What follows belongs to an exercise in optimizing a design on an open flow for small area; a production flow would make more cautious choices.
At most, simulation tests tie the RTL to the original design; equivalence was not proved.
The series may have gaps, and a smaller design here may also do less where the tests do not look.
No functional check of the RTL was part of run 3.
Power figures rest on the tool's default switching activity, not on a simulated workload.

**flow/run.sh**
```bash
#!/bin/bash
# synth_recipe.tcl (not shown) runs the flow's synth.tcl, then flattens the netlist and writes it again
# the make line also repeats each setting of config.mk as NAME=value (left out here)
make -C /OpenROAD-flow-scripts/flow DESIGN_CONFIG=/design/flow/config.mk WORK_HOME=/design/flow/orfs CLKGATE_MAP_FILE= SYNTH_SCRIPT=/design/flow/synth_recipe.tcl finish
```
**flow/config.mk**
```make
export PLATFORM = sky130hd
export DESIGN_NAME = pong
export DESIGN_NICKNAME = pong
export VERILOG_FILES = /design/flow/design.v
export SDC_FILE = /design/flow/constraint.sdc
export NUM_CORES = 4
export LEC_CHECK = 0
export CAP_MARGIN = 20
export CORE_MARGIN = 2
export CORE_UTILIZATION = 40
export SLEW_MARGIN = 20
```
**flow/constraint.sdc**
```tcl
create_clock -name core_clock -period 20.0 [get_ports {clk}]
set_input_delay 4.0000 -clock core_clock [delete_from_list [all_inputs] [get_ports {clk}]]
set_output_delay 4.0000 -clock core_clock [all_outputs]
set_load 0.01 [all_outputs]
```
**flow/design.v**
```verilog
module hvsync_generator(clk, rst, vga_h_sync, vga_v_sync, inDisplayArea, CounterX, CounterY);
input clk;
input rst;
output vga_h_sync, vga_v_sync;
output inDisplayArea;
output [9:0] CounterX;
output [8:0] CounterY;
reg [9:0] CounterX;
reg [8:0] CounterY;
wire CounterXmaxed = (CounterX==10'h2FF);
always @(posedge clk, posedge rst)
if(rst)
	CounterX <= 0;
else if(CounterXmaxed)
	CounterX <= 0;
else
	CounterX <= CounterX + 1;
always @(posedge clk, posedge rst)
if(rst)
	CounterY <= 0;
else if(CounterXmaxed) CounterY <= CounterY + 1;
reg	vga_HS, vga_VS;
always @(posedge clk, posedge rst)
if(rst) begin
	vga_HS <= 0;
	vga_VS <= 0;
end
else begin
	vga_HS <= (CounterX[9:4]==6'h29);  
	vga_VS <= (CounterY==500);  
end
reg inDisplayArea;
always @(posedge clk, posedge rst)
if(rst)
	inDisplayArea <= 0;
else if(inDisplayArea==0)
	inDisplayArea <= (CounterXmaxed) && (CounterY<478);
else
	inDisplayArea <= !(CounterX==629);
assign vga_h_sync = ~vga_HS;
assign vga_v_sync = ~vga_VS;
endmodule
module pong(clk, rst, Movleft, Movright, vga_h_sync, vga_v_sync, vga_R, vga_G, vga_B, Shoot);
input clk, rst, Movleft, Movright, Shoot;
output vga_h_sync, vga_v_sync, vga_R, vga_G, vga_B;
wire inDisplayArea;
wire [9:0] CounterX;
wire [8:0] CounterY;
integer start;
integer GameO;
hvsync_generator syncgen(.clk(clk), .rst(rst), .vga_h_sync(vga_h_sync), .vga_v_sync(vga_v_sync), 
  .inDisplayArea(inDisplayArea), .CounterX(CounterX), .CounterY(CounterY));
reg [8:0] PaddlePosition;  
reg [19:0] accum;
wire pps = (accum == 0);
always @(posedge clk, posedge rst) begin
    if(rst) begin
        PaddlePosition <= 249;
        accum <= 0;
    end
    else begin
        accum <= (pps ? 5_000 : accum) - 1;  
        if (pps && (start == 0) && (GameO==0)) begin
                if(Movright)
                   begin
                   	   if(~&PaddlePosition)begin         
                   		  PaddlePosition <= PaddlePosition + 1;
                   	   end
                   end
                else if (Movleft)
                   begin
                   	   if(|PaddlePosition)begin         
                   		   PaddlePosition <= PaddlePosition - 1;
                   	   end
                   end
        end
        if(start == 1) begin
            PaddlePosition <= 249;
        end
    end
end
reg ball_inX, ball_inY;
reg [9:0] ballX;  
reg [8:0] ballY;  
always @(posedge clk, posedge rst)
        if(rst) ball_inX <= 0;
        else if(ball_inX==0) ball_inX <= (CounterX==ballX) & ball_inY; 
        else ball_inX <= !(CounterX==ballX+16);  
always @(posedge clk, posedge rst)
        if(rst) ball_inY <= 0;
        else if(ball_inY==0) ball_inY <= (CounterY==ballY); 
        else ball_inY <= !(CounterY==ballY+16);  
wire ball = ball_inX & ball_inY;
wire border = (CounterX[9:3]==0) || (CounterX[9:3]==78) || (CounterY[8:3]==0) || (CounterY[8:3]==59);  
wire paddle = (CounterX>=PaddlePosition+8) && (CounterX<=PaddlePosition+120) && (CounterY[8:4]==27);  
wire BouncingObject = border | paddle;  
wire deatharea = (CounterX>=0) && (CounterX<=640) && (CounterY[8:4]==28);  
reg [8:4] y0; 
reg [8:4] y1;
reg [8:4] y2;
reg [8:4] y3;
reg [8:4] y4;
reg [8:4] y5;
reg [8:4] y6;
reg [8:4] y7;
reg [8:4] y8;
wire block0 =  (CounterX>=40) && (CounterX<= 100) && (CounterY[8:4] == y0);
wire block1 = (CounterX>=102) && (CounterX<= 162) && (CounterY[8:4] == y1);
wire block2 = (CounterX>=164) && (CounterX<= 224) && (CounterY[8:4] == y2);
wire block3 = (CounterX>=226) && (CounterX<= 286) && (CounterY[8:4] == y3);
wire block4 = (CounterX>=288) && (CounterX<= 348) && (CounterY[8:4] == y4);
wire block5 = (CounterX>=350) && (CounterX<= 410) && (CounterY[8:4] == y5);
wire block6 = (CounterX>=412) && (CounterX<= 472) && (CounterY[8:4] == y6);
wire block7 = (CounterX>=474) && (CounterX<= 534) && (CounterY[8:4] == y7);
wire block8 = (CounterX>=536) && (CounterX<= 596) && (CounterY[8:4] == y8);
wire blocks = block0 | block1 | block2 | block3 | block4 | block5 | block6 | block7 | block8;
reg ResetCollision;
always @(posedge clk, posedge rst) if(rst) ResetCollision <= 0; else ResetCollision <= (CounterY==500) & (CounterX==0);   
reg CollisionX1, CollisionX2, CollisionY1, CollisionY2;
always @(posedge clk, posedge rst) if(rst) CollisionX1<=0; else if(ResetCollision) CollisionX1<=0; else if(BouncingObject & (CounterX==ballX   ) & (CounterY==ballY+ 8)) CollisionX1<=1;
always @(posedge clk, posedge rst) if(rst) CollisionX2<=0; else if(ResetCollision) CollisionX2<=0; else if(BouncingObject & (CounterX==ballX+16) & (CounterY==ballY+ 8)) CollisionX2<=1;
always @(posedge clk, posedge rst) if(rst) CollisionY1<=0; else if(ResetCollision) CollisionY1<=0; else if(BouncingObject & (CounterX==ballX+ 8) & (CounterY==ballY   )) CollisionY1<=1;
always @(posedge clk, posedge rst) if(rst) CollisionY2<=0; else if(ResetCollision) CollisionY2<=0; else if(BouncingObject & (CounterX==ballX+ 8) & (CounterY==ballY+16)) CollisionY2<=1;
reg Block00Collision, Block01Collision, Block10Collision, Block11Collision, Block20Collision, Block21Collision, Block30Collision, Block31Collision, Block40Collision, Block41Collision, Blcok50Collision, Blcok51Collision, Block60Collision, Block61Collision, Block70Collision, Block71Collision, Block80Collision, Block81Collision;
always @(posedge clk, posedge rst) if(rst) Block00Collision<=0; else if(ResetCollision) Block00Collision<=0; else if(block0 & (CounterX==ballX) & (CounterY==ballY+8)) Block00Collision<=1;  
always @(posedge clk, posedge rst) if(rst) Block01Collision<=0; else if(ResetCollision) Block01Collision<=0; else if(block0 & (CounterX==ballX+8) & (CounterY==ballY)) Block01Collision<=1;
always @(posedge clk, posedge rst) if(rst) Block10Collision<=0; else if(ResetCollision) Block10Collision<=0; else if(block1 & (CounterX==ballX) & (CounterY==ballY+8)) Block10Collision<=1;  
always @(posedge clk, posedge rst) if(rst) Block11Collision<=0; else if(ResetCollision) Block11Collision<=0; else if(block1 & (CounterX==ballX+8) & (CounterY==ballY)) Block11Collision<=1;
always @(posedge clk, posedge rst) if(rst) Block20Collision<=0; else if(ResetCollision) Block20Collision<=0; else if(block2 & (CounterX==ballX) & (CounterY==ballY+8)) Block20Collision<=1;  
always @(posedge clk, posedge rst) if(rst) Block21Collision<=0; else if(ResetCollision) Block21Collision<=0; else if(block2 & (CounterX==ballX+8) & (CounterY==ballY)) Block21Collision<=1;
always @(posedge clk, posedge rst) if(rst) Block30Collision<=0; else if(ResetCollision) Block30Collision<=0; else if(block3 & (CounterX==ballX) & (CounterY==ballY+8)) Block30Collision<=1;  
always @(posedge clk, posedge rst) if(rst) Block31Collision<=0; else if(ResetCollision) Block31Collision<=0; else if(block3 & (CounterX==ballX+8) & (CounterY==ballY)) Block31Collision<=1;
always @(posedge clk, posedge rst) if(rst) Block40Collision<=0; else if(ResetCollision) Block40Collision<=0; else if(block4 & (CounterX==ballX) & (CounterY==ballY+8)) Block40Collision<=1;  
always @(posedge clk, posedge rst) if(rst) Block41Collision<=0; else if(ResetCollision) Block41Collision<=0; else if(block4 & (CounterX==ballX+8) & (CounterY==ballY)) Block41Collision<=1;
always @(posedge clk, posedge rst) if(rst) Blcok50Collision<=0; else if(ResetCollision) Blcok50Collision<=0; else if(block5 & (CounterX==ballX) & (CounterY==ballY+8)) Blcok50Collision<=1;  
always @(posedge clk, posedge rst) if(rst) Blcok51Collision<=0; else if(ResetCollision) Blcok51Collision<=0; else if(block5 & (CounterX==ballX+8) & (CounterY==ballY)) Blcok51Collision<=1;
always @(posedge clk, posedge rst) if(rst) Block60Collision<=0; else if(ResetCollision) Block60Collision<=0; else if(block6 & (CounterX==ballX) & (CounterY==ballY+8)) Block60Collision<=1;  
always @(posedge clk, posedge rst) if(rst) Block61Collision<=0; else if(ResetCollision) Block61Collision<=0; else if(block6 & (CounterX==ballX+8) & (CounterY==ballY)) Block61Collision<=1;
always @(posedge clk, posedge rst) if(rst) Block70Collision<=0; else if(ResetCollision) Block70Collision<=0; else if(block7 & (CounterX==ballX) & (CounterY==ballY+8)) Block70Collision<=1;  
always @(posedge clk, posedge rst) if(rst) Block71Collision<=0; else if(ResetCollision) Block71Collision<=0; else if(block7 & (CounterX==ballX+8) & (CounterY==ballY)) Block71Collision<=1;
always @(posedge clk, posedge rst) if(rst) Block80Collision<=0; else if(ResetCollision) Block80Collision<=0; else if(block8 & (CounterX==ballX) & (CounterY==ballY+8)) Block80Collision<=1;  
always @(posedge clk, posedge rst) if(rst) Block81Collision<=0; else if(ResetCollision) Block81Collision<=0; else if(block8 & (CounterX==ballX+8) & (CounterY==ballY)) Block81Collision<=1;
wire BlockCollision = Block00Collision | Block01Collision | Block10Collision | Block11Collision | Block20Collision | Block21Collision | Block30Collision | Block31Collision | Block40Collision | Block41Collision | Blcok50Collision | Blcok51Collision | Block60Collision | Block61Collision | Block70Collision | Block71Collision | Block80Collision | Block81Collision;
reg CollisionDeath;
always @(posedge clk, posedge rst) if(rst) CollisionDeath<=0; else if(ResetCollision) CollisionDeath<=0; else if(deatharea & (CounterX==ballX   ) & (CounterY==ballY+ 8)) CollisionDeath<=1;  
wire BCollision = ResetCollision;
reg [2:0] lives;
integer livereset;
integer exitstart;
integer respawn;
integer death;
reg [2:0] lives_n;
reg lives_dec;
integer GameO_n, livereset_n, respawn_n, start_n;
reg [8:4] y0_n, y1_n, y2_n, y3_n, y4_n, y5_n, y6_n, y7_n, y8_n;
always @* begin
    lives_n = lives; lives_dec = 0;
    GameO_n = GameO; livereset_n = livereset; respawn_n = respawn; start_n = start;
    y0_n = y0; y1_n = y1; y2_n = y2; y3_n = y3; y4_n = y4; y5_n = y5; y6_n = y6; y7_n = y7; y8_n = y8;
        if(BCollision | CollisionDeath | (lives_n==0) | Shoot)
        begin 
            if((Block00Collision | Block01Collision) & (respawn_n==0))
                y0_n = 30;
            else if((Block10Collision | Block11Collision) & (respawn_n==0))
                y1_n = 30;
            else if((Block20Collision | Block21Collision) & (respawn_n==0))
                y2_n = 30;
            else if((Block30Collision | Block31Collision) & (respawn_n==0))
                y3_n = 30;
            else if((Block40Collision | Block41Collision) & (respawn_n==0))
                y4_n = 30;
            else if((Blcok50Collision | Blcok51Collision) & (respawn_n==0))
                y5_n = 30;
            else if((Block60Collision | Block61Collision) & (respawn_n==0))
                y6_n = 30;
            else if((Block70Collision | Block71Collision) & (respawn_n==0))
                y7_n = 30;
            else if((Block80Collision | Block81Collision) & (respawn_n==0))
                y8_n = 30;
            else if(CollisionDeath && (livereset_n <= 0) && (GameO_n==0) && (start_n==0)) begin        
                lives_dec = 1;
                livereset_n = 1;
                end
            else if (Shoot && (GameO_n==0)) livereset_n = 0;
             if(Shoot && (GameO_n==1)) begin
                y0_n = 7; y1_n = 7; y2_n = 7; y3_n = 7; y4_n = 7; y5_n = 7; y6_n = 7; y7_n = 7; y8_n = 7;
                lives_n = 3;
                livereset_n = 1;
                start_n = 1;
                GameO_n = 0;
            end
            if(lives_n == 0) begin
                 GameO_n = 1;
            end
            if((exitstart == 1) && (start_n == 1)) begin
                start_n = 0;
            end
        end
        else if(y0_n==30 & y1_n==30 & y2_n==30 & y3_n==30 & y4_n==30 & y5_n==30 & y6_n==30 & y7_n==30 & y8_n==30)
        begin
            respawn_n = 1;
            lives_n = lives_n+1;
            y0_n = 7; y1_n = 7; y2_n = 7; y3_n = 7; y4_n = 7; y5_n = 7; y6_n = 7; y7_n = 7; y8_n = 7;
        end
        if(death==1 & respawn_n==1) begin
            respawn_n = 0;
        end
end
always @(posedge clk, posedge rst) begin
    if(rst) begin
        lives <= 3;
        GameO <= 0;
        y0 <= 7; y1 <= 7; y2 <= 7; y3 <= 7; y4 <= 7; y5 <= 7; y6 <= 7; y7 <= 7; y8 <= 7;
        livereset <= 0;
        respawn <= 0;
        start <= 1;
    end
    else begin
        lives <= lives_dec ? lives-1 : lives_n;
        GameO <= GameO_n;
        y0 <= y0_n; y1 <= y1_n; y2 <= y2_n; y3 <= y3_n; y4 <= y4_n; y5 <= y5_n; y6 <= y6_n; y7 <= y7_n; y8 <= y8_n;
        livereset <= livereset_n;
        respawn <= respawn_n;
        start <= start_n;
    end
end
reg [8:4] a0, a1, a2, a3, a4, a5;
reg [9:0] b0, b1, b2, b3, b4, b5, b6, b7, b8, b9, b10;
wire Gtop = (CounterX>=125) && (CounterX<=190) && (CounterY[8:4]==a0);       
wire Gbottom = (CounterX>=125) && (CounterX<=190) && (CounterY[8:4]==a1);    
wire Gmiddle = (CounterX>=165) && (CounterX<=190) && (CounterY[8:4]==a2);    
wire Gleft = (CounterX>=b0) && (CounterX<=135) && (CounterY[8:6]==3);       
wire Gright = (CounterX>=b1) && (CounterX<=190) && (CounterY[8:5]==7);      
wire Aleft = (CounterX>=b2) && (CounterX<=220) && (CounterY[8:6]==3);       
wire Aright = (CounterX>=b3) && (CounterX<=275) && (CounterY[8:6]==3);      
wire Atop = (CounterX>=210) && (CounterX<=275) && (CounterY[8:4]==a0);       
wire Amid = (CounterX>=210) && (CounterX<=275) && (CounterY[8:4]==a2);       
wire Mleft = (CounterX>=b4) && (CounterX<=305) && (CounterY[8:6]==3);       
wire Mright = (CounterX>=b5) && (CounterX<=360) && (CounterY[8:6]==3);      
wire Mtop1 = (CounterX>=295) && (CounterX<=322) && (CounterY[8:4]==a0);      
wire Mtop2 = (CounterX>=333) && (CounterX<=360) && (CounterY[8:4]==a0);      
wire Mmid = (CounterX>=b6) && (CounterX<=333) && (CounterY[8:6]==3);        
wire Eleft = (CounterX>=b7) && (CounterX<=390) && (CounterY[8:6]==3);       
wire Etop = (CounterX>=380) && (CounterX<=445) && (CounterY[8:4]==a0);       
wire Emid = (CounterX>=380) && (CounterX<=445) && (CounterY[8:4]==a2);       
wire Ebottom = (CounterX>=380) && (CounterX<=445) && (CounterY[8:4]==a1);    
wire Oleft = (CounterX>=b0) && (CounterX<=135) && (CounterY[8:6]==5);       
wire Oright = (CounterX>=b1) && (CounterX<=190) && (CounterY[8:6]==5);      
wire Otop = (CounterX>=125) && (CounterX<=190) && (CounterY[8:4]==a3);       
wire Obottom = (CounterX>=125) && (CounterX<=190) && (CounterY[8:4]==a5);    
wire Vleft = (CounterX>=b2) && (CounterX<=220) && (CounterY[8:5]==10);       
wire Vleft1 = (CounterX>=b2) && (CounterX<=220) && (CounterY[8:4]==19);      
wire Vleft2 = (CounterX>=b8) && (CounterX<=230) && (CounterY[8:4]==22);      
wire Vright = (CounterX>=b3) && (CounterX<=275) && (CounterY[8:5]==10);      
wire Vright1 = (CounterX>=b3) && (CounterX<=275) && (CounterY[8:4]==19);     
wire Vright2 = (CounterX>=b9) && (CounterX<=265) && (CounterY[8:4]==22);     
wire Vbottom = (CounterX>=230) && (CounterX<=255) && (CounterY[8:4]==a5);     
wire E2left = (CounterX>=b4) && (CounterX<=305) && (CounterY[8:6]==5);      
wire E2top = (CounterX>=295) && (CounterX<=360) && (CounterY[8:4]==a3);      
wire E2mid = (CounterX>=295) && (CounterX<=360) && (CounterY[8:4]==a4);      
wire E2bottom = (CounterX>=295) && (CounterX<=360) && (CounterY[8:4]==a5);   
wire Rleft = (CounterX>=b7) && (CounterX<=390) && (CounterY[8:6]==5);       
wire Rtop = (CounterX>=380) && (CounterX<=445) && (CounterY[8:4]==a3);       
wire Rmid = (CounterX>=380) && (CounterX<=435) && (CounterY[8:4]==a4);       
wire Rright = (CounterX>=b7) && (CounterX<=390) && (CounterY[8:5]==11);     
wire Rright2 = (CounterX>=b10) && (CounterX<=445) && (CounterY[8:4]==20);    
wire Rright3 = (CounterX>=b10) && (CounterX<=445) && (CounterY[8:5]==11);    
wire GameOver = Rright2 | Rright3 | Rleft | Rtop | Rmid | Rright | Gtop | Gbottom |Gmiddle | Gleft | Gright | Aleft | Aright | Atop | Amid | Mleft | Mright | Mtop1 | Mtop2 | Mmid | Eleft | Etop | Emid | Ebottom | Oleft | Oright | Otop | Obottom | Vleft | Vright | Vbottom | E2left | E2top | E2mid | E2bottom | Vleft2 | Vright2 | Vright1 | Vleft1;
always @(posedge clk, posedge rst)begin
    if(rst) begin
        a0 <= 30; a1 <= 30; a2 <= 30; a3 <= 30; a4 <= 30; a5 <= 30; b0 <= 136; b1 <= 191; b2 <= 221; b3 <= 276; b4 <= 306; b5 <= 361; b6 <= 334; b7 <= 391; b8 <= 231; b9 <= 266; b10 <= 446;
    end
    else begin
        if(GameO == 1)begin
            a0 <= 11; a1 <= 15; a2 <= 13; a3 <= 19; a4 <= 21; a5 <= 23; b0 <= 125; b1 <= 180; b2 <= 210; b3 <= 265; b4 <= 295; b5 <= 350; b6 <= 322; b7 <= 380; b8 <= 220; b9 <= 255; b10 <= 435;
        end
        else if(GameO == 0)begin
            a0 <= 30; a1 <= 30; a2 <= 30; a3 <= 30; a4 <= 30; a5 <= 30; b0 <= 136; b1 <= 191; b2 <= 221; b3 <= 276; b4 <= 306; b5 <= 361; b6 <= 334; b7 <= 391; b8 <= 231; b9 <= 266; b10 <= 446;
        end
    end
end
reg [8:4] c, c0, c1, c2;
reg [9:0] d1, d2, d3, d4;
wire threetop = (CounterX>=257) && (CounterX<=322) && (CounterY[8:4]==c0);  
wire threemid = (CounterX>=257) && (CounterX<=322) && (CounterY[8:4]==c1);  
wire threebottom = (CounterX>=257) && (CounterX<=322) && (CounterY[8:4]==c2);  
wire threeleft = (CounterX>=d4) && (CounterX<=322) && (CounterY[8:6]==3);  
wire twoleft = (CounterX>=d1) && (CounterX<= 267) && (CounterY[8:5]==7);  
wire tworight = (CounterX>=d3) && (CounterX<=322) && (CounterY[8:5]==6);  
wire onemid = (CounterX>=d2) && (CounterX<=295) && (CounterY[8:6]==3);  
wire onetop = (CounterX>=257) && (CounterX<=295) && (CounterY[8:4]==c); 
wire countdown = onemid | onetop | threebottom | threetop | threemid | threeleft | twoleft | tworight;
reg [27:0] accum1;
wire pps1 = (accum1 == 0);
reg [3:0] i;
reg s;
reg [3:0] i_n;
reg s_n;
reg [8:4] c_n, c0_n, c1_n, c2_n;
reg [9:0] d1_n, d2_n, d3_n, d4_n;
always @* begin
        i_n = i; s_n = s; c_n = c; c0_n = c0; c1_n = c1; c2_n = c2; d1_n = d1; d2_n = d2; d3_n = d3; d4_n = d4;
        if(pps1 && (start==1))begin
            i_n = i_n+1;
        end
        else if(start == 0) begin
            s_n = 0;
        end
        if(i_n==1)begin
            c0_n = 11; c1_n = 13; c2_n = 15; d4_n = 312;
        end
        if(i_n==2)begin
            d1_n = 257; d3_n = 312; d4_n = 323;
        end
        if(i_n==3)begin
            d1_n = 268; d2_n = 285; d3_n = 323; c0_n = 30; c1_n = 30; c_n = 11;
        end
        if(i_n==4)begin
            s_n = 1;
            c2_n = 30; d2_n = 296; c_n = 30;
            i_n = 0;
        end
end
always @(posedge clk, posedge rst) begin
    if(rst) begin
        accum1 <= 0;
        i <= 0;
        s <= 0;
        c <= 30; c0 <= 30; c1 <= 30; c2 <= 30; d1 <= 268; d2 <= 296; d3 <= 323; d4 <= 323;
    end
    else begin
        accum1 <= (pps1 ? 500_000 : accum1) - 1;
        i <= i_n; s <= s_n;
        c <= c_n; c0 <= c0_n; c1 <= c1_n; c2 <= c2_n; d1 <= d1_n; d2 <= d2_n; d3 <= d3_n; d4 <= d4_n;
    end
end
integer exitstart_n;
always @* begin
       exitstart_n = exitstart;
       if(s==1) begin
           exitstart_n = 1;
       end
       if((start==0) && (exitstart_n==1))begin
           exitstart_n = 0;
       end
end
always @(posedge clk, posedge rst)begin
    if(rst) begin
        exitstart <= 0;
    end
    else begin
        exitstart <= exitstart_n;
    end
end
wire UpdateBallPosition = ResetCollision;   
reg ball_dirX, ball_dirY;
integer negX;
integer negY;
integer posX;
integer posY;
reg [9:0] ballX_n;
reg [8:0] ballY_n;
reg ball_dirX_n, ball_dirY_n;
integer negX_n, negY_n, posX_n, posY_n, death_n;
always @* begin
    ballX_n = ballX; ballY_n = ballY; ball_dirX_n = ball_dirX; ball_dirY_n = ball_dirY;
    negX_n = negX; negY_n = negY; posX_n = posX; posY_n = posY; death_n = death;
        if(UpdateBallPosition && (GameO==0))
        begin
        	if(~(CollisionX1 & CollisionX2) & !death_n & (respawn==0) | BlockCollision)         
        	begin
        		ballX_n = ballX + (ball_dirX ? negX_n : posX_n);  
        		if(CollisionX2) ball_dirX_n = 1; 
        		else if(CollisionX1) ball_dirX_n = 0;
        		else if(BlockCollision & (posX_n == 0) & (negX_n == 0)) begin
        		      posX_n = 2;
        		      negX_n = -2;
        		      ball_dirY_n = 0;
        		      if(PaddlePosition > 249)
        		          ball_dirX_n = 0;
        		      else if(PaddlePosition < 249)
        		          ball_dirX_n = 1;
        		end
        		else if(BlockCollision & (ball_dirX==1) & (ball_dirY==0)) ball_dirY_n = 1;
        		else if(BlockCollision & (ball_dirX==0) & (ball_dirY==0)) ball_dirY_n = 1;
        		else if(BlockCollision & (ball_dirX==1) & (ball_dirY==1)) ball_dirY_n = 0;
        		else if(BlockCollision & (ball_dirX==0) & (ball_dirY==1)) ball_dirY_n = 0;
        	end
        	if(~(CollisionY1 & CollisionY2 & (respawn==0)) & !death_n | BlockCollision)         
        	begin
        		ballY_n = ballY + (ball_dirY ? negY_n : posY_n);  
        		if(CollisionY2) ball_dirY_n = 1; 
        		else if(CollisionY1) begin
        		  ball_dirY_n = 0;
        		  negX_n = -2;
        		  posX_n = 2;
        		end
        	end
        	if(CollisionDeath | (respawn==1))  
        	begin
        	   ballX_n = PaddlePosition+50;
               ballY_n = 420;
               negX_n = 0;  
               posX_n = 0;  
               negY_n = 0;
               posY_n = 0;
               death_n = 1;  
        	end
        	else if(death_n==1) begin
        	   ballX_n = PaddlePosition+55;
        	   if(Shoot && (start==0))begin  
        	       negY_n = -16;
        	       posY_n = 16;
        	       death_n = 0;
        	    end
        	end
        end
end
always @(posedge clk, posedge rst) begin
if(rst)begin
    negX <= 0; negY <= 0; posX <= 0; posY <= 0;
    death <= 1;
    ballX <= 180;
    ballY <= 420;
    ball_dirX <= 0;
    ball_dirY <= 0;
end
else begin
    negX <= negX_n; negY <= negY_n; posX <= posX_n; posY <= posY_n;
    death <= death_n;
    ballX <= ballX_n;
    ballY <= ballY_n;
    ball_dirX <= ball_dirX_n;
    ball_dirY <= ball_dirY_n;
end
end
wire R = BouncingObject | ball | GameOver;  
wire G = BouncingObject | ball | blocks | GameOver;
wire B = BouncingObject | ball | blocks | GameOver | countdown;
reg vga_R, vga_G, vga_B;
always @(posedge clk, posedge rst)
if(rst) begin
	vga_R <= 0;
	vga_G <= 0;
	vga_B <= 0;
end
else begin
	vga_R <= R & inDisplayArea;
	vga_G <= G & inDisplayArea;
	vga_B <= B & inDisplayArea;
end
endmodule
```
Run 1, cell sizes after repair:
(2 px per um)
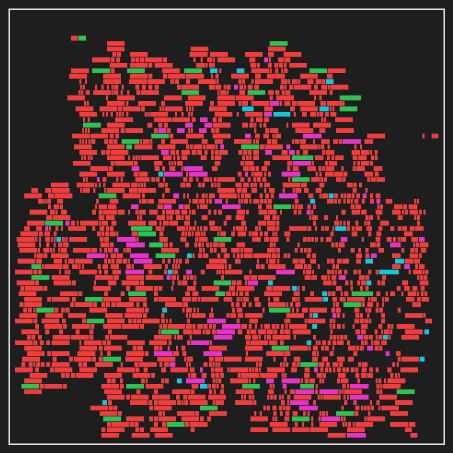
legend:
  x3 and x4:
    color: cyan
    cells: 31
    share: 1.6%
  x2:
    color: magenta
    cells: 81
    share: 4.2%
  x6 and larger:
    color: green
    cells: 50
    share: 2.6%
  x1 and smaller:
    color: red
    cells: 1754
    share: 92%
area growth from synthesis to layout: 10.8%
Non-Filler Cell Area, Final: 0.0200 mm2

Run 1, signal wires on met2:
(2 px per um)
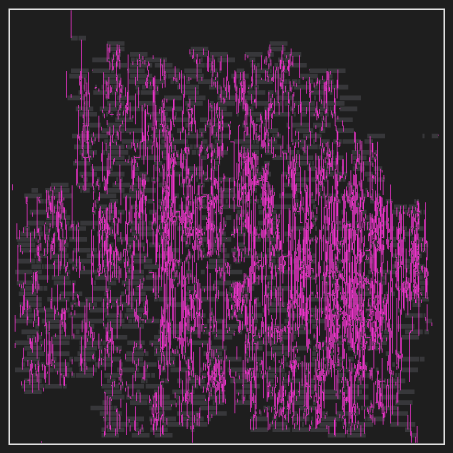
wire length on this layer: 19700 um
main direction: vertical

Run 1, gate families picked out:
(1.5 px per um)
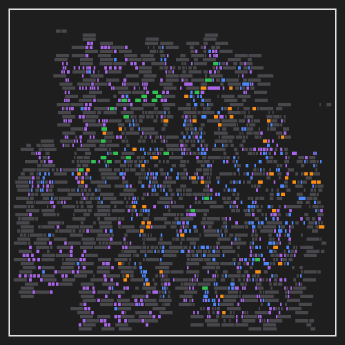
legend:
  nand cells:
    color: blue
    cells: 258
  nor cells:
    color: purple
    cells: 451
    where: widely spread
  mux cells:
    color: green
    cells: 24
  non-inverting ao/oa cells:
    color: orange
    cells: 51
multi-input logic portion of the cell area: 46.2%
most common cell after layout, fill and taps aside: sky130_fd_sc_hd__dfrtp_1
Final Non-Filler Cells: 2508

Run 1, clock network drawn from the DEF:
(1.5 px per um)
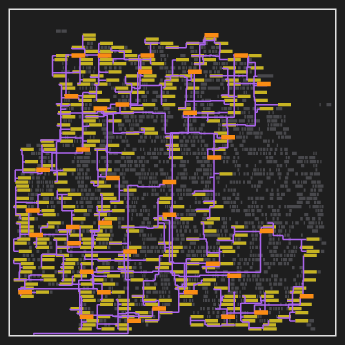
legend:
  clock wires:
    color: purple
    length: 4400 um
  clock-net drivers:
    color: orange
    count: 38
  flip-flops:
    color: yellow
    count: 328
routed clock nets: 39
clock group total power: 696 uW
clock skew: 0.0195 ns
portion of total power attributed to the clock network: 49.7%

==> impl_summary.txt, run 1 <==
----------------------------------------------------
[Global routing]
  Remaining global-route overflow ... 0
  Largest net degree at the start of global routing ... 197
  Wire length of the first global-routing pass ... 73100 um

[Worst hold path]
  Hold endpoint ... accum[0]

[Logic synthesis]
  Library cell occupying the most area in the post-synthesis netlist ... sky130_fd_sc_hd__dfrtp_1
  Combined area of all synthesized cells ... 0.0181 mm2
  Post-synth top area share ... 40.8%
  Synth async-reset ratio ... 100%
  Area share of fa/ha/maj cells after synthesis ... 6.97%
  Number of nets produced by synthesis ... 2007
  Dominant combinational cell family by area after synthesis ... simple AND/OR/NAND/NOR gates
  Fraction of synthesized area in multiplexers ... 1.43%
  Warnings, synthesis ... 2
  Most instantiated flip-flop cell in the synthesis netlist ... sky130_fd_sc_hd__dfrtp_1
  Commonest cells in the netlist ... sky130_fd_sc_hd__dfrtp_1, sky130_fd_sc_hd__nor2_1, sky130_fd_sc_hd__nand2_1, sky130_fd_sc_hd__nor2b_1, sky130_fd_sc_hd__ha_1
  Simple-gate share of the synthesized area ... 24.2%

[Drt]
  Metal3 WL ... 2100 um
  Via count ... 14001
  Wire length per cell after detailed routing ... 17.5 um
  Number of vias per cell after detailed routing ... 5.58
  WL met1 ... 20800 um
  First-pass iteration count of the detailed router ... 6
  Total DRC errors in the routed layout ... 0
  Final Routed Wirelength ... 43800 um
  Initial drt markers ... 981

[Placement]
  Number of port buffers ... 9
  Final weighted congestion in routability-driven placement ... 0.973
  HPWL after detailed placement ... 30200 um

[Clock tree]
  Sink count of the clock tree ... 328
  Maximum count of clock buffers along a single path ... 3
  Clock-pin slew of the registers on the worst-case setup and hold paths ... 0.05 ns
  CTS tree ... yes
  Num CTS Buffers ... 38

[Floorplan]
  Boundary pin count ... 10
  Area of the core ... 0.0444 mm2
  Starting density of the core ... 40.7%
  Die W ... 217 um
  Area enclosed by the die boundary ... 0.0470 mm2
  Overall die height ... 217 um
  Rows ... 77

[Final layout]
  Antenna fix cells ... 0
  Final net count ... 1991

[Critical path]
  Worst r2r src ... syncgen.CounterX[0]
  Reg2Reg Capture Point ... vga_B
  Data required time at the worst endpoint ... 20.48 ns
  Setup slack of the most critical reg-to-reg path ... 15.58 ns
  Crit Path Class ... in2reg
  FF-to-FF path depth ... 10

[STA]
  TNS Setup ... 0 ns
  # setup viols final ... 0
  Max Transition Viols Final ... 0
  Transition at the pin with the smallest max-transition slack ... 1.10 ns
  Max_slew headroom ... 26.2%
  Hold WS ... 0.463 ns

[Pwr]
  Leakage power total ... 0.00948 uW
  Int Power ... 1090 uW
  Psw ... 307 uW
  Switching share of power ... 21.9%
  Peak VDD IR ... 0.0000643 V

[Status]
  Run status ... timing/DRC/antenna clean

----------------------------------------------------
[run 1: worst max-delay path, cell delays in order]
cell	delay (ns)
sky130_fd_sc_hd__clkdlybuf4s50_1	0.51
sky130_fd_sc_hd__inv_1	0.19
sky130_fd_sc_hd__fa_1	0.50
sky130_fd_sc_hd__a21o_1	0.19
sky130_fd_sc_hd__a21oi_1	0.16
sky130_fd_sc_hd__nor2b_1	0.08
sky130_fd_sc_hd__o21ai_0	0.21
sky130_fd_sc_hd__a21oi_1	0.11
sky130_fd_sc_hd__xnor2_1	0.14
sky130_fd_sc_hd__or3_1	0.31
sky130_fd_sc_hd__a21oi_1	0.14
[run 1: worst max-delay path by stage]
| stage | startpoint | to | slack [ns] |
|---|---|---|---|
| after floorplan | rst | Blcok50Collision | 6.97 |
| after global placement | Movright | PaddlePosition[8] | 13.41 |
| after detailed placement | Movright | PaddlePosition[8] | 13.40 |
| after CTS | Movright | PaddlePosition[8] | 13.98 |
| after global routing | Movright | PaddlePosition[8] | 13.73 |
| final | Movright | PaddlePosition[8] | 13.94 |
[run 1: metrics by stage]
stage                     std cells  instance area, um2  util, %  worst slack, ns  total power [uW]
after global placement         2438               18800     42.2            13.41               715
after detailed placement       2438               18800     42.2            13.40               716
after CTS                      2507               20000     45.1            13.98              1420
after floorplan                1903               18100        -             6.97               706
final                          2508               20000     45.1            13.94              1400
after global routing           2508               20000     45.1            13.73              1450
[run 1: cell type report]
cell class	count	area, um2	share of cell area (%)
clock inverter	13	214	1.07
multi-input combinational	1421	9260	46.2
timing repair buffer	29	273	1.36
tap	592	741	3.70
clock buffer	56	1040	5.18
sequential	328	8250	41.2
inverter	69	267	1.33
[run 1: placed cells by master (no fill, tap or decap), types with 31 or more instances in the layout]
cell and instances:
sky130_fd_sc_hd__dfstp_2 33, sky130_fd_sc_hd__clkbuf_16 38, sky130_fd_sc_hd__nand3_1 51, sky130_fd_sc_hd__nor3_1 54, sky130_fd_sc_hd__ha_1 96, sky130_fd_sc_hd__inv_1 68
sky130_fd_sc_hd__o21ai_0 91, sky130_fd_sc_hd__xnor2_1 66, sky130_fd_sc_hd__nor2_1 198, sky130_fd_sc_hd__xor2_1 59, sky130_fd_sc_hd__nand2_1 133, sky130_fd_sc_hd__nand4_1 31
sky130_fd_sc_hd__dfrtp_1 295, sky130_fd_sc_hd__a21oi_1 93, sky130_fd_sc_hd__nor2b_1 109, sky130_fd_sc_hd__nor4_1 76, sky130_fd_sc_hd__and2_1 38
[run 1: state kept, by name, indices dropped and copies added (netlist names), 3 cells and up]
name	count
PaddlePosition	9
accum	20
accum1	28
ballX	10
ballY	6
exitstart	32
i	4
lives	3
negX	32
posX	32
respawn	32
start	32
syncgen.CounterX	10
syncgen.CounterY	9
[run 1: power groups by stage]
stage | Combinational (uW) | Clock [uW] | Sequential, uW
2_1_floorplan | 26.3 | 0 | 679
3_3_place_gp | 34.4 | 0 | 680
3_5_place_dp | 35.4 | 0 | 680
4_1_cts | 35.6 | 718 | 669
5_1_grt | 41.0 | 744 | 669
6_report | 35.4 | 696 | 669
[run 1: layer usage]
metal  up-vias  global-route usage [%]
met5         -                       0
met4         0                    6.42
met3        80                    3.03
li1       6735                       -
met2       341                    29.9
met1      6845                    27.1
[run 1: cells by family (layout without fill, tap and decap cells)]
logic type,Yosys count,after routing
compound gates,350,350
fa+ha+maj,99,99
mux,24,24
flops,328,328
xor+xnor,125,125
simple gates,823,823
buf+inv,154,167
==> run 2: a larger rewrite; changed files in full <==
==> flow/design.v <==
module hvsync_generator(clk, rst, vga_h_sync, vga_v_sync, inDisplayArea, CounterX, CounterY, frame_tick);
input clk;
input rst;
output vga_h_sync, vga_v_sync;
output inDisplayArea;
output [9:0] CounterX;
output [8:0] CounterY;
output frame_tick;
reg [9:0] CounterX;
reg [8:0] CounterY;
wire CounterXmaxed = CounterX[9] & (&CounterX[7:0]);
always @(posedge clk, posedge rst)
if(rst)
	CounterX <= 0;
else if(CounterXmaxed)
	CounterX <= 0;
else
	CounterX <= CounterX + 1;
always @(posedge clk, posedge rst)
if(rst)
	CounterY <= 0;
else if(CounterXmaxed) CounterY <= CounterY + 1;
reg vga_HS, vga_VS;
always @(posedge clk, posedge rst)
if(rst) begin
	vga_HS <= 0;
	vga_VS <= 0;
end
else begin
	vga_HS <= CounterX[9] & CounterX[7] & ~CounterX[6] & ~CounterX[5] & CounterX[4];
	vga_VS <= (CounterY==500);
end
reg inDisplayArea;
always @(posedge clk, posedge rst)
if(rst)
	inDisplayArea <= 0;
else if(inDisplayArea==0)
	inDisplayArea <= (CounterXmaxed) && (CounterY<478);
else
	inDisplayArea <= !(CounterX==629);
assign frame_tick = vga_VS & (CounterX==1);
assign vga_h_sync = ~vga_HS;
assign vga_v_sync = ~vga_VS;
endmodule
module pong(clk, rst, Movleft, Movright, vga_h_sync, vga_v_sync, vga_R, vga_G, vga_B, Shoot);
input clk, rst, Movleft, Movright, Shoot;
output vga_h_sync, vga_v_sync, vga_R, vga_G, vga_B;
wire inDisplayArea;
wire [9:0] X;
wire [8:0] Y;
wire ResetCollision;
hvsync_generator syncgen(.clk(clk), .rst(rst), .vga_h_sync(vga_h_sync), .vga_v_sync(vga_v_sync),
  .inDisplayArea(inDisplayArea), .CounterX(X), .CounterY(Y), .frame_tick(ResetCollision));
wire [4:0] Yr = Y[8:4];
reg start, GameO, GameO_d, livereset, respawn, exitstart, death;
reg [2:0] lives;
reg [8:0] blk_gone;          
reg [12:0] accum;
reg [6:0] accum_hi;
wire pps = (accum == 0);
wire pps1 = pps & (accum_hi == 0);
always @(posedge clk, posedge rst)
    if(rst) begin
        accum <= 0;
        accum_hi <= 0;
    end
    else begin
        accum <= (pps ? 13'd5000 : accum) - 1'b1;
        if (pps) accum_hi <= (accum_hi == 0 ? 7'd100 : accum_hi) - 1'b1;
    end
reg [8:0] PaddlePosition;
always @(posedge clk, posedge rst)
    if(rst) PaddlePosition <= 249;
    else if(start) PaddlePosition <= 249;
    else if(pps & ~GameO) begin
        if(Movright) begin
            if(~&PaddlePosition) PaddlePosition <= PaddlePosition + 1'b1;
        end
        else if(Movleft) begin
            if(|PaddlePosition) PaddlePosition <= PaddlePosition - 1'b1;
        end
    end
reg [9:0] ballX;
reg [4:0] ballYr;
reg ball_dirX, ball_dirY, movX, movY;
wire [10:0] dX = {1'b0, X} - {1'b0, ballX};      
wire xb0  = (dX == 11'd0);
wire xb8  = (dX == 11'd8);
wire xb16 = (dX == 11'd16);
wire yrow  = (Yr == ballYr);
wire [5:0] ballYr1 = {1'b0, ballYr} + 1'b1;
wire yrow1 = ({1'b0, Yr} == ballYr1);
wire y4  = (Y[3:0] == 4'd4);
wire y12 = (Y[3:0] == 4'd12);
wire yb0  = y4 & yrow;       
wire yb8  = y12 & yrow;      
wire yb16 = y4 & yrow1;      
reg ball_inX, ball_inY;
always @(posedge clk, posedge rst)
        if(rst) ball_inX <= 0;
        else if(ball_inX==0) ball_inX <= xb0 & ball_inY;
        else ball_inX <= !xb16;
always @(posedge clk, posedge rst)
        if(rst) ball_inY <= 0;
        else if(ball_inY==0) ball_inY <= yb0;
        else ball_inY <= !yb16;
wire ball = ball_inX & ball_inY;
wire border = (X[9:3]==0) || (X[9:3]==78) || (Y[8:3]==0) || (Y[8:3]==59);
wire [10:0] dP = {1'b0, X} - {2'b0, PaddlePosition};     
wire paddle = ~dP[10] && (dP[9:0] >= 8) && (dP[9:0] <= 120) && (Yr==27);
wire BouncingObject = border | paddle;
wire deatharea = (X<=640) && (Yr==28);
wire [8:0] bcol;
assign bcol[0] = (X>=40)  && (X<=100);
assign bcol[1] = (X>=102) && (X<=162);
assign bcol[2] = (X>=164) && (X<=224);
assign bcol[3] = (X>=226) && (X<=286);
assign bcol[4] = (X>=288) && (X<=348);
assign bcol[5] = (X>=350) && (X<=410);
assign bcol[6] = (X>=412) && (X<=472);
assign bcol[7] = (X>=474) && (X<=534);
assign bcol[8] = (X>=536) && (X<=596);
wire row7 = (Yr == 7);
wire row30 = (Yr == 30);
wire [8:0] blk = bcol & (({9{row30}} & blk_gone) | ({9{row7}} & ~blk_gone));
wire blocks = |blk;
wire hitA = xb0 & yb8;       
wire hitB = xb8 & yb0;       
wire hitC = xb16 & yb8;      
wire hitD = xb8 & yb16;      
reg CollisionX1, CollisionX2, CollisionY1, CollisionY2, CollisionDeath;
reg [8:0] BlockHit;
always @(posedge clk, posedge rst)
    if(rst) begin
        CollisionX1 <= 0; CollisionX2 <= 0; CollisionY1 <= 0; CollisionY2 <= 0;
        CollisionDeath <= 0; BlockHit <= 0;
    end
    else if(ResetCollision) begin
        CollisionX1 <= 0; CollisionX2 <= 0; CollisionY1 <= 0; CollisionY2 <= 0;
        CollisionDeath <= 0; BlockHit <= 0;
    end
    else begin
        if(BouncingObject & hitA) CollisionX1 <= 1;
        if(BouncingObject & hitC) CollisionX2 <= 1;
        if(BouncingObject & hitB) CollisionY1 <= 1;
        if(BouncingObject & hitD) CollisionY2 <= 1;
        if(deatharea & hitA) CollisionDeath <= 1;
        BlockHit <= BlockHit | (blk & {9{hitA | hitB}});
    end
wire BlockCollision = |BlockHit;
reg [2:0] lives_n;
reg lives_dec;
reg GameO_n, livereset_n, respawn_n, start_n;
reg [8:0] blk_gone_n;
wire [8:0] first_hit = BlockHit & ~(BlockHit - 1'b1);
always @* begin
    lives_n = lives; lives_dec = 0;
    GameO_n = GameO; livereset_n = livereset; respawn_n = respawn; start_n = start;
    blk_gone_n = blk_gone;
    if(ResetCollision | CollisionDeath | (lives==0) | Shoot) begin
        if(BlockCollision & ~respawn)
            blk_gone_n = blk_gone | first_hit;
        else if(CollisionDeath & ~livereset & ~GameO & ~start) begin
            lives_dec = 1;
            livereset_n = 1;
        end
        else if(Shoot & ~GameO) livereset_n = 0;
        if(Shoot & GameO) begin
            blk_gone_n = 0;
            lives_n = 3;
            livereset_n = 1;
            start_n = 1;
            GameO_n = 0;
        end
        if(lives_n == 0) GameO_n = 1;
        if(exitstart & start_n) start_n = 0;
    end
    else if(&blk_gone) begin
        respawn_n = 1;
        lives_n = lives + 1'b1;
        blk_gone_n = 0;
    end
    if(death & respawn_n) respawn_n = 0;
end
reg [1:0] i;
reg s;
wire cd_step = pps1 & start;
always @(posedge clk, posedge rst)
    if(rst) begin
        i <= 0; s <= 0; exitstart <= 0;
    end
    else begin
        if(cd_step) begin
            i <= i + 1'b1;
            if(i == 3) s <= 1;
        end
        else if(~start) s <= 0;
        exitstart <= start & (s | exitstart);
    end
reg [9:0] ballX_n;
reg [4:0] ballYr_n;
reg ball_dirX_n, ball_dirY_n, movX_n, movY_n, death_n;
always @* begin
    ballX_n = ballX; ballYr_n = ballYr; ball_dirX_n = ball_dirX; ball_dirY_n = ball_dirY;
    movX_n = movX; movY_n = movY; death_n = death;
    if(ResetCollision & ~GameO) begin
        if((~(CollisionX1 & CollisionX2) & ~death & ~respawn) | BlockCollision) begin
            if(movX) ballX_n = ball_dirX ? ballX - 2'd2 : ballX + 2'd2;
            if(CollisionX2) ball_dirX_n = 1;
            else if(CollisionX1) ball_dirX_n = 0;
            else if(BlockCollision & ~movX) begin
                movX_n = 1;
                ball_dirY_n = 0;
                if(PaddlePosition > 249) ball_dirX_n = 0;
                else if(PaddlePosition < 249) ball_dirX_n = 1;
            end
            else if(BlockCollision) ball_dirY_n = ~ball_dirY;
        end
        if((~(CollisionY1 & CollisionY2 & ~respawn) & ~death) | BlockCollision) begin
            if(movY) ballYr_n = ball_dirY ? ballYr - 1'b1 : ballYr + 1'b1;
            if(CollisionY2) ball_dirY_n = 1;
            else if(CollisionY1) begin
                ball_dirY_n = 0;
                movX_n = 1;
            end
        end
        if(CollisionDeath | respawn) begin
            ballX_n = PaddlePosition + 10'd50;
            ballYr_n = 26;
            movX_n = 0;
            movY_n = 0;
            death_n = 1;
        end
        else if(death) begin
            ballX_n = PaddlePosition + 10'd55;
            if(Shoot & ~start) begin
                movY_n = 1;
                death_n = 0;
            end
        end
    end
end
always @(posedge clk, posedge rst)
    if(rst) begin
        lives <= 3;
        GameO <= 0;
        GameO_d <= 0;
        blk_gone <= 0;
        livereset <= 0;
        respawn <= 0;
        start <= 1;
        movX <= 0; movY <= 0;
        death <= 1;
        ballX <= 180;
        ballYr <= 26;
        ball_dirX <= 0;
        ball_dirY <= 0;
    end
    else begin
        lives <= lives_dec ? lives - 1'b1 : lives_n;
        GameO <= GameO_n;
        GameO_d <= GameO;
        blk_gone <= blk_gone_n;
        livereset <= livereset_n;
        respawn <= respawn_n;
        start <= start_n;
        movX <= movX_n; movY <= movY_n;
        death <= death_n;
        ballX <= ballX_n;
        ballYr <= ballYr_n;
        ball_dirX <= ball_dirX_n;
        ball_dirY <= ball_dirY_n;
    end
wire Gtop    = (X>=125) && (X<=190) && (Yr==11);
wire Gbottom = (X>=125) && (X<=190) && (Yr==15);
wire Gmiddle = (X>=165) && (X<=190) && (Yr==13);
wire Gleft   = (X>=125) && (X<=135) && (Y[8:6]==3);
wire Gright  = (X>=180) && (X<=190) && (Y[8:5]==7);
wire Aleft   = (X>=210) && (X<=220) && (Y[8:6]==3);
wire Aright  = (X>=265) && (X<=275) && (Y[8:6]==3);
wire Atop    = (X>=210) && (X<=275) && (Yr==11);
wire Amid    = (X>=210) && (X<=275) && (Yr==13);
wire Mleft   = (X>=295) && (X<=305) && (Y[8:6]==3);
wire Mright  = (X>=350) && (X<=360) && (Y[8:6]==3);
wire Mtop1   = (X>=295) && (X<=322) && (Yr==11);
wire Mtop2   = (X>=333) && (X<=360) && (Yr==11);
wire Mmid    = (X>=322) && (X<=333) && (Y[8:6]==3);
wire Eleft   = (X>=380) && (X<=390) && (Y[8:6]==3);
wire Etop    = (X>=380) && (X<=445) && (Yr==11);
wire Emid    = (X>=380) && (X<=445) && (Yr==13);
wire Ebottom = (X>=380) && (X<=445) && (Yr==15);
wire Oleft   = (X>=125) && (X<=135) && (Y[8:6]==5);
wire Oright  = (X>=180) && (X<=190) && (Y[8:6]==5);
wire Otop    = (X>=125) && (X<=190) && (Yr==19);
wire Obottom = (X>=125) && (X<=190) && (Yr==23);
wire Vleft   = (X>=210) && (X<=220) && (Y[8:5]==10);
wire Vleft1  = (X>=210) && (X<=220) && (Yr==19);
wire Vleft2  = (X>=220) && (X<=230) && (Yr==22);
wire Vright  = (X>=265) && (X<=275) && (Y[8:5]==10);
wire Vright1 = (X>=265) && (X<=275) && (Yr==19);
wire Vright2 = (X>=255) && (X<=265) && (Yr==22);
wire Vbottom = (X>=230) && (X<=255) && (Yr==23);
wire E2left  = (X>=295) && (X<=305) && (Y[8:6]==5);
wire E2top   = (X>=295) && (X<=360) && (Yr==19);
wire E2mid   = (X>=295) && (X<=360) && (Yr==21);
wire E2bottom= (X>=295) && (X<=360) && (Yr==23);
wire Rleft   = (X>=380) && (X<=390) && (Y[8:6]==5);
wire Rtop    = (X>=380) && (X<=445) && (Yr==19);
wire Rmid    = (X>=380) && (X<=435) && (Yr==21);
wire Rright  = (X>=380) && (X<=390) && (Y[8:5]==11);
wire Rright2 = (X>=435) && (X<=445) && (Yr==20);
wire Rright3 = (X>=435) && (X<=445) && (Y[8:5]==11);
wire GameOver = GameO_d & (Rright2 | Rright3 | Rleft | Rtop | Rmid | Rright | Gtop | Gbottom | Gmiddle | Gleft | Gright | Aleft | Aright | Atop | Amid | Mleft | Mright | Mtop1 | Mtop2 | Mmid | Eleft | Etop | Emid | Ebottom | Oleft | Oright | Otop | Obottom | Vleft | Vright | Vbottom | E2left | E2top | E2mid | E2bottom | Vleft2 | Vright2 | Vright1 | Vleft1);
wire xA = (X>=257) && (X<=322);
wire threeA   = xA && ((Yr==11) || (Yr==13));
wire threeB   = xA && (Yr==15);
wire threeleft= (X>=312) && (X<=322) && (Y[8:6]==3);
wire twoleft  = (X>=257) && (X<=267) && (Y[8:5]==7);
wire tworight = (X>=312) && (X<=322) && (Y[8:5]==6);
wire onemid   = (X>=285) && (X<=295) && (Y[8:6]==3);
wire onetop   = (X>=257) && (X<=295) && (Yr==11);
wire countdown = ((i==1 || i==2) && threeA) || ((i!=0) && threeB) || ((i==1) && threeleft)
              || ((i==2) && (twoleft || tworight)) || ((i==3) && (onemid || onetop));
wire R = BouncingObject | ball | GameOver;
wire G = R | blocks;
wire B = G | countdown;
reg vga_R, vga_G, vga_B;
always @(posedge clk, posedge rst)
if(rst) begin
	vga_R <= 0;
	vga_G <= 0;
	vga_B <= 0;
end
else begin
	vga_R <= R & inDisplayArea;
	vga_G <= G & inDisplayArea;
	vga_B <= B & inDisplayArea;
end
endmodule
Run 2, cell sizes after repair:
(3 px per um)
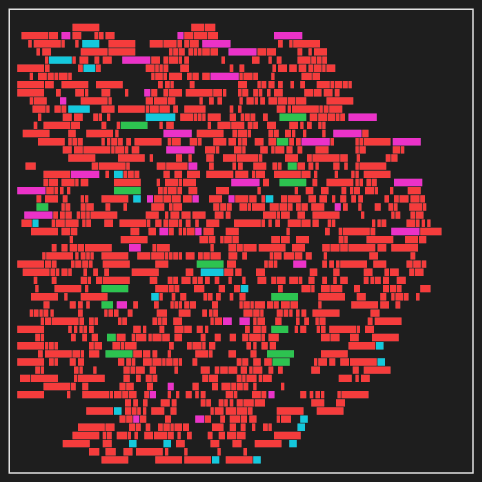
legend:
  x3 and x4:
    color: cyan
    cells: 22
    share: 2.0%
  x6 and larger:
    color: green
    cells: 16
    share: 1.5%
  x2:
    color: magenta
    cells: 38
    share: 3.5%
  x1 and smaller:
    color: red
    cells: 1010
    share: 93%
Non-Filler Cell Area, Final: 0.00963 mm2
non-clock buffer count in the final layout: 24
area growth from synthesis to layout: 6.86%
minimum setup slack in the final design: 13.77 ns

Run 2, signal wires on met2:
(3 px per um)
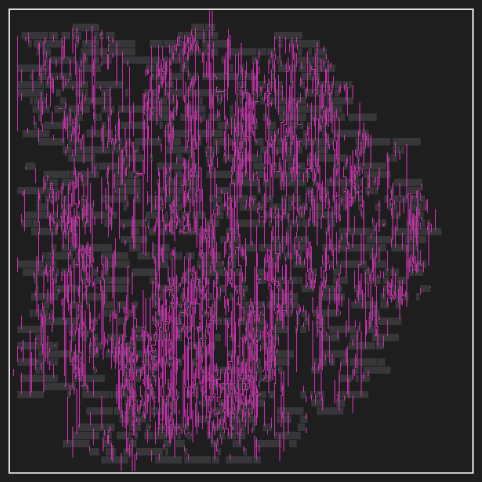
wire length on this layer: 11000 um
main direction: vertical
longest straight run: 53.7 um
share of all routed wire: 43%
nets with wire on the layer: 931
via count: 8217
met2 Usage GRT: 32.9%

==> impl_summary.txt, run 2 <==
----------------------------------------------------
[STA]
  Max Transition Viols Final ... 0 (unchanged)
  Max_slew headroom ... 35.0% (+8.7 points)
  Hold Fails Final Rpt ... 0
  # setup viols final ... 0 (unchanged)
  Clock skew ... 0.0107 ns (-0.00883 ns)
  Transition at the pin with the smallest max-transition slack ... 0.967 ns (-0.136 ns)

[Logic synthesis]
  Commonest cells in the netlist ... sky130_fd_sc_hd__nand2_1, sky130_fd_sc_hd__nor2_1, sky130_fd_sc_hd__dfrtp_1, sky130_fd_sc_hd__a21oi_1, sky130_fd_sc_hd__o21ai_0
  Most instantiated flip-flop cell in the synthesis netlist ... sky130_fd_sc_hd__dfrtp_1
  Fraction of synthesized area in multiplexers ... 1.01% (-0.42 points)
  Simple-gate share of the synthesized area ... 24.3% (+0.045 points)
  Library cell occupying the most area in the post-synthesis netlist ... sky130_fd_sc_hd__dfrtp_1
  Count of flip-flops with a built-in enable after synthesis ... 0
  Post-synth top area share ... 26.1% (-15 points)
  Count leader, synth ... sky130_fd_sc_hd__nand2_1
  Dominant combinational cell family by area after synthesis ... simple AND/OR/NAND/NOR gates
  Area share of fa/ha/maj cells after synthesis ... 9.22% (+2.3 points)
  Number of nets produced by synthesis ... 1172 (-42%)
  Synth area leaders ... sky130_fd_sc_hd__dfrtp_1, sky130_fd_sc_hd__ha_1, sky130_fd_sc_hd__dfstp_2, sky130_fd_sc_hd__nand2_1, sky130_fd_sc_hd__a21oi_1
  Flop and latch count out of synthesis ... 111

[Clock tree]
  Maximum count of clock buffers along a single path ... 2 (-1)
  Post-CTS setup buffer count ... 0
  Number of H-tree levels ... 3
  Clock-pin slew of the registers on the worst-case setup and hold paths ... 0.09 ns (+0.04 ns)
  CTS tree ... yes

[Drt]
  Initial drt markers ... 783 (-20%)
  Wire length per cell after detailed routing ... 18.5 um (+6.0%)
  First-pass iteration count of the detailed router ... 6 (unchanged)
  Total DRC errors in the routed layout ... 0 (unchanged)
  Metal3 WL ... 1710 um (-19%)
  Number of vias per cell after detailed routing ... 6.02 (+7.8%)
  WL met1 ... 12000 um (-42%)
  Final Routed Wirelength ... 25300 um (-42%)

[Floorplan]
  Die W ... 154 um (-29%)
  Starting density of the core ... 41.0% (+0.28 points)
  Area enclosed by the die boundary ... 0.0237 mm2 (-49%)
  Boundary pin count ... 10 (unchanged)
  Area of the core ... 0.0220 mm2 (-51%)
  Overall die height ... 154 um (-29%)

[Placement]
  Number of port buffers ... 9 (unchanged)
  HPWL after detailed placement ... 18600 um (-38%)
  Final weighted congestion in routability-driven placement ... 0.961 (-1.2%)

[Global routing]
  Largest net degree at the start of global routing ... 78 (-60%)
  Wire length of the first global-routing pass ... 41500 um (-43%)
  Global-route usage over all layers ... 21.7%
  Remaining global-route overflow ... 0 (unchanged)

[Pwr]
  Peak VDD IR ... 0.0000383 V (-40%)
  Leakage power total ... 0.00396 uW (-58%)

[Status]
  Run status ... timing/DRC/antenna clean

[Final layout]
  Final net count ... 1150 (-42%)
  Most common cell after layout, fill and taps aside ... sky130_fd_sc_hd__nand2_1
  Antenna fix cells ... 0 (unchanged)
  Top flop regs ... accum (13), ballX (10), syncgen.CounterX (10)
  Commonest cells after routing, fill and taps aside ... sky130_fd_sc_hd__nand2_1, sky130_fd_sc_hd__nor2_1, sky130_fd_sc_hd__dfrtp_1
  Final Core Density ... 43.8% (-1.3 points)
  Max FFs per register ... 13

[Critical path]
  Data required time at the worst endpoint ... 20.30 ns (-0.18 ns)
  Crit Path Class ... in2reg

----------------------------------------------------
Run 2, clock network drawn from the DEF:
(2 px per um)
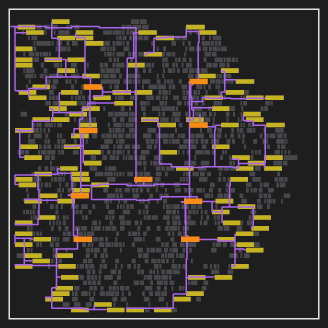
legend:
  flip-flops:
    color: yellow
    count: 111
  clock-net drivers:
    color: orange
    count: 9
  clock wires:
    color: purple
    length: 1660 um
routed clock nets: 10

Run 2, clock routing:
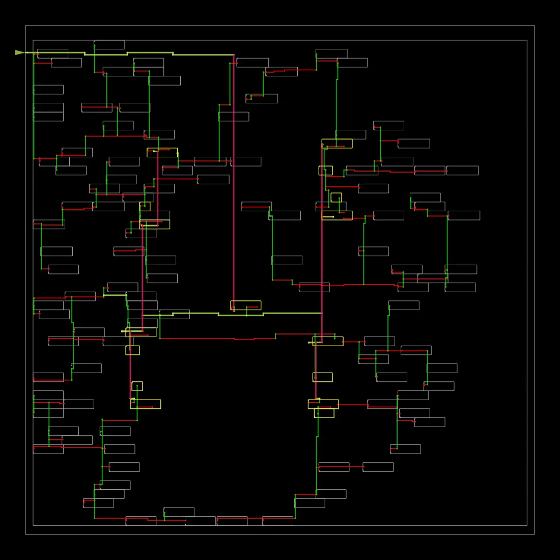
layout sequential cell count: 111
sink count of the clock tree: 111
clock group total power: 192 uW
Num CTS Buffers: 9
clock latency of the later-clocked register in the worst-skew pair: 0.37 ns

[run 2: area by class of cell]
type	instances	area [um2]	area share, %
multi-input combinational	868	5710	59.3
clock inverter	7	81.3	0.845
inverter	67	254	2.64
timing repair buffer	24	206	2.14
clock buffer	9	225	2.34
sequential	111	2800	29.1
tap	280	350	3.64
[run 2: critical path, stage by stage]
cell and delay, ns:
sky130_fd_sc_hd__clkdlybuf4s50_1 0.55, sky130_fd_sc_hd__inv_1 0.20, sky130_fd_sc_hd__ha_1 0.38, sky130_fd_sc_hd__nor2b_1 0.14
sky130_fd_sc_hd__o21ai_0 0.19, sky130_fd_sc_hd__a21boi_0 0.15, sky130_fd_sc_hd__o21ai_0 0.23, sky130_fd_sc_hd__a21oi_1 0.11
sky130_fd_sc_hd__xnor2_1 0.13, sky130_fd_sc_hd__or3_1 0.31, sky130_fd_sc_hd__a21oi_1 0.14
[run 2: worst paths after layout]
path / startpoint / cells past startpoint / end / slack (ns)
max: Movright / 11 / PaddlePosition[8] / 13.77
min: exitstart / 1 / start / 0.43
max reg2reg: syncgen.CounterY[6] / 7 / BlockHit[1] / 16.19
min reg2reg: exitstart / 1 / start / 0.43
max in group asynchronous: rst / 3 / syncgen.CounterY[3] / 14.94
min in group asynchronous: rst / 2 / lives[2] / 3.99
[run 2: routing by layer]
layer  vias up  global-route usage [%]
met1      3920                    32.0
met2       294                    32.9
li1       3963                       -
met5         -                       0
met4         0                    7.21
met3        40                    2.65
[run 2: logic make-up (layout without fill, tap and decap cells)]
group,count (synthesis),after routing
xor gates and xnor gates,68,68
DFF,111,111
AOI/OAI and AO/OA,305,305
and+or+nand+nor,422,422
muxes,9,9
adders and majority gates,64,64
buffers and inverters,124,107
[run 2: through the flow]
step,std cells,hold WS [ns],total power (uW),area (um2)
after floorplan,1103,0.352,243,9010
after global routing,1366,0.458,451,9630
after CTS,1366,0.444,440,9620
final,1366,0.434,435,9630
after global placement,1350,0.423,247,9320
after detailed placement,1350,0.429,248,9320
[run 2: report_power, final]
part / internal, uW / total [uW] / leakage, uW / switching [uW]
combinational: 5.46 / 16.7 / 0.00241 / 11.2
clock: 90.6 / 192 / 0.000150 / 101
sequential: 226 / 227 / 0.00140 / 0.807
## Run 3: what changed since run 2
--- a/flow/design.v
+++ b/flow/design.v
@@ -272,44 +272,26 @@
         ball_dirY <= ball_dirY_n;
     end
-wire Gtop    = (X>=125) && (X<=190) && (Yr==11);
-wire Gbottom = (X>=125) && (X<=190) && (Yr==15);
-wire Gmiddle = (X>=165) && (X<=190) && (Yr==13);
-wire Gleft   = (X>=125) && (X<=135) && (Y[8:6]==3);
-wire Gright  = (X>=180) && (X<=190) && (Y[8:5]==7);
-wire Aleft   = (X>=210) && (X<=220) && (Y[8:6]==3);
-wire Aright  = (X>=265) && (X<=275) && (Y[8:6]==3);
-wire Atop    = (X>=210) && (X<=275) && (Yr==11);
-wire Amid    = (X>=210) && (X<=275) && (Yr==13);
-wire Mleft   = (X>=295) && (X<=305) && (Y[8:6]==3);
-wire Mright  = (X>=350) && (X<=360) && (Y[8:6]==3);
-wire Mtop1   = (X>=295) && (X<=322) && (Yr==11);
-wire Mtop2   = (X>=333) && (X<=360) && (Yr==11);
-wire Mmid    = (X>=322) && (X<=333) && (Y[8:6]==3);
-wire Eleft   = (X>=380) && (X<=390) && (Y[8:6]==3);
-wire Etop    = (X>=380) && (X<=445) && (Yr==11);
-wire Emid    = (X>=380) && (X<=445) && (Yr==13);
-wire Ebottom = (X>=380) && (X<=445) && (Yr==15);
-wire Oleft   = (X>=125) && (X<=135) && (Y[8:6]==5);
-wire Oright  = (X>=180) && (X<=190) && (Y[8:6]==5);
-wire Otop    = (X>=125) && (X<=190) && (Yr==19);
-wire Obottom = (X>=125) && (X<=190) && (Yr==23);
-wire Vleft   = (X>=210) && (X<=220) && (Y[8:5]==10);
-wire Vleft1  = (X>=210) && (X<=220) && (Yr==19);
-wire Vleft2  = (X>=220) && (X<=230) && (Yr==22);
-wire Vright  = (X>=265) && (X<=275) && (Y[8:5]==10);
-wire Vright1 = (X>=265) && (X<=275) && (Yr==19);
-wire Vright2 = (X>=255) && (X<=265) && (Yr==22);
-wire Vbottom = (X>=230) && (X<=255) && (Yr==23);
-wire E2left  = (X>=295) && (X<=305) && (Y[8:6]==5);
-wire E2top   = (X>=295) && (X<=360) && (Yr==19);
-wire E2mid   = (X>=295) && (X<=360) && (Yr==21);
-wire E2bottom= (X>=295) && (X<=360) && (Yr==23);
-wire Rleft   = (X>=380) && (X<=390) && (Y[8:6]==5);
-wire Rtop    = (X>=380) && (X<=445) && (Yr==19);
-wire Rmid    = (X>=380) && (X<=435) && (Yr==21);
-wire Rright  = (X>=380) && (X<=390) && (Y[8:5]==11);
-wire Rright2 = (X>=435) && (X<=445) && (Yr==20);
-wire Rright3 = (X>=435) && (X<=445) && (Y[8:5]==11);
-wire GameOver = GameO_d & (Rright2 | Rright3 | Rleft | Rtop | Rmid | Rright | Gtop | Gbottom | Gmiddle | Gleft | Gright | Aleft | Aright | Atop | Amid | Mleft | Mright | Mtop1 | Mtop2 | Mmid | Eleft | Etop | Emid | Ebottom | Oleft | Oright | Otop | Obottom | Vleft | Vright | Vbottom | E2left | E2top | E2mid | E2bottom | Vleft2 | Vright2 | Vright1 | Vleft1);
+function inr; input [9:0] x; input [9:0] lo; input [9:0] hi; inr = (x >= lo) && (x <= hi); endfunction
+wire I1 = inr(X,125,135), I2 = inr(X,125,190), I3 = inr(X,165,190), I4 = inr(X,180,190), I5 = inr(X,210,220),
+     I6 = inr(X,210,275), I7 = inr(X,265,275), I8 = inr(X,295,305), I9 = inr(X,295,322), I10 = inr(X,322,333),
+     I11 = inr(X,333,360), I12 = inr(X,350,360), I13 = inr(X,380,390), I14 = inr(X,380,445), I15 = inr(X,295,360),
+     I16 = inr(X,435,445), I17 = inr(X,380,435), I18 = inr(X,220,230), I19 = inr(X,255,265), I20 = inr(X,230,255);
+wire S = I1|I5|I7|I8|I12|I10|I13;
+wire T = I1|I4|I8|I13;
+reg go_row;
+always @* case (Yr)
+  11: go_row = I2|I6|I9|I11|I14;
+  12: go_row = S;
+  13: go_row = S|I3|I6|I14;
+  14: go_row = S|I4;
+  15: go_row = S|I4|I2|I14;
+  19: go_row = I2|I5|I7|I15|I14;
+  20: go_row = T|I5|I7|I16;
+  21: go_row = T|I5|I7|I15|I17;
+  22: go_row = T|I18|I19|I16;
+  23: go_row = T|I20|I15|I16|I2;
+  default: go_row = 0;
+endcase
+wire GameOver = GameO_d & go_row;
 wire xA = (X>=257) && (X<=322);
 wire threeA   = xA && ((Yr==11) || (Yr==13));
==> flow/flow/run.sh (new file) <==
#!/bin/bash
# Own layout flow: the standard ORFS flow (standard.sh), with one change
# to synthesis: the combinational logic is mapped by ABC with an area-oriented
# script (flow/abc.script) and Yosys's adder cell mapping is skipped, so ABC
# sees the adders as plain logic. Registers are mapped exactly as in the
# standard synthesis. Every tool's output goes to a log file in this folder
# (ORFS also keeps its per-step logs under orfs/logs/).
set -euo pipefail
W=$PWD
rm -rf "$W/scripts_x"
cp -r "$FLOW_HOME/scripts" "$W/scripts_x"
cp "$W/flow/abc.script" "$W/scripts_x/abc_speed.script"
bash standard.sh SCRIPTS_DIR="$W/scripts_x" ADDER_MAP_FILE= synth > "$W/synth.log" 2>&1
bash standard.sh SCRIPTS_DIR="$W/scripts_x" ADDER_MAP_FILE= finish > "$W/layout.log" 2>&1
test -f "$W/out/final.def"
==> flow/flow/abc.script (new file) <==
&get -n
&st
&deepsyn -T 60
&dch -f
&nf -R 1000
&put
topo
==> flow/standard.sh (new file) <==
#!/bin/bash
# synth_recipe.tcl (not shown) runs the flow's synth.tcl, then flattens the netlist and writes it again
# the make line also repeats each setting of config.mk as NAME=value (left out here)
make -C /OpenROAD-flow-scripts/flow DESIGN_CONFIG=/design/flow/config.mk WORK_HOME=/design/flow/orfs CLKGATE_MAP_FILE= SYNTH_SCRIPT=/design/flow/synth_recipe.tcl "${@:-finish}"
removed: flow/run.sh
Run 3, cell sizes after repair:
(4 px per um)
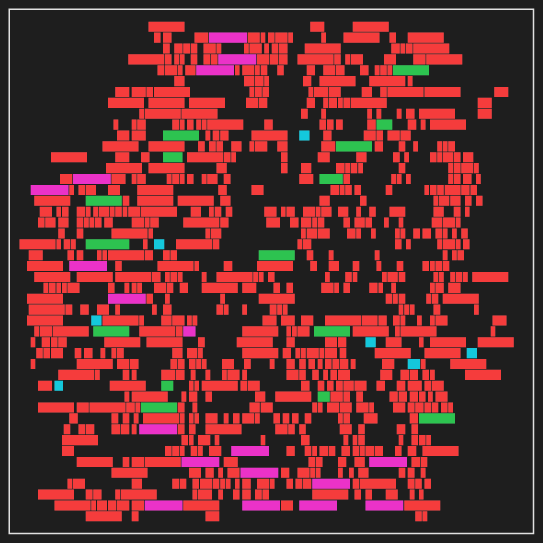
legend:
  x1 and smaller:
    color: red
    cells: 753
    share: 95%
  x3 and x4:
    color: cyan
    cells: 7
    share: 0.88%
  x2:
    color: magenta
    cells: 18
    share: 2.3%
  x6 and larger:
    color: green
    cells: 15
    share: 1.9%
non-clock buffer count in the final layout: 14
minimum setup slack in the final design: 14.25 ns
area growth from synthesis to layout: 11.3%

Run 3, clock network drawn from the DEF:
(3 px per um)
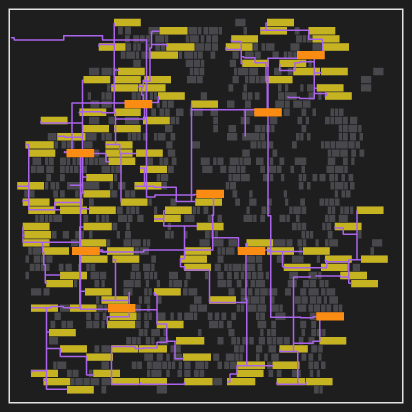
legend:
  clock-net drivers:
    color: orange
    count: 9
  clock wires:
    color: purple
    length: 1570 um
  flip-flops:
    color: yellow
    count: 111
flops lie: widely spread
routed clock nets: 10

==> impl_summary.txt, run 3 <==
----------------------------------------------------
[Clock tree]
  Maximum count of clock buffers along a single path ... 2 (unchanged)
  Sink count of the clock tree ... 111 (unchanged)
  Number of H-tree levels ... 3 (unchanged)

[STA]
  Clock skew ... 0.0142 ns (+0.00354 ns)
  Max Transition Viols Final ... 0 (unchanged)
  Hold Fails Final Rpt ... 0 (unchanged)

[Global routing]
  Largest net degree at the start of global routing ... 62 (-21%)
  Remaining global-route overflow ... 0 (unchanged)
  Global-route usage over all layers ... 23.2% (+1.5 points)

[Pwr]
  Portion of total power attributed to the clock network ... 44.8% (+0.7 points)
  Leakage power total ... 0.00289 uW (-27%)
  Psw ... 106 uW (-6.9%)
  Comb power frac ... 3.1% (-0.7 points)
  Peak VDD IR ... 0.0000407 V (+6.4%)
  Int Power ... 334 uW (+3.8%)

[Critical path]
  Buffers and inverters on the worst path ... 1 (-1)

[Logic synthesis]
  Count of flip-flops with a built-in enable after synthesis ... 0 (unchanged)
  Synth area leaders ... sky130_fd_sc_hd__dfrtp_1, sky130_fd_sc_hd__dfstp_2, sky130_fd_sc_hd__nand2_1, sky130_fd_sc_hd__o21ai_0, sky130_fd_sc_hd__a21oi_1
  Post-synth top area share ... 36.7% (+11 points)
  Number of nets produced by synthesis ... 768 (-34%)
  Most instantiated flip-flop cell in the synthesis netlist ... sky130_fd_sc_hd__dfrtp_1

[Drt]
  Total DRC errors in the routed layout ... 0 (unchanged)
  Number of vias per cell after detailed routing ... 5.95 (-1.0%)
  Initial drt markers ... 652 (-17%)
  Final Routed Wirelength ... 18900 um (-25%)

[Worst hold path]
  Hold path cells ... 1 (unchanged)

[Final layout]
  Top flop regs ... accum (13), ballX (10), syncgen.CounterX (10)

[Status]
  Run status ... timing/DRC/antenna clean

----------------------------------------------------
Run 3, signal wires on met2:
(4 px per um)
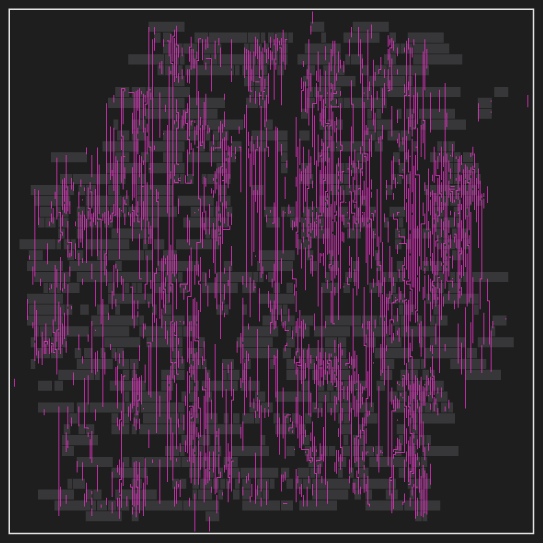
nets with wire on the layer: 661
main direction: vertical
longest straight run: 66.6 um

Run 3, gate families picked out:
(3 px per um)
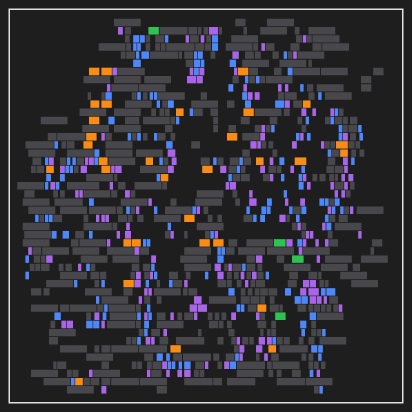
legend:
  non-inverting ao/oa cells:
    color: orange
    cells: 32
  mux cells:
    color: green
    cells: 4
  nand cells:
    color: blue
    cells: 160
    where: widely spread
  nor cells:
    color: purple
    cells: 154
Final Non-Filler Cells: 1009
multi-input logic portion of the cell area: 49.4%
most common cell after layout, fill and taps aside: sky130_fd_sc_hd__nand2_1

==> run 3: power by group through the flow <==
stage | clock network (uW) | registers (uW) | logic, uW
after floorplan | 0 | 232 | 10.2
after global placement | 0 | 233 | 13.5
after detailed placement | 0 | 233 | 14.1
after CTS | 202 | 229 | 14.2
after global routing | 211 | 229 | 16.0
final | 197 | 229 | 13.8
==> run 3: area by class of cell <==
cell class	instances	share of cell area (%)
Multi-Input combinational cell	628	49.4
Tap cell	216	3.78
Timing Repair Buffer	14	1.79
Clock buffer	10	3.35
Sequential cell	111	39.2
Inverter	24	1.30
Clock inverter	6	1.17
==> run 3: cell families after synthesis <==
group / after synthesis / synth area share, %
multiplexers: 4 / 0.663
flip-flops: 111 / 43.6
buffers and inverters: 24 / 1.40
AO/OA/AOI/OAI: 226 / 21.7
XOR/XNOR: 52 / 7.10
AND/OR/NAND/NOR: 346 / 25.5
==> run 3: metal layers <==
metal | routed length (um) | vias up | track usage [%]
li1 | - | 2842 | -
met1 | 8820 | 2927 | 33.0
met2 | 8300 | 195 | 34.1
met3 | 1150 | 43 | 5.09
met4 | 585 | 0 | 10.2
met5 | 0 | - | 0
==> run 3: through the flow <==
stage	hold slack, ns	power [uW]
detailed placement	0.407	248
CTS	0.420	445
global route	0.448	456
floorplan	0.384	243
finish	0.419	440
global placement	0.420	247
==> run 3: worst max path at each step <==
stage	slack [ns]	to	start	depth (start not counted)
6_report	14.25	lives[2]	Shoot	7
5_1_grt	14.13	PaddlePosition[5]	Movright	11
4_1_cts	14.29	lives[2]	Shoot	7
3_5_place_dp	13.90	lives[2]	Shoot	7
3_3_place_gp	13.97	lives[2]	Shoot	7
2_1_floorplan	14.11	BlockHit[0]	rst	1
## Run 4: what changed since run 3
--- a/flow/design.v
+++ b/flow/design.v
@@ -31,12 +31,5 @@
 	vga_VS <= (CounterY==500);
 end
-reg inDisplayArea;
-always @(posedge clk, posedge rst)
-if(rst)
-	inDisplayArea <= 0;
-else if(inDisplayArea==0)
-	inDisplayArea <= (CounterXmaxed) && (CounterY<478);
-else
-	inDisplayArea <= !(CounterX==629);
+wire inDisplayArea = (CounterY != 0) && (CounterY <= 478) && (CounterX <= 629);
 assign frame_tick = vga_VS & (CounterX==1);
 assign vga_h_sync = ~vga_HS;
==> flow/flow/run.sh (replaced) <==
#!/bin/bash
# Own layout flow: the standard ORFS flow (standard.sh) with these changes:
#  - synthesis maps the combinational logic with ABC using an area-oriented
#    script (flow/abc.script: &deepsyn, then &dch/&nf) instead of ORFS's
#    delay-oriented one, and skips Yosys's adder cell mapping so that ABC
#    sees adders as plain logic. Registers are mapped exactly as in the
#    standard synthesis (same Yosys passes up to ABC).
#  - synthesis runs eight times, four at a time, with different &deepsyn
#    seeds, and the smallest netlist is kept for the layout.
#  - the port buffers are sky130_fd_sc_hd__buf_1.
# Each run's full output goes to a log file in this folder (ORFS keeps its
# per-step logs under orfs/logs/).
set -euo pipefail
W=$PWD
SEEDS="0 1 2 3 4 5 6 7"
run_seed() {
  s=$1
  rm -rf "$W/scripts_$s" "$W/orfs_$s"
  cp -r "$FLOW_HOME/scripts" "$W/scripts_$s"
  sed "s/@SEED@/$s/" "$W/flow/abc.script" > "$W/scripts_$s/abc_speed.script"
  bash standard.sh SCRIPTS_DIR="$W/scripts_$s" ADDER_MAP_FILE= WORK_HOME="$W/orfs_$s" synth > "$W/synth_$s.log" 2>&1 || true
}
for s in 0 1 2 3; do run_seed $s & done
wait
for s in 4 5 6 7; do run_seed $s & done
wait
best=""; best_area=""
for s in $SEEDS; do
  rpt="$W/orfs_$s/reports/$FLOW_PLATFORM/pong/base/synth_stat.txt"
  [[ -f "$rpt" ]] || continue
  a=$(awk '/Chip area for module/ {print $NF}' "$rpt")
  echo "seed $s: area $a" >> "$W/synth_choice.log"
  if [[ -z "$best" ]] || awk -v a="$a" -v b="$best_area" 'BEGIN{exit !(a < b)}'; then
    best=$s; best_area=$a
  fi
done
echo "chosen seed $best ($best_area)" >> "$W/synth_choice.log"
rm -rf "$W/orfs"
mv "$W/orfs_$best" "$W/orfs"
for s in $SEEDS; do [[ "$s" == "$best" ]] || rm -rf "$W/orfs_$s" "$W/scripts_$s"; done
bash standard.sh SCRIPTS_DIR="$W/scripts_$best" ADDER_MAP_FILE= BUFFER_PORTS_ARGS="-buffer_cell sky130_fd_sc_hd__buf_1" finish > "$W/layout.log" 2>&1
test -f "$W/out/final.def"
==> flow/flow/abc.script (replaced) <==
&get -n
&st
&deepsyn -J 100 -T 300 -S @SEED@
&dch -f
&nf -R 1000
&put
topo
--- a/flow/config.mk
+++ b/flow/config.mk
@@ -8,4 +8,6 @@
 export CAP_MARGIN = 20
 export CORE_MARGIN = 2
-export CORE_UTILIZATION = 40
+export CORE_UTILIZATION = 60
+export CTS_BUF_LIST = sky130_fd_sc_hd__clkbuf_8
+export PLACE_DENSITY = 0.7
 export SLEW_MARGIN = 20
Run 4, cell sizes after repair:
(4 px per um)
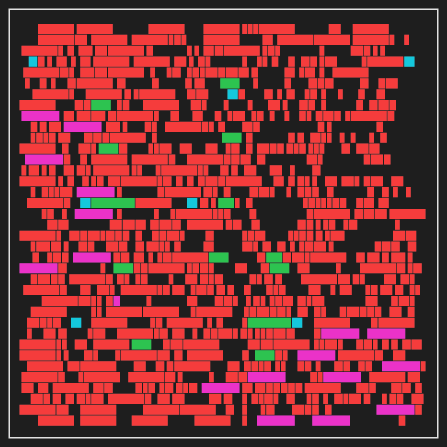
legend:
  x1 and smaller:
    color: red
    cells: 742
    share: 95%
  x2:
    color: magenta
    cells: 18
    share: 2.3%
  x3 and x4:
    color: cyan
    cells: 7
    share: 0.90%
  x6 and larger:
    color: green
    cells: 13
    share: 1.7%

Run 4, clock routing:
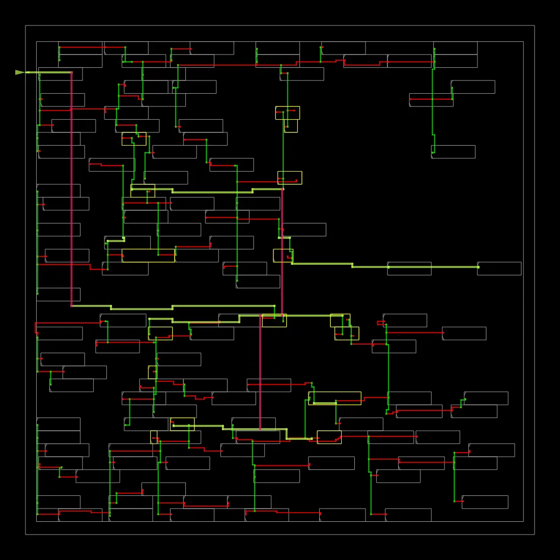
sink count of the clock tree: 110
# clk buffers: 9

==> impl_summary.txt, run 4 <==
----------------------------------------------------
[Pwr]
  Sum of internal, switching and leakage power ... 395 uW (-10%)
  Psw ... 94.6 uW (-11%)
  Leakage power total ... 0.00274 uW (-5.0%)
  Portion of total power attributed to the clock network ... 38.5% (-6.3 points)
  Comb power frac ... 4.0% (+0.9 points)
  Peak VDD IR ... 0.0000428 V (+5.1%)
  Int Power ... 301 uW (-10%)

[Drt]
  Initial drt markers ... 707 (+8.4%)
  Total DRC errors in the routed layout ... 0 (unchanged)
  Final Routed Wirelength ... 17700 um (-6.0%)
  Number of vias per cell after detailed routing ... 6.54 (+9.8%)

[Placement]
  Worst Setup Slack post-DPL ... 14.14 ns

[Final layout]
  Most common cell after layout, fill and taps aside ... sky130_fd_sc_hd__dfrtp_1
  Top flop regs ... accum (13), ballX (10), syncgen.CounterX (10)
  Area growth from synthesis to layout ... 7.37%

[STA]
  Minimum setup slack in the final design ... 14.48 ns (+0.238 ns)
  Max Transition Viols Final ... 0 (unchanged)
  Hold Fails Final Rpt ... 0 (unchanged)
  Clock skew ... 0.0120 ns (-0.00224 ns)

[Global routing]
  Remaining global-route overflow ... 0 (unchanged)
  Wire length of the first global-routing pass ... 28800 um

[Logic synthesis]
  Count of flip-flops with a built-in enable after synthesis ... 0 (unchanged)
  Most instantiated flip-flop cell in the synthesis netlist ... sky130_fd_sc_hd__dfrtp_1
  Synth area leaders ... sky130_fd_sc_hd__dfrtp_1, sky130_fd_sc_hd__dfstp_2, sky130_fd_sc_hd__o21ai_0, sky130_fd_sc_hd__nor2_1, sky130_fd_sc_hd__nand2_1
  Number of nets produced by synthesis ... 755 (-1.7%)
  Post-synth top area share ... 36.7% (+0.090 points)

[Clock tree]
  Root buffer cell ... sky130_fd_sc_hd__clkbuf_8
  Post-CTS setup buffer count ... 0
  Number of H-tree levels ... 3 (unchanged)
  Maximum count of clock buffers along a single path ... 2 (unchanged)

[Status]
  Run status ... timing/DRC/antenna clean

----------------------------------------------------
Run 4, signal wires on met2:
(4 px per um)
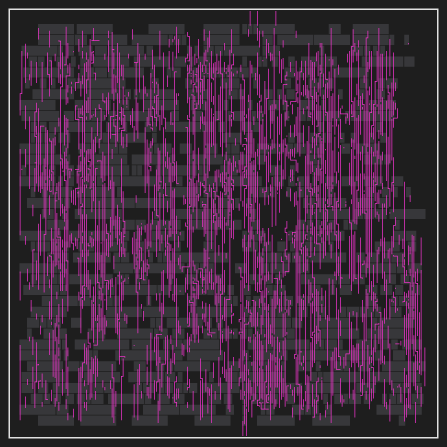
wire length on this layer: 8040 um
nets with wire on the layer: 650
share of all routed wire: 45%
longest straight run: 44.9 um
main direction: vertical

Run 4, clock network drawn from the DEF:
(4 px per um)
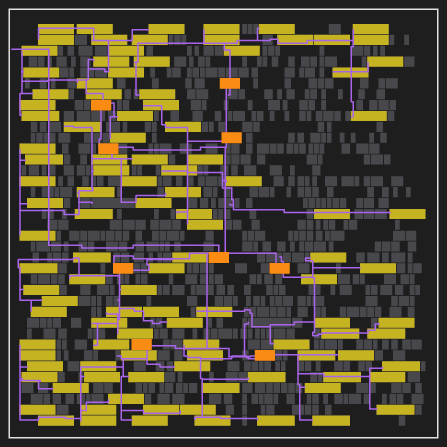
legend:
  flip-flops:
    color: yellow
    count: 110
  clock wires:
    color: purple
    length: 1320 um
  clock-net drivers:
    color: orange
    count: 9
routed clock nets: 10

-- run 4: cell types whose count changed after synthesis, moves of 4 or more --
cell                       change
sky130_fd_sc_hd__a21oi_1       -7
sky130_fd_sc_hd__nor4_1        +4
sky130_fd_sc_hd__and3_1        -6
sky130_fd_sc_hd__o22ai_1       +7
sky130_fd_sc_hd__nand2_1      -23
sky130_fd_sc_hd__or3_1         +5
sky130_fd_sc_hd__clkinv_1      +9
sky130_fd_sc_hd__o21a_1        -4
sky130_fd_sc_hd__a31oi_1       -4
sky130_fd_sc_hd__o211ai_1      +5
-- run 4: power by group through the flow --
stage / Combinational (uW) / Clock (uW) / Sequential [uW]
5_1_grt: 17.8 / 164 / 228
4_1_cts: 15.8 / 154 / 227
6_report: 15.8 / 152 / 227
3_5_place_dp: 15.7 / 0 / 231
2_1_floorplan: 11.8 / 0 / 230
3_3_place_gp: 15.0 / 0 / 231
-- run 4: cell families after synthesis --
group,share of synthesized area (%)
buf+inv,1.96
xor+xnor,7.05
compound gates,22.7
flops,43.8
mux,0.158
simple gates,24.4
-- run 4: metal layers --
layer | vias up | GRT usage [%] | part of all wire [%]
met5 | - | 0 | 0
met4 | 0 | 8.44 | 1.8
met3 | 27 | 7.29 | 8.4
met2 | 276 | 49.3 | 45
met1 | 2882 | 48.1 | 45
li1 | 2804 | - | -
-- run 4: worst max-delay path: stages --
cell and delay, ns:
sky130_fd_sc_hd__buf_1 0.25, sky130_fd_sc_hd__nor4_1 0.15, sky130_fd_sc_hd__a2111oi_0 0.91, sky130_fd_sc_hd__nor3b_1 0.33
sky130_fd_sc_hd__a32o_1 0.20
-- run 4: final timing paths --
kind | start | to | slack [ns] | depth (start not counted)
worst min-delay path | accum[8] | accum[8] | 0.46 | 1
worst min register to register | accum[8] | accum[8] | 0.46 | 1
min in group asynchronous | rst | BlockHit[6] | 3.72 | 2
worst max register to register | syncgen.CounterX[5] | ballX[9] | 15.28 | 13
worst max-delay path | Shoot | blk_gone[6] | 14.48 | 5
max in group asynchronous | rst | PaddlePosition[2] | 15.09 | 3
-- run 4: stage by stage --
step	hold WS (ns)	area (um2)	std cells
after global routing	0.503	6800	916
after floorplan	0.384	6330	750
final	0.462	6800	916
after CTS	0.472	6800	916
after global placement	0.446	6580	900
after detailed placement	0.452	6580	900
-- run 4: layout make-up --
type,count,share of cell area [%]
clock buffer,9,1.82
timing repair buffer,14,1.05
inverter,33,1.86
tap,136,2.50
sequential,110,40.8
multi-input combinational,607,50.5
clock inverter,7,1.45
## Run 5: what changed since run 4
--- a/flow/design.v
+++ b/flow/design.v
@@ -49,15 +49,15 @@
 reg [2:0] lives;
 reg [8:0] blk_gone;          
-reg [12:0] accum;
+reg [9:0] accum8;
 reg [6:0] accum_hi;
-wire pps = (accum == 0);
+wire pps = (X[2:0] == 0) & (accum8 == 0);
 wire pps1 = pps & (accum_hi == 0);
 always @(posedge clk, posedge rst)
     if(rst) begin
-        accum <= 0;
+        accum8 <= 0;
         accum_hi <= 0;
     end
     else begin
-        accum <= (pps ? 13'd5000 : accum) - 1'b1;
+        if (&X[2:0]) accum8 <= (accum8[9] & accum8[6] & accum8[5] & accum8[4]) ? 10'd0 : accum8 + 1'b1;   
         if (pps) accum_hi <= (accum_hi == 0 ? 7'd100 : accum_hi) - 1'b1;
     end
Run 5, cell sizes after repair:
(4 px per um)
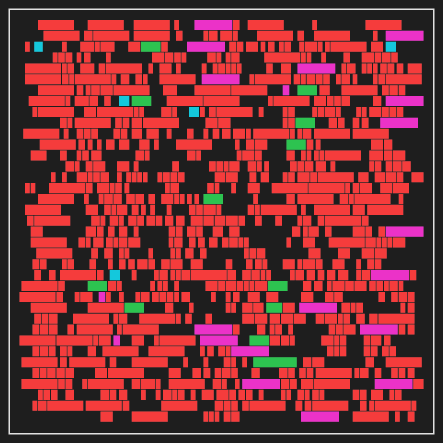
legend:
  x6 and larger:
    color: green
    cells: 12
    share: 1.5%
  x1 and smaller:
    color: red
    cells: 740
    share: 95%
  x2:
    color: magenta
    cells: 20
    share: 2.6%
  x3 and x4:
    color: cyan
    cells: 5
    share: 0.64%
minimum setup slack in the final design: 14.40 ns
non-clock buffer count in the final layout: 12
Non-Filler Cell Area, Final: 0.00664 mm2
area growth from synthesis to layout: 6.93%

Run 5, gate families picked out:
(4 px per um)
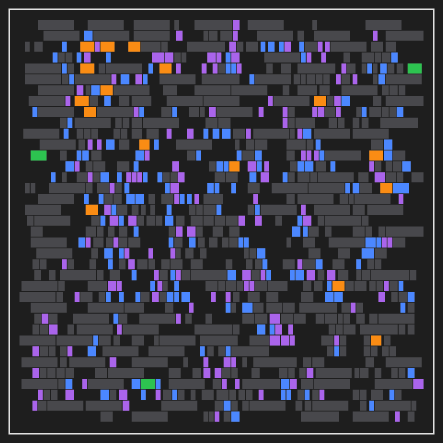
legend:
  mux cells:
    color: green
    cells: 3
  nor cells:
    color: purple
    cells: 140
  nand cells:
    color: blue
    cells: 150
    where: widely spread
  non-inverting ao/oa cells:
    color: orange
    cells: 16

==> impl_summary.txt, run 5 <==
----------------------------------------------------
[Status]
  Run status ... timing/DRC/antenna clean

[Pwr]
  Leakage power total ... 0.00253 uW (-7.7%)
  Peak VDD IR ... 0.0000393 V (-8.3%)

[Clock tree]
  Number of buffers inserted by hold repair at cts ... 0
  Maximum count of clock buffers along a single path ... 2 (unchanged)
  CTS tree ... yes
  Post-CTS setup buffer count ... 0 (unchanged)
  Root buffer cell ... sky130_fd_sc_hd__clkbuf_8
  Total of cells resized after clock tree synthesis ... 0
  Sink count of the clock tree ... 107 (-2.7%)
  Number of H-tree levels ... 3 (unchanged)

[STA]
  Hold Fails Final Rpt ... 0 (unchanged)
  Achievable clock frequency ... 0.179 GHz
  Fraction of the cycle the final worst path needs ... 28.0%
  Max Transition Viols Final ... 0 (unchanged)
  Transition at the pin with the smallest max-transition slack ... 0.957 ns

[Final layout]
  Top flop regs ... accum8 (10), ballX (10), syncgen.CounterX (10)
  Most common cell after layout, fill and taps aside ... sky130_fd_sc_hd__nand2_1
  Final net count ... 777
  Final Core Density ... 65.2%
  Area taken by flip-flops and latches ... 0.00270 mm2

[Global routing]
  Wire length of the first global-routing pass ... 28800 um (-0.31%)
  Met1 routing resource usage after global routing ... 46.1% (-2.0 points)
  Most used routing layer in global routing ... met2
  Met2 Usage GRT ... 49.8% (+0.54 points)
  Remaining global-route overflow ... 0 (unchanged)
  Met3 track demand over resource ... 4.76% (-2.5 points)

[Logic synthesis]
  Post-synth top area share ... 36.3% (-0.48 points)
  Commonest cells in the netlist ... sky130_fd_sc_hd__nand2_1, sky130_fd_sc_hd__dfrtp_1, sky130_fd_sc_hd__o21ai_0, sky130_fd_sc_hd__nor2_1, sky130_fd_sc_hd__a21oi_1
  Most instantiated flip-flop cell in the synthesis netlist ... sky130_fd_sc_hd__dfrtp_1
  Count of flip-flops with a built-in enable after synthesis ... 0 (unchanged)
  Synth area leaders ... sky130_fd_sc_hd__dfrtp_1, sky130_fd_sc_hd__dfstp_2, sky130_fd_sc_hd__o21ai_0, sky130_fd_sc_hd__nand2_1, sky130_fd_sc_hd__a21oi_1
  Number of nets produced by synthesis ... 754 (-0.13%)

[Critical path]
  Crit Path Class ... in2reg
  Data required time at the worst endpoint ... 20.33 ns
  Crit start category ... input port

[Floorplan]
  Overall die height ... 106 um
  Area enclosed by the die boundary ... 0.0112 mm2
  Rows ... 37
  Starting density of the core ... 61.0%

[Drt]
  Total DRC errors in the routed layout ... 0 (unchanged)
  Wire length per cell after detailed routing ... 19.1 um
  Initial drt markers ... 674 (-4.7%)
  Final Routed Wirelength ... 17500 um (-1.4%)
  Number of vias per cell after detailed routing ... 6.68 (+2.1%)

----------------------------------------------------
Run 5, signal wires on met2:
(4 px per um)
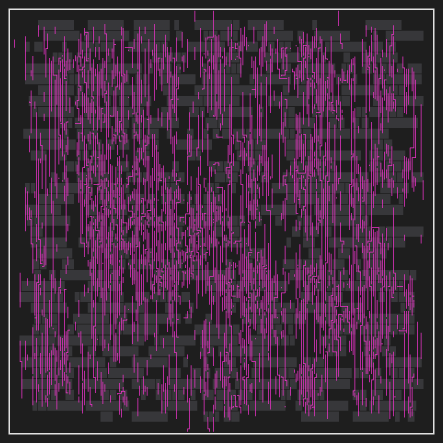
nets with wire on the layer: 672
longest straight run: 49.6 um
wire length on this layer: 8080 um
share of all routed wire: 46%
main direction: vertical

Run 5, clock routing:
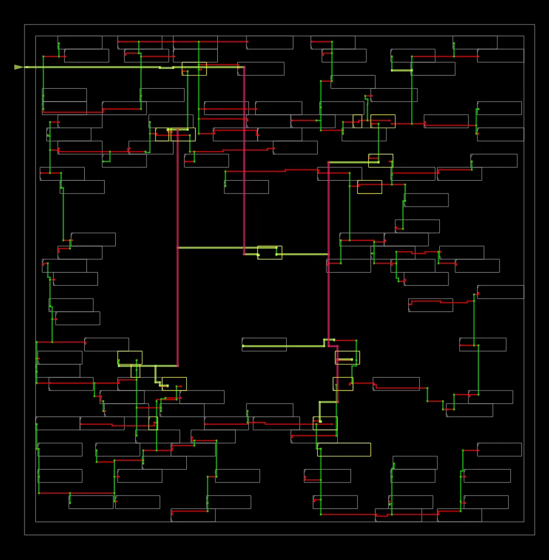
clock latency of the later-clocked register in the worst-skew pair: 0.39 ns
# clk buffers: 10
clock skew: 0.0157 ns

[run 5: area by class of cell]
cell class | count | share of cell area (%)
multi-input combinational | 615 | 51.3
sequential | 107 | 40.6
tap | 136 | 2.56
clock buffer | 10 | 2.07
inverter | 27 | 1.56
clock inverter | 6 | 0.961
timing repair buffer | 12 | 0.848
[run 5: where the power goes]
part / switching, uW / internal (uW)
registers: 2.11 / 217
clock network: 77.5 / 61.6
logic: 6.33 / 1.37
[run 5: per-stage QoR]
| stage | setup WS, ns | hold WS [ns] | power [uW] | std cells | area [um2] |
|---|---|---|---|---|---|
| 4_1_cts | 14.44 | 0.465 | 368 | 913 | 6640 |
| 6_report | 14.40 | 0.479 | 366 | 913 | 6640 |
| 2_1_floorplan | 14.19 | 0.383 | 228 | 749 | 6210 |
| 5_1_grt | 14.15 | 0.492 | 378 | 913 | 6640 |
| 3_3_place_gp | 14.18 | 0.452 | 231 | 897 | 6440 |
| 3_5_place_dp | 14.06 | 0.456 | 232 | 897 | 6440 |
[run 5: per-layer routing]
layer  wire length, um  vias to the layer above  share of wire [%]
li1                  -                     2802                  -
met3              1390                       52                8.0
met4               462                        0                2.6
met2              8080                      321                 46
met1              7550                     2920                 43
met5                 0                        -                  0
[run 5: final timing paths]
check	start	endpoint	slack, ns	cells after the start
max	Movright	PaddlePosition[6]	14.40	10
min	accum_hi[3]	accum_hi[3]	0.48	1
max reg2reg	syncgen.CounterX[5]	ballX[9]	15.00	17
min reg2reg	accum_hi[3]	accum_hi[3]	0.48	1
max in group asynchronous	rst	ballX[0]	15.17	3
min in group asynchronous	rst	BlockHit[4]	3.70	2
[run 5: critical path, stage by stage]
cell and delay, ns:
sky130_fd_sc_hd__buf_1 0.19, sky130_fd_sc_hd__nor2_1 0.07, sky130_fd_sc_hd__or3_1 0.33, sky130_fd_sc_hd__a21oi_1 0.14
sky130_fd_sc_hd__o21ai_0 0.14, sky130_fd_sc_hd__nor2_1 0.34, sky130_fd_sc_hd__o21ai_0 0.33, sky130_fd_sc_hd__nor3_1 0.25
sky130_fd_sc_hd__nor2_1 0.06, sky130_fd_sc_hd__nand2_1 0.08
[run 5: cell families (layout without fill, tap and decap cells)]
logic type      count (synthesis)  in the layout  synth area share (%)
compound gates                239            239                  23.1
xor+xnor                       40             40                  5.64
buf+inv                        27             55                  1.63
flops                         107            107                  43.5
mux                             3              3                 0.504
simple gates                  333            333                  25.6
## Run 6: what changed since run 5
--- a/flow/config.mk
+++ b/flow/config.mk
@@ -8,6 +8,6 @@
 export CAP_MARGIN = 20
 export CORE_MARGIN = 2
-export CORE_UTILIZATION = 60
+export CORE_UTILIZATION = 75
 export CTS_BUF_LIST = sky130_fd_sc_hd__clkbuf_8
-export PLACE_DENSITY = 0.7
+export PLACE_DENSITY = 0.85
 export SLEW_MARGIN = 20
Run 6, gate families picked out:
(4 px per um)
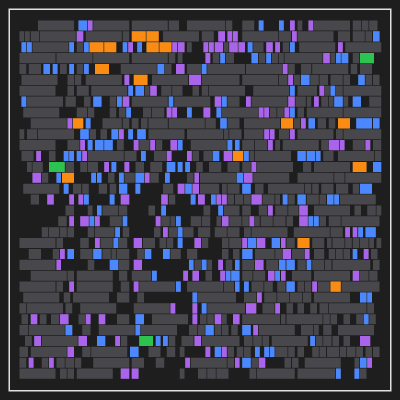
legend:
  nand cells:
    color: blue
    cells: 150
    where: widely spread
  mux cells:
    color: green
    cells: 3
  nor cells:
    color: purple
    cells: 140
    where: widely spread
  non-inverting ao/oa cells:
    color: orange
    cells: 16

Run 6, clock routing:
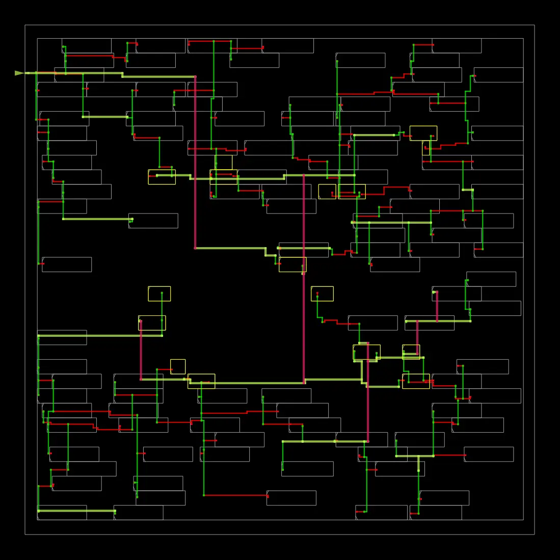
clock skew: 0.0197 ns
clock group total power: 130 uW
sink count of the clock tree: 107
# clk buffers: 9
layout sequential cell count: 107

==> impl_summary.txt, run 6 <==
----------------------------------------------------
[Pwr]
  Int Power ... 267 uW (-4.9%)
  Switching share of power ... 25.4% (+2.0 points)
  Sequential fraction of design power ... 61.4% (+1.5 points)
  Leakage power total ... 0.00252 uW (-0.55%)
  Comb power frac ... 2.1% (about the same)
  Psw ... 90.9 uW (+5.8%)
  Portion of total power attributed to the clock network ... 36.5% (-1.5 points)
  Sum of internal, switching and leakage power ... 358 uW (-2.4%)

[Floorplan]
  Starting density of the core ... 76.3% (+15 points)
  Overall die height ... 95.0 um (-10%)
  Area enclosed by the die boundary ... 0.00902 mm2 (-19%)

[Drt]
  Number of vias per cell after detailed routing ... 7.37 (+10%)
  Total DRC errors in the routed layout ... 0 (unchanged)
  Final Routed Wirelength ... 18500 um (+5.7%)
  First-pass iteration count of the detailed router ... 8
  Initial drt markers ... 928 (+38%)
  Wire length per cell after detailed routing ... 21.0 um (+9.6%)

[Logic synthesis]
  Most instantiated flip-flop cell in the synthesis netlist ... sky130_fd_sc_hd__dfrtp_1
  Compound-gate portion of the synthesized area ... 23.1% (unchanged)
  Fraction of synthesized area in multiplexers ... 0.504% (unchanged)
  Synth area leaders ... sky130_fd_sc_hd__dfrtp_1, sky130_fd_sc_hd__dfstp_2, sky130_fd_sc_hd__o21ai_0, sky130_fd_sc_hd__nand2_1, sky130_fd_sc_hd__a21oi_1
  Commonest cells in the netlist ... sky130_fd_sc_hd__nand2_1, sky130_fd_sc_hd__dfrtp_1, sky130_fd_sc_hd__o21ai_0, sky130_fd_sc_hd__nor2_1, sky130_fd_sc_hd__a21oi_1
  Simple-gate share of the synthesized area ... 25.6% (unchanged)
  Post-synth top area share ... 36.3% (unchanged)
  Area share of fa/ha/maj cells after synthesis ... 0% (unchanged)
  Dominant combinational cell family by area after synthesis ... simple AND/OR/NAND/NOR gates
  Area share of xor/xnor cells in the synthesized design ... 5.64% (unchanged)
  Count of flip-flops with a built-in enable after synthesis ... 0 (unchanged)

[Final layout]
  Final net count ... 776 (-0.13%)
  Final Core Density ... 80.8% (+16 points)
  Fraction of layout instances using a drive strength above 1 ... 4.51%
  Top flop regs ... accum8 (10), ballX (10), syncgen.CounterX (10)
  Most common cell after layout, fill and taps aside ... sky130_fd_sc_hd__nand2_1
  Final Non-Filler Cells ... 881 (-3.5%)

[Global routing]
  Wire length of the first global-routing pass ... 30000 um (+4.3%)
  Remaining global-route overflow ... 0 (unchanged)

[Critical path]
  FF-to-FF path depth ... 17 (unchanged)
  Reg2Reg Capture Point ... ballX[9]
  Crit start category ... input port
  Worst r2r src ... syncgen.CounterX[5]
  Data required time at the worst endpoint ... 20.33 ns (about the same)
  Setup slack of the most critical reg-to-reg path ... 14.95 ns (-0.05 ns)
  Crit Path Class ... in2reg

[Placement]
  Cell count after placement ... 865 (-3.6%)

[Clock tree]
  Root buffer cell ... sky130_fd_sc_hd__clkbuf_8
  Total of cells resized after clock tree synthesis ... 0 (unchanged)
  Clock latency of the later-clocked register in the worst-skew pair ... 0.39 ns (about the same)
  Number of buffers inserted by hold repair at cts ... 0 (unchanged)
  Maximum count of clock buffers along a single path ... 2 (unchanged)
  Number of H-tree levels ... 3 (unchanged)
  CTS tree ... yes

[STA]
  Fraction of the cycle the final worst path needs ... 28.5% (+0.48 points)
  Max Transition Viols Final ... 0 (unchanged)
  Hold WS ... 0.477 ns (-0.00193 ns)
  Achievable clock frequency ... 0.176 GHz (-1.7%)
  Hold Fails Final Rpt ... 0 (unchanged)
  Transition at the pin with the smallest max-transition slack ... 1.11 ns (+0.150 ns)

[Status]
  Run status ... timing/DRC/antenna clean

[Worst hold path]
  Hold path cells ... 1 (unchanged)
  Hold endpoint ... accum_hi[6]

----------------------------------------------------
Run 6, clock network drawn from the DEF:
(4 px per um)
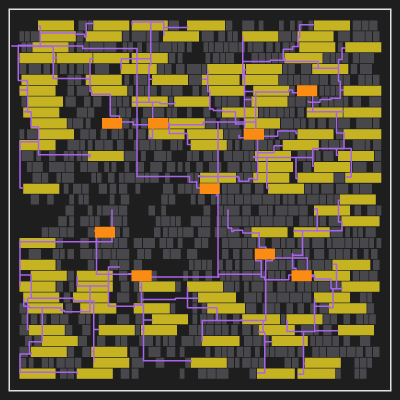
legend:
  flip-flops:
    color: yellow
    count: 107
  clock-net drivers:
    color: orange
    count: 9
  clock wires:
    color: purple
    length: 1220 um
routed clock nets: 10
flops lie: widely spread

Run 6, cell sizes after repair:
(4 px per um)
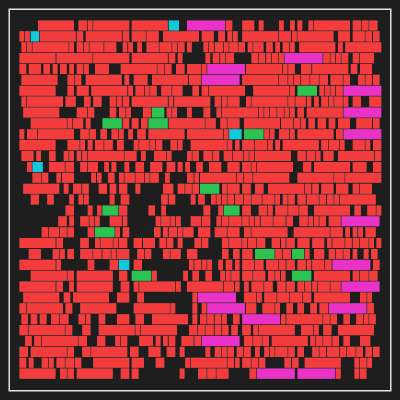
legend:
  x2:
    color: magenta
    cells: 17
    share: 2.2%
  x6 and larger:
    color: green
    cells: 13
    share: 1.7%
  x1 and smaller:
    color: red
    cells: 741
    share: 95%
  x3 and x4:
    color: cyan
    cells: 5
    share: 0.64%
non-clock buffer count in the final layout: 11
area growth from synthesis to layout: 5.90%
Non-Filler Cell Area, Final: 0.00658 mm2

## run 6: cell types whose count changed in the layout (fill, tap and decap cells not counted), sizes merged
cell | previous run | this run
buf | 12 | 11
clkbuf | 10 | 9
bufinv | 1 | 0
inv | 2 | 6
clkinv | 29 | 27
## run 6: worst max path at each step
| stage | start | endpoint | slack [ns] | depth (start not counted) |
|---|---|---|---|---|
| 3_5_place_dp | Movright | PaddlePosition[6] | 13.98 | 10 |
| 3_3_place_gp | Movright | PaddlePosition[6] | 14.20 | 10 |
| 2_1_floorplan | rst | BlockHit[0] | 14.19 | 1 |
| 4_1_cts | Movright | PaddlePosition[6] | 14.36 | 10 |
| 5_1_grt | Movright | PaddlePosition[6] | 14.05 | 10 |
| 6_report | Movright | PaddlePosition[7] | 14.31 | 10 |
## run 6: layout make-up
cell class / instances / area (um2) / share of cell area, %
clock inverters: 7 / 60.1 / 0.913
repair buffers: 11 / 48.8 / 0.742
multi-input cells: 615 / 3410 / 51.8
flip-flops and latches: 107 / 2700 / 41.0
inverters: 27 / 104 / 1.58
clock buffers: 9 / 124 / 1.88
well taps: 105 / 131 / 2.00
## run 6: worst max-delay path, cell delays in order
cell and delay (ns):
sky130_fd_sc_hd__buf_1 0.19, sky130_fd_sc_hd__nor2_1 0.07, sky130_fd_sc_hd__or3_1 0.35, sky130_fd_sc_hd__a21oi_1 0.15
sky130_fd_sc_hd__o21ai_0 0.15, sky130_fd_sc_hd__nor2_1 0.37, sky130_fd_sc_hd__o21ai_0 0.32, sky130_fd_sc_hd__nor3_1 0.27
sky130_fd_sc_hd__nor2_1 0.07, sky130_fd_sc_hd__nand2_1 0.08
## run 6: power groups by stage
stage	Sequential, uW	Combinational, uW	Clock [uW]
after detailed placement	223	7.73	0
after floorplan	223	5.41	0
final	220	7.58	130
after CTS	219	7.72	129
after global placement	223	7.30	0
after global routing	220	8.88	139
## run 6: kinds of logic after synthesis
kind of cell | Yosys count
AND/OR/NAND/NOR | 333
XOR/XNOR | 40
multiplexers | 3
buffers and inverters | 27
flip-flops | 107
AO/OA/AOI/OAI | 239
## run 6: routing by layer
metal,GRT usage (%),share of wire (%)
met5,0,0
met4,21.6,4.7
met3,11.3,12
met2,65.6,46
met1,56.8,38
## run 6: through the flow
stage | setup WS [ns] | cell area (um2)
after floorplan | 14.19 | 6210
after global placement | 14.20 | 6390
after detailed placement | 13.98 | 6390
after CTS | 14.36 | 6580
after global routing | 14.05 | 6580
final | 14.31 | 6580
## Run 7: what changed since run 6
--- a/flow/flow/run.sh
+++ b/flow/flow/run.sh
@@ -9,4 +9,5 @@
 #    seeds, and the smallest netlist is kept for the layout.
 #  - the port buffers are sky130_fd_sc_hd__buf_1.
+#  - clock tree synthesis inserts no dummy loads (CTS_ARGS below).
 # Each run's full output goes to a log file in this folder (ORFS keeps its
 # per-step logs under orfs/logs/).
@@ -39,4 +40,4 @@
 mv "$W/orfs_$best" "$W/orfs"
 for s in $SEEDS; do [[ "$s" == "$best" ]] || rm -rf "$W/orfs_$s" "$W/scripts_$s"; done
-bash standard.sh SCRIPTS_DIR="$W/scripts_$best" ADDER_MAP_FILE= BUFFER_PORTS_ARGS="-buffer_cell sky130_fd_sc_hd__buf_1" finish > "$W/layout.log" 2>&1
+bash standard.sh SCRIPTS_DIR="$W/scripts_$best" ADDER_MAP_FILE= BUFFER_PORTS_ARGS="-buffer_cell sky130_fd_sc_hd__buf_1" CTS_ARGS="-sink_clustering_enable -sink_clustering_size 27 -sink_clustering_max_diameter 150 -sink_clustering_levels 1 -repair_clock_nets -buf_list sky130_fd_sc_hd__clkbuf_8 -dont_use_dummy_load" finish > "$W/layout.log" 2>&1
 test -f "$W/out/final.def"
Run 7, clock network drawn from the DEF:
(4 px per um)
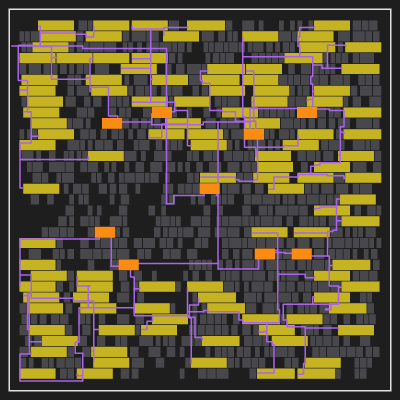
legend:
  clock wires:
    color: purple
    length: 1200 um
  flip-flops:
    color: yellow
    count: 107
  clock-net drivers:
    color: orange
    count: 9
flops lie: widely spread
routed clock nets: 10
clock skew: 0.0358 ns
clock group total power: 108 uW
clock latency of the later-clocked register in the worst-skew pair: 0.38 ns
portion of total power attributed to the clock network: 32.3%

Run 7, clock routing:
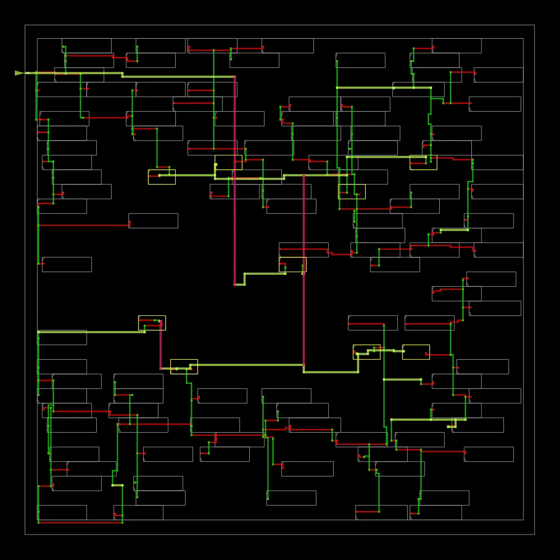

==> impl_summary.txt, run 7 <==
----------------------------------------------------
[Logic synthesis]
  Count of flip-flops with a built-in enable after synthesis ... 0 (unchanged)
  Most instantiated flip-flop cell in the synthesis netlist ... sky130_fd_sc_hd__dfrtp_1
  Post-synth top area share ... 36.3% (unchanged)

[Clock tree]
  Number of buffers inserted by hold repair at cts ... 0 (unchanged)
  Sink count of the clock tree ... 107 (unchanged)
  CTS tree ... yes

[Status]
  Run status ... timing/DRC/antenna clean

[Pwr]
  Switching share of power ... 22.6% (-2.8 points)
  Int Power ... 260 uW (-2.7%)
  Sequential fraction of design power ... 65.4% (+4.0 points)

[Final layout]
  Top flop regs ... accum8 (10), ballX (10), syncgen.CounterX (10)
  Area growth from synthesis to layout ... 4.94%
  Final net count ... 776 (unchanged)
  Final Non-Filler Cells ... 874 (-0.79%)
  Fraction of layout instances using a drive strength above 1 ... 3.77% (-0.74 points)

[Drt]
  Number of vias per cell after detailed routing ... 7.31 (-0.80%)
  Total DRC errors in the routed layout ... 0 (unchanged)
  First-pass iteration count of the detailed router ... 8 (unchanged)

[Critical path]
  Reg2Reg Capture Point ... ballX[9]
  Crit Path Class ... in2reg
  Crit path from ... Movright
  Buffers and inverters on the worst path ... 1 (unchanged)
  Data required time at the worst endpoint ... 20.30 ns (-0.03 ns)
  Total stage count of the critical path ... 10 (unchanged)

[STA]
  Fraction of the cycle the final worst path needs ... 28.8% (+0.29 points)
  Hold Fails Final Rpt ... 0 (unchanged)
  Max Transition Viols Final ... 0 (unchanged)

[Floorplan]
  Starting density of the core ... 76.3% (unchanged)
  Overall die height ... 95.0 um (unchanged)

----------------------------------------------------
Run 7, gate families picked out:
(4 px per um)
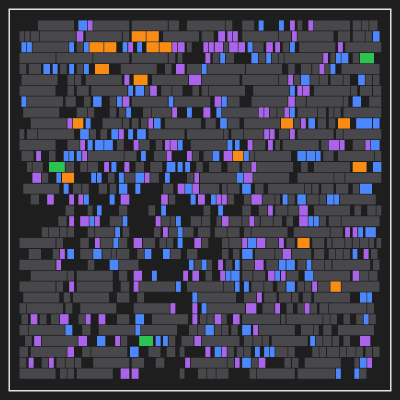
legend:
  mux cells:
    color: green
    cells: 3
  non-inverting ao/oa cells:
    color: orange
    cells: 16
  nor cells:
    color: purple
    cells: 140
    where: widely spread
  nand cells:
    color: blue
    cells: 150
    where: widely spread

Run 7, signal wires on met2:
(4 px per um)
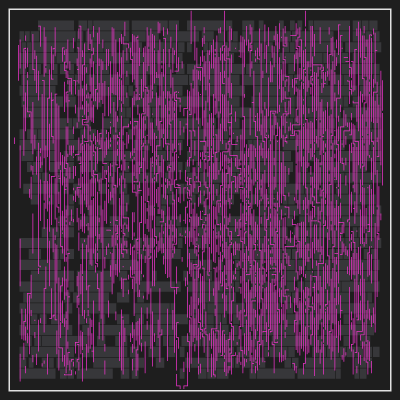
longest straight run: 32.6 um
nets with wire on the layer: 672
main direction: vertical
share of all routed wire: 46%
wire length on this layer: 8540 um
via count: 6387
Final Routed Wirelength: 18400 um
met2 Usage GRT: 66.7%

==> run 7: cell counts after synthesis <==
Identical to the previous run, type by type.
==> run 7: cells by family after synthesis <==
family | synth area share, %
AOI/OAI and AO/OA | 23.1
xor gates and xnor gates | 5.64
muxes | 0.504
and+or+nand+nor | 25.6
buffers and inverters | 1.63
DFF | 43.5
==> run 7: worst min path at each step <==
stage	end	slack (ns)	start
2_1_floorplan	start	0.38	exitstart
3_3_place_gp	start	0.44	exitstart
3_5_place_dp	exitstart	0.45	s
4_1_cts	accum_hi[6]	0.47	accum_hi[6]
5_1_grt	accum_hi[6]	0.50	accum_hi[6]
6_report	accum_hi[6]	0.47	accum_hi[6]
==> run 7: power groups by stage <==
| stage | clock network (uW) | logic [uW] | registers, uW |
|---|---|---|---|
| global route | 115 | 8.86 | 220 |
| detailed placement | 0 | 7.73 | 223 |
| CTS | 107 | 7.73 | 219 |
| finish | 108 | 7.53 | 220 |
| floorplan | 0 | 5.41 | 223 |
| global placement | 0 | 7.30 | 223 |
==> run 7: metal layers <==
| layer | vias up | part of all wire, % | global-route usage, % |
|---|---|---|---|
| met4 | 0 | 4.7 | 21.0 |
| met5 | - | 0 | 0 |
| met2 | 506 | 46 | 66.7 |
| met3 | 102 | 12 | 9.42 |
| li1 | 2787 | - | - |
| met1 | 2992 | 37 | 56.4 |
==> run 7: cell type report <==
class	count	share of cell area (%)
Timing Repair Buffer	11	0.749
Multi-Input combinational cell	615	52.3
Sequential cell	107	41.4
Clock buffer	9	1.90
Inverter	27	1.59
Tap cell	105	2.02
==> run 7: metrics by stage <==
stage,area (um2),hold WS (ns),total power (uW),setup WS [ns]
detailed placement,6390,0.448,231,13.98
finish,6520,0.473,335,14.25
global route,6520,0.499,344,14.02
global placement,6390,0.441,231,14.20
CTS,6520,0.474,334,14.33
floorplan,6210,0.383,228,14.19
==> run 7: worst register-to-register path: stages, from the launching register on <==
cell and delay (ns):
sky130_fd_sc_hd__dfrtp_1 0.67, sky130_fd_sc_hd__nor2_1 0.62, sky130_fd_sc_hd__nand2_1 0.29, sky130_fd_sc_hd__or3_1 0.63, sky130_fd_sc_hd__nor2_1 0.35, sky130_fd_sc_hd__o21ai_0 0.23
sky130_fd_sc_hd__clkinv_1 0.09, sky130_fd_sc_hd__nand2_1 0.19, sky130_fd_sc_hd__or3_1 0.43, sky130_fd_sc_hd__or3_1 0.34, sky130_fd_sc_hd__o21ai_0 0.33, sky130_fd_sc_hd__nor3b_1 0.30
sky130_fd_sc_hd__nor2_1 0.10, sky130_fd_sc_hd__a21oi_1 0.16, sky130_fd_sc_hd__xnor2_1 0.13, sky130_fd_sc_hd__a21oi_1 0.08
## Run 8: what changed since run 7
--- a/flow/flow/run.sh
+++ b/flow/flow/run.sh
@@ -40,4 +40,4 @@
 mv "$W/orfs_$best" "$W/orfs"
 for s in $SEEDS; do [[ "$s" == "$best" ]] || rm -rf "$W/orfs_$s" "$W/scripts_$s"; done
-bash standard.sh SCRIPTS_DIR="$W/scripts_$best" ADDER_MAP_FILE= BUFFER_PORTS_ARGS="-buffer_cell sky130_fd_sc_hd__buf_1" CTS_ARGS="-sink_clustering_enable -sink_clustering_size 27 -sink_clustering_max_diameter 150 -sink_clustering_levels 1 -repair_clock_nets -buf_list sky130_fd_sc_hd__clkbuf_8 -dont_use_dummy_load" finish > "$W/layout.log" 2>&1
+bash standard.sh SCRIPTS_DIR="$W/scripts_$best" ADDER_MAP_FILE= BUFFER_PORTS_ARGS="-buffer_cell sky130_fd_sc_hd__buf_1" CTS_ARGS="-sink_clustering_enable -repair_clock_nets -buf_list sky130_fd_sc_hd__clkbuf_8 -dont_use_dummy_load" finish > "$W/layout.log" 2>&1
 test -f "$W/out/final.def"
Run 8, cell sizes after repair:
(4 px per um)
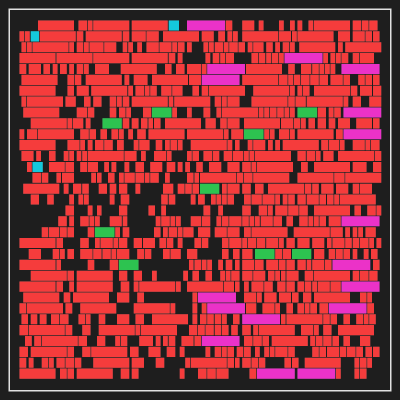
legend:
  x1 and smaller:
    color: red
    cells: 740
    share: 96%
  x6 and larger:
    color: green
    cells: 9
    share: 1.2%
  x3 and x4:
    color: cyan
    cells: 3
    share: 0.39%
  x2:
    color: magenta
    cells: 17
    share: 2.2%
Non-Filler Cell Area, Final: 0.00652 mm2
area growth from synthesis to layout: 4.94%

==> impl_summary.txt, run 8 <==
----------------------------------------------------
[Pwr]
  Sequential fraction of design power ... 65.4% (about the same)
  Switching share of power ... 22.6% (unchanged)
  Portion of total power attributed to the clock network ... 32.3% (about the same)
  Int Power ... 260 uW (unchanged)

[Clock tree]
  CTS tree ... yes
  Clock latency of the later-clocked register in the worst-skew pair ... 0.38 ns (about the same)
  Sink count of the clock tree ... 107 (unchanged)
  Maximum count of clock buffers along a single path ... 2
  Post-CTS setup buffer count ... 0
  Number of buffers inserted by hold repair at cts ... 0 (unchanged)

[Final layout]
  Final net count ... 776 (unchanged)
  Fraction of layout instances using a drive strength above 1 ... 3.77% (unchanged)
  Top flop regs ... accum8 (10), ballX (10), syncgen.CounterX (10)

[Drt]
  Via count ... 6387 (unchanged)
  Number of vias per cell after detailed routing ... 7.31 (unchanged)
  Final Routed Wirelength ... 18400 um (unchanged)
  Number of nets with antenna violations after detailed routing ... 0
  Total DRC errors in the routed layout ... 0 (unchanged)

[Critical path]
  Setup slack of the most critical reg-to-reg path ... 14.89 ns
  Reg2Reg Capture Point ... ballX[9]
  Maximum single-stage delay on the critical path ... 0.37 ns
  Crit Path Class ... in2reg
  Buffers and inverters on the worst path ... 1 (unchanged)
  Data required time at the worst endpoint ... 20.30 ns (about the same)

[Worst hold path]
  Source of the worst hold timing path ... accum_hi[6]
  Hold endpoint ... accum_hi[6]

[Logic synthesis]
  Count of flip-flops with a built-in enable after synthesis ... 0 (unchanged)
  Flop and latch count out of synthesis ... 107
  Post-synth top area share ... 36.3% (unchanged)
  Library cell occupying the most area in the post-synthesis netlist ... sky130_fd_sc_hd__dfrtp_1
  Most instantiated flip-flop cell in the synthesis netlist ... sky130_fd_sc_hd__dfrtp_1

[STA]
  Hold Fails Final Rpt ... 0 (unchanged)
  Minimum setup slack in the final design ... 14.25 ns (unchanged)
  # setup viols final ... 0
  Fraction of the cycle the final worst path needs ... 28.8% (unchanged)
  Hold WS ... 0.473 ns (unchanged)
  Transition at the pin with the smallest max-transition slack ... 1.10 ns
  Max Transition Viols Final ... 0 (unchanged)
  Clock skew ... 0.0358 ns (unchanged)

[Placement]
  Worst Setup Slack post-DPL ... 13.98 ns (unchanged)
  Placed standard-cell area ... 0.00639 mm2 (unchanged)
  Final weighted congestion in routability-driven placement ... 0.982

[Global routing]
  Most used routing layer in global routing ... met2
  Met1 routing resource usage after global routing ... 56.4% (unchanged)
  Via count of the first global-routing pass ... 6089
  Met2 Usage GRT ... 66.7% (unchanged)
  Global-route usage over all layers ... 42.7%
  Met3 track demand over resource ... 9.42% (unchanged)

[Floorplan]
  Area enclosed by the die boundary ... 0.00902 mm2
  Overall die height ... 95.0 um (unchanged)
  Rows ... 33
  Starting density of the core ... 76.3% (unchanged)

[Status]
  Run status ... timing/DRC/antenna clean

----------------------------------------------------
-- run 8: power groups by stage --
| stage | registers [uW] | logic [uW] | clock network (uW) |
|---|---|---|---|
| 2_1_floorplan | 223 | 5.41 | 0 |
| 3_3_place_gp | 223 | 7.30 | 0 |
| 3_5_place_dp | 223 | 7.73 | 0 |
| 4_1_cts | 219 | 7.73 | 107 |
| 5_1_grt | 220 | 8.86 | 115 |
| 6_report | 220 | 7.53 | 108 |
-- run 8: cells by family (layout without fill, tap and decap cells) --
group | count (synthesis) | after routing | synth area share, %
buffers and inverters | 27 | 47 | 1.63
multiplexers | 3 | 3 | 0.504
flip-flops | 107 | 107 | 43.5
AO/OA/AOI/OAI | 239 | 239 | 23.1
XOR/XNOR | 40 | 40 | 5.64
AND/OR/NAND/NOR | 333 | 333 | 25.6
-- run 8: per-layer routing --
metal,wire length (um),part of all wire (%)
met1,6800,37
met2,8540,46
met3,2200,12
met4,874,4.7
met5,0,0
-- run 8: area by class of cell --
cell class                      instances  area (um2)  share of cell area (%)
Multi-Input combinational cell        615        3410                    52.3
Timing Repair Buffer                   11        48.8                   0.749
Inverter                               27         104                    1.59
Tap cell                              105         131                    2.02
Clock buffer                            9         124                    1.90
Sequential cell                       107        2700                    41.4
-- run 8: worst max path at each step --
stage	startpoint	endpoint	cells after the start
finish	Movright	PaddlePosition[6]	10
global route	Movright	PaddlePosition[6]	10
CTS	Movright	PaddlePosition[6]	10
detailed placement	Movright	PaddlePosition[6]	10
global placement	Movright	PaddlePosition[6]	10
floorplan	rst	BlockHit[0]	1
-- run 8: stage by stage --
stage | cells | power, uW
6_report | 874 | 335
3_5_place_dp | 865 | 231
5_1_grt | 874 | 344
4_1_cts | 874 | 334
3_3_place_gp | 865 | 231
2_1_floorplan | 749 | 228
## Run 9: what changed since run 8
==> flow/flow/abc.script (replaced) <==
&get -n
&st
&deepsyn -J 100 -T 300 -S @SEED@
&dch -f
&nf -R 1000 -p -F 10 -A 10 -a
&put
topo
Run 9, cell sizes after repair:
(4 px per um)
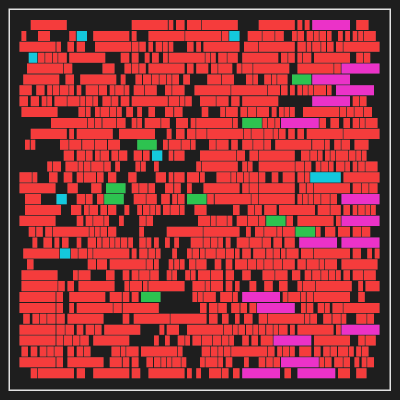
legend:
  x1 and smaller:
    color: red
    cells: 727
    share: 96%
  x3 and x4:
    color: cyan
    cells: 7
    share: 0.92%
  x6 and larger:
    color: green
    cells: 9
    share: 1.2%
  x2:
    color: magenta
    cells: 17
    share: 2.2%

Run 9, clock routing:
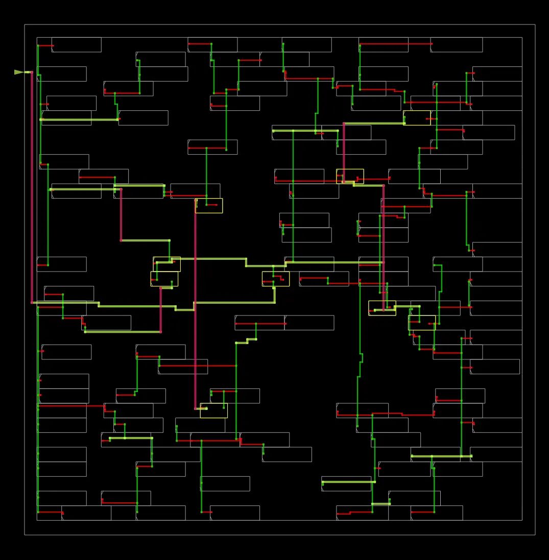
clock group total power: 109 uW
clock skew: 0.0371 ns

==> impl_summary.txt, run 9 <==
----------------------------------------------------
[Status]
  Run status ... timing/DRC/antenna clean

[Worst hold path]
  Hold endpoint ... accum_hi[6]
  Source of the worst hold timing path ... accum_hi[6]

[Clock tree]
  Post-CTS setup buffer count ... 0 (unchanged)
  CTS tree ... yes
  Clock latency of the later-clocked register in the worst-skew pair ... 0.38 ns (about the same)

[Pwr]
  Sequential fraction of design power ... 65.2% (-0.2 points)
  Int Power ... 260 uW (about the same)
  Switching share of power ... 22.8% (+0.18 points)

[Drt]
  WL met1 ... 6900 um (+1.5%)
  Number of vias per cell after detailed routing ... 7.37 (+0.82%)
  Metal3 WL ... 2130 um (-3.0%)
  Amount of wire on met2 after detailed routing ... 8460 um (-0.89%)

[Logic synthesis]
  Flop and latch count out of synthesis ... 107 (unchanged)
  Most instantiated flip-flop cell in the synthesis netlist ... sky130_fd_sc_hd__dfrtp_1

[Final layout]
  Top flop regs ... accum8 (10), ballX (10), syncgen.CounterX (10)
  Multi-input gate area ... 0.00340 mm2 (-0.26%)
  Final net count ... 767 (-1.2%)
  Fraction of layout instances using a drive strength above 1 ... 4.34% (+0.57 points)

[STA]
  Fraction of the cycle the final worst path needs ... 28.7% (-0.066 points)
  # setup viols final ... 0 (unchanged)
  Transition at the pin with the smallest max-transition slack ... 0.835 ns (-0.262 ns)
  Max Transition Viols Final ... 0 (unchanged)
  Hold Fails Final Rpt ... 0 (unchanged)

[Floorplan]
  Starting density of the core ... 76.5% (+0.20 points)
  Rows ... 33 (unchanged)
  Area enclosed by the die boundary ... 0.00900 mm2 (-0.23%)

[Critical path]
  Crit path from ... Movright
  Data required time at the worst endpoint ... 20.28 ns (-0.02 ns)
  Setup slack of the most critical reg-to-reg path ... 14.29 ns (-0.60 ns)
  Reg2Reg Capture Point ... ballX[9]

[Placement]
  Final weighted congestion in routability-driven placement ... 1.11 (+13%)
  Cell count after placement ... 856 (-1.0%)

----------------------------------------------------
Run 9, signal wires on met2:
(4 px per um)
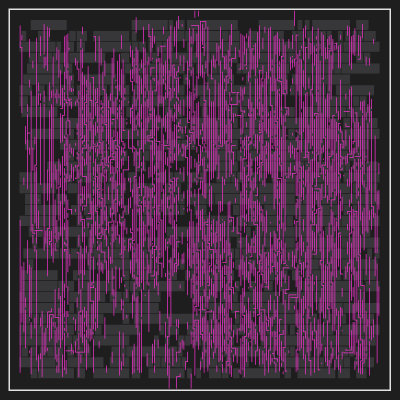
longest straight run: 45.9 um
share of all routed wire: 45%

Run 9, gate families picked out:
(4 px per um)
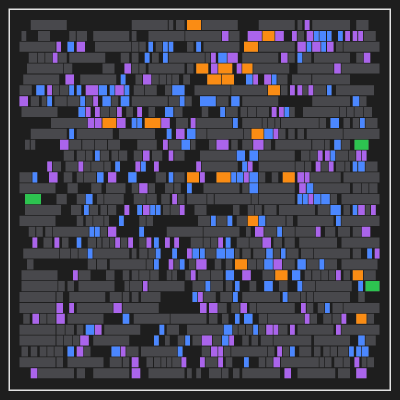
legend:
  nand cells:
    color: blue
    cells: 136
    where: widely spread
  non-inverting ao/oa cells:
    color: orange
    cells: 20
  nor cells:
    color: purple
    cells: 139
    where: widely spread
  mux cells:
    color: green
    cells: 3

## run 9: logic make-up (layout without fill, tap and decap cells)
kind of cell | after synthesis | in the layout | synth area share [%]
and+or+nand+nor | 318 | 318 | 25.0
buffers and inverters | 29 | 52 | 1.76
AOI/OAI and AO/OA | 238 | 238 | 23.2
xor gates and xnor gates | 42 | 42 | 5.94
DFF | 107 | 107 | 43.6
muxes | 3 | 3 | 0.505
## run 9: worst max path at each step
stage                             end  slack (ns)
floorplan                 BlockHit[0]       14.19
global placement    PaddlePosition[6]       14.22
detailed placement  PaddlePosition[6]       14.01
CTS                 PaddlePosition[7]       14.38
global route                 ballX[9]       13.98
finish              PaddlePosition[7]       14.26
## run 9: through the flow
stage | setup slack (ns) | power (uW) | cell area [um2] | hold slack (ns)
detailed placement | 14.01 | 231 | 6400 | 0.457
CTS | 14.38 | 335 | 6530 | 0.481
floorplan | 14.19 | 228 | 6190 | 0.383
finish | 14.26 | 336 | 6540 | 0.480
global placement | 14.22 | 231 | 6400 | 0.454
global route | 13.98 | 345 | 6540 | 0.508
## run 9: cell type report
cell class / count / share of cell area (%)
clock buffers: 9 / 1.89
flip-flops and latches: 107 / 41.3
multi-input cells: 601 / 52.0
inverters: 29 / 1.70
well taps: 105 / 2.01
repair buffers: 14 / 1.09
## run 9: metal layers
| metal | global-route usage [%] | vias up |
|---|---|---|
| li1 | - | 2759 |
| met1 | 54.9 | 2967 |
| met2 | 67.0 | 508 |
| met3 | 9.26 | 139 |
| met4 | 24.4 | 0 |
| met5 | 0 | - |
## run 9: critical path, stage by stage
cell and delay, ns:
sky130_fd_sc_hd__buf_1 0.20, sky130_fd_sc_hd__nor2_1 0.07, sky130_fd_sc_hd__or3_1 0.35, sky130_fd_sc_hd__a21oi_1 0.16
sky130_fd_sc_hd__o21ai_0 0.17, sky130_fd_sc_hd__nor2_1 0.33, sky130_fd_sc_hd__o21ai_0 0.31, sky130_fd_sc_hd__o21ai_0 0.32
sky130_fd_sc_hd__nand2_1 0.10
## run 9: power by group through the flow
stage               clock network, uW  registers, uW  logic (uW)
floorplan                           0            223        5.50
global placement                    0            223        7.48
detailed placement                  0            223        8.04
CTS                               107            219        8.13
global route                      117            220        9.24
finish                            109            219        7.92
## Run 10: what changed since run 9
--- a/flow/flow/run.sh
+++ b/flow/flow/run.sh
@@ -9,10 +9,11 @@
 #    seeds, and the smallest netlist is kept for the layout.
 #  - the port buffers are sky130_fd_sc_hd__buf_1.
-#  - clock tree synthesis inserts no dummy loads (CTS_ARGS below).
+#  - clock tree synthesis inserts no dummy loads and uses a clkbuf_4 root
+#    buffer with clkbuf_8 elsewhere (CTS_ARGS below).
 # Each run's full output goes to a log file in this folder (ORFS keeps its
 # per-step logs under orfs/logs/).
 set -euo pipefail
 W=$PWD
-SEEDS="0 1 2 3 4 5 6 7"
+SEEDS="6"
 run_seed() {
   s=$1
@@ -22,7 +23,7 @@
   bash standard.sh SCRIPTS_DIR="$W/scripts_$s" ADDER_MAP_FILE= WORK_HOME="$W/orfs_$s" synth > "$W/synth_$s.log" 2>&1 || true
 }
-for s in 0 1 2 3; do run_seed $s & done
+for s in 6; do run_seed $s & done
 wait
-for s in 4 5 6 7; do run_seed $s & done
+true
 wait
 best=""; best_area=""
@@ -40,4 +41,4 @@
 mv "$W/orfs_$best" "$W/orfs"
 for s in $SEEDS; do [[ "$s" == "$best" ]] || rm -rf "$W/orfs_$s" "$W/scripts_$s"; done
-bash standard.sh SCRIPTS_DIR="$W/scripts_$best" ADDER_MAP_FILE= BUFFER_PORTS_ARGS="-buffer_cell sky130_fd_sc_hd__buf_1" CTS_ARGS="-sink_clustering_enable -repair_clock_nets -buf_list sky130_fd_sc_hd__clkbuf_8 -dont_use_dummy_load" finish > "$W/layout.log" 2>&1
+bash standard.sh SCRIPTS_DIR="$W/scripts_$best" ADDER_MAP_FILE= BUFFER_PORTS_ARGS="-buffer_cell sky130_fd_sc_hd__buf_1" CTS_ARGS="-sink_clustering_enable -repair_clock_nets -buf_list sky130_fd_sc_hd__clkbuf_8 -root_buf sky130_fd_sc_hd__clkbuf_4 -dont_use_dummy_load" finish > "$W/layout.log" 2>&1
 test -f "$W/out/final.def"
--- a/flow/config.mk
+++ b/flow/config.mk
@@ -8,6 +8,6 @@
 export CAP_MARGIN = 20
 export CORE_MARGIN = 2
-export CORE_UTILIZATION = 75
+export CORE_UTILIZATION = 85
 export CTS_BUF_LIST = sky130_fd_sc_hd__clkbuf_8
-export PLACE_DENSITY = 0.85
+export PLACE_DENSITY = 0.92
 export SLEW_MARGIN = 20
==> impl_summary.txt, run 10 <==
----------------------------------------------------
[Floorplan]
  Die W ... 89.4 um
  Rows ... 31 (-6.1%)
  Overall die height ... 89.4 um
  Starting density of the core ... 86.8% (+10 points)

[Logic synthesis]
  Synth Instances ... 737
  Warnings, synthesis ... 2
  Post-synth top area share ... 36.4%
  Flop and latch count out of synthesis ... 107 (unchanged)
  Count leader, synth ... sky130_fd_sc_hd__dfrtp_1
  Syn avg cell area ... 8.41 um2
  Synth area leaders ... sky130_fd_sc_hd__dfrtp_1, sky130_fd_sc_hd__dfstp_2, sky130_fd_sc_hd__o21ai_0, sky130_fd_sc_hd__a21oi_1, sky130_fd_sc_hd__nand2_1
  Library cell occupying the most area in the post-synthesis netlist ... sky130_fd_sc_hd__dfrtp_1
  Combined area of all synthesized cells ... 0.00619 mm2
  Commonest cells in the netlist ... sky130_fd_sc_hd__dfrtp_1, sky130_fd_sc_hd__nand2_1, sky130_fd_sc_hd__o21ai_0, sky130_fd_sc_hd__nor2_1, sky130_fd_sc_hd__a21oi_1
  Most instantiated flip-flop cell in the synthesis netlist ... sky130_fd_sc_hd__dfrtp_1
  Count of flip-flops with a built-in enable after synthesis ... 0
  Sequential element share of the synthesized area ... 43.6%
  Synth async-reset ratio ... 100%
  Number of nets produced by synthesis ... 742
  Synth cell types ... 52

[Status]
  Run status ... aborted with a tool error
  First reported error ... [ERROR GPL-0301] Utilization 100.519 % exceeds 100%.
  Last stage reached ... 3_1_place_gp_skip_io

----------------------------------------------------
run 10: cell counts after synthesis:
Identical to the previous run, type by type.
run 10: logic make-up after synthesis:
group | Yosys count | synth area share (%)
AOI/OAI and AO/OA | 238 | 23.2
xor gates and xnor gates | 42 | 5.94
buffers and inverters | 29 | 1.76
DFF | 107 | 43.6
muxes | 3 | 0.505
and+or+nand+nor | 318 | 25.0

==> what the ideal ports hide <==
How much do the figures lean on ideal ports? The routed layouts below were timed once more, with nothing changed but the port constraints. Step 1 assumes that a clkbuf_16 drives the clock port and a buf_2 every other input. Step 2 adds t to the input delays and takes it off the output delays; t is the mean of the earliest and latest rising clock arrival at the registers after step 1. Input paths then give back, and output paths get back, about the clock's delay inside the block. Three values: ideal ports, drivers, drivers and shift; two values: the first two.
| run | shift t [ns] | setup WS [ns] | hold slack, ns | worst setup path at the end | worst register clock-pin slew, ns |
|---|---|---|---|---|---|
| run 1 | 0.605 | 13.940 / 13.946 / 13.340 | 0.463 / 0.463 / 0.463 | input to register | 0.06 / 0.06 |
| run 2 | 0.415 | 13.765 / 13.790 / 13.375 | 0.434 / 0.434 / 0.434 | input to register | 0.09 / 0.09 |
| run 3 | 0.411 | 14.246 / 14.267 / 13.856 | 0.419 / 0.419 / 0.419 | input to register | 0.08 / 0.08 |
| run 4 | 0.414 | 14.484 / 14.501 / 14.087 | 0.462 / 0.462 / 0.462 | input to register | 0.11 / 0.11 |
| run 5 | 0.414 | 14.401 / 14.412 / 13.998 | 0.479 / 0.479 / 0.479 | input to register | 0.11 / 0.11 |
| run 6 | 0.413 | 14.306 / 14.314 / 13.901 | 0.477 / 0.477 / 0.477 | input to register | 0.12 / 0.12 |
| run 7 | 0.400 | 14.248 / 14.257 / 13.857 | 0.473 / 0.473 / 0.473 | input to register | 0.11 / 0.11 |
| run 8 | 0.400 | 14.248 / 14.257 / 13.857 | 0.473 / 0.473 / 0.473 | input to register | 0.11 / 0.11 |
| run 9 | 0.399 | 14.261 / 14.273 / 13.874 | 0.480 / 0.480 / 0.480 | input to register | 0.11 / 0.11 |
After both steps every run listed still meets setup and hold. For run 1, which loses most, drivers alone change the setup slack by +0.006 ns; drivers and shift together by -0.600 ns.
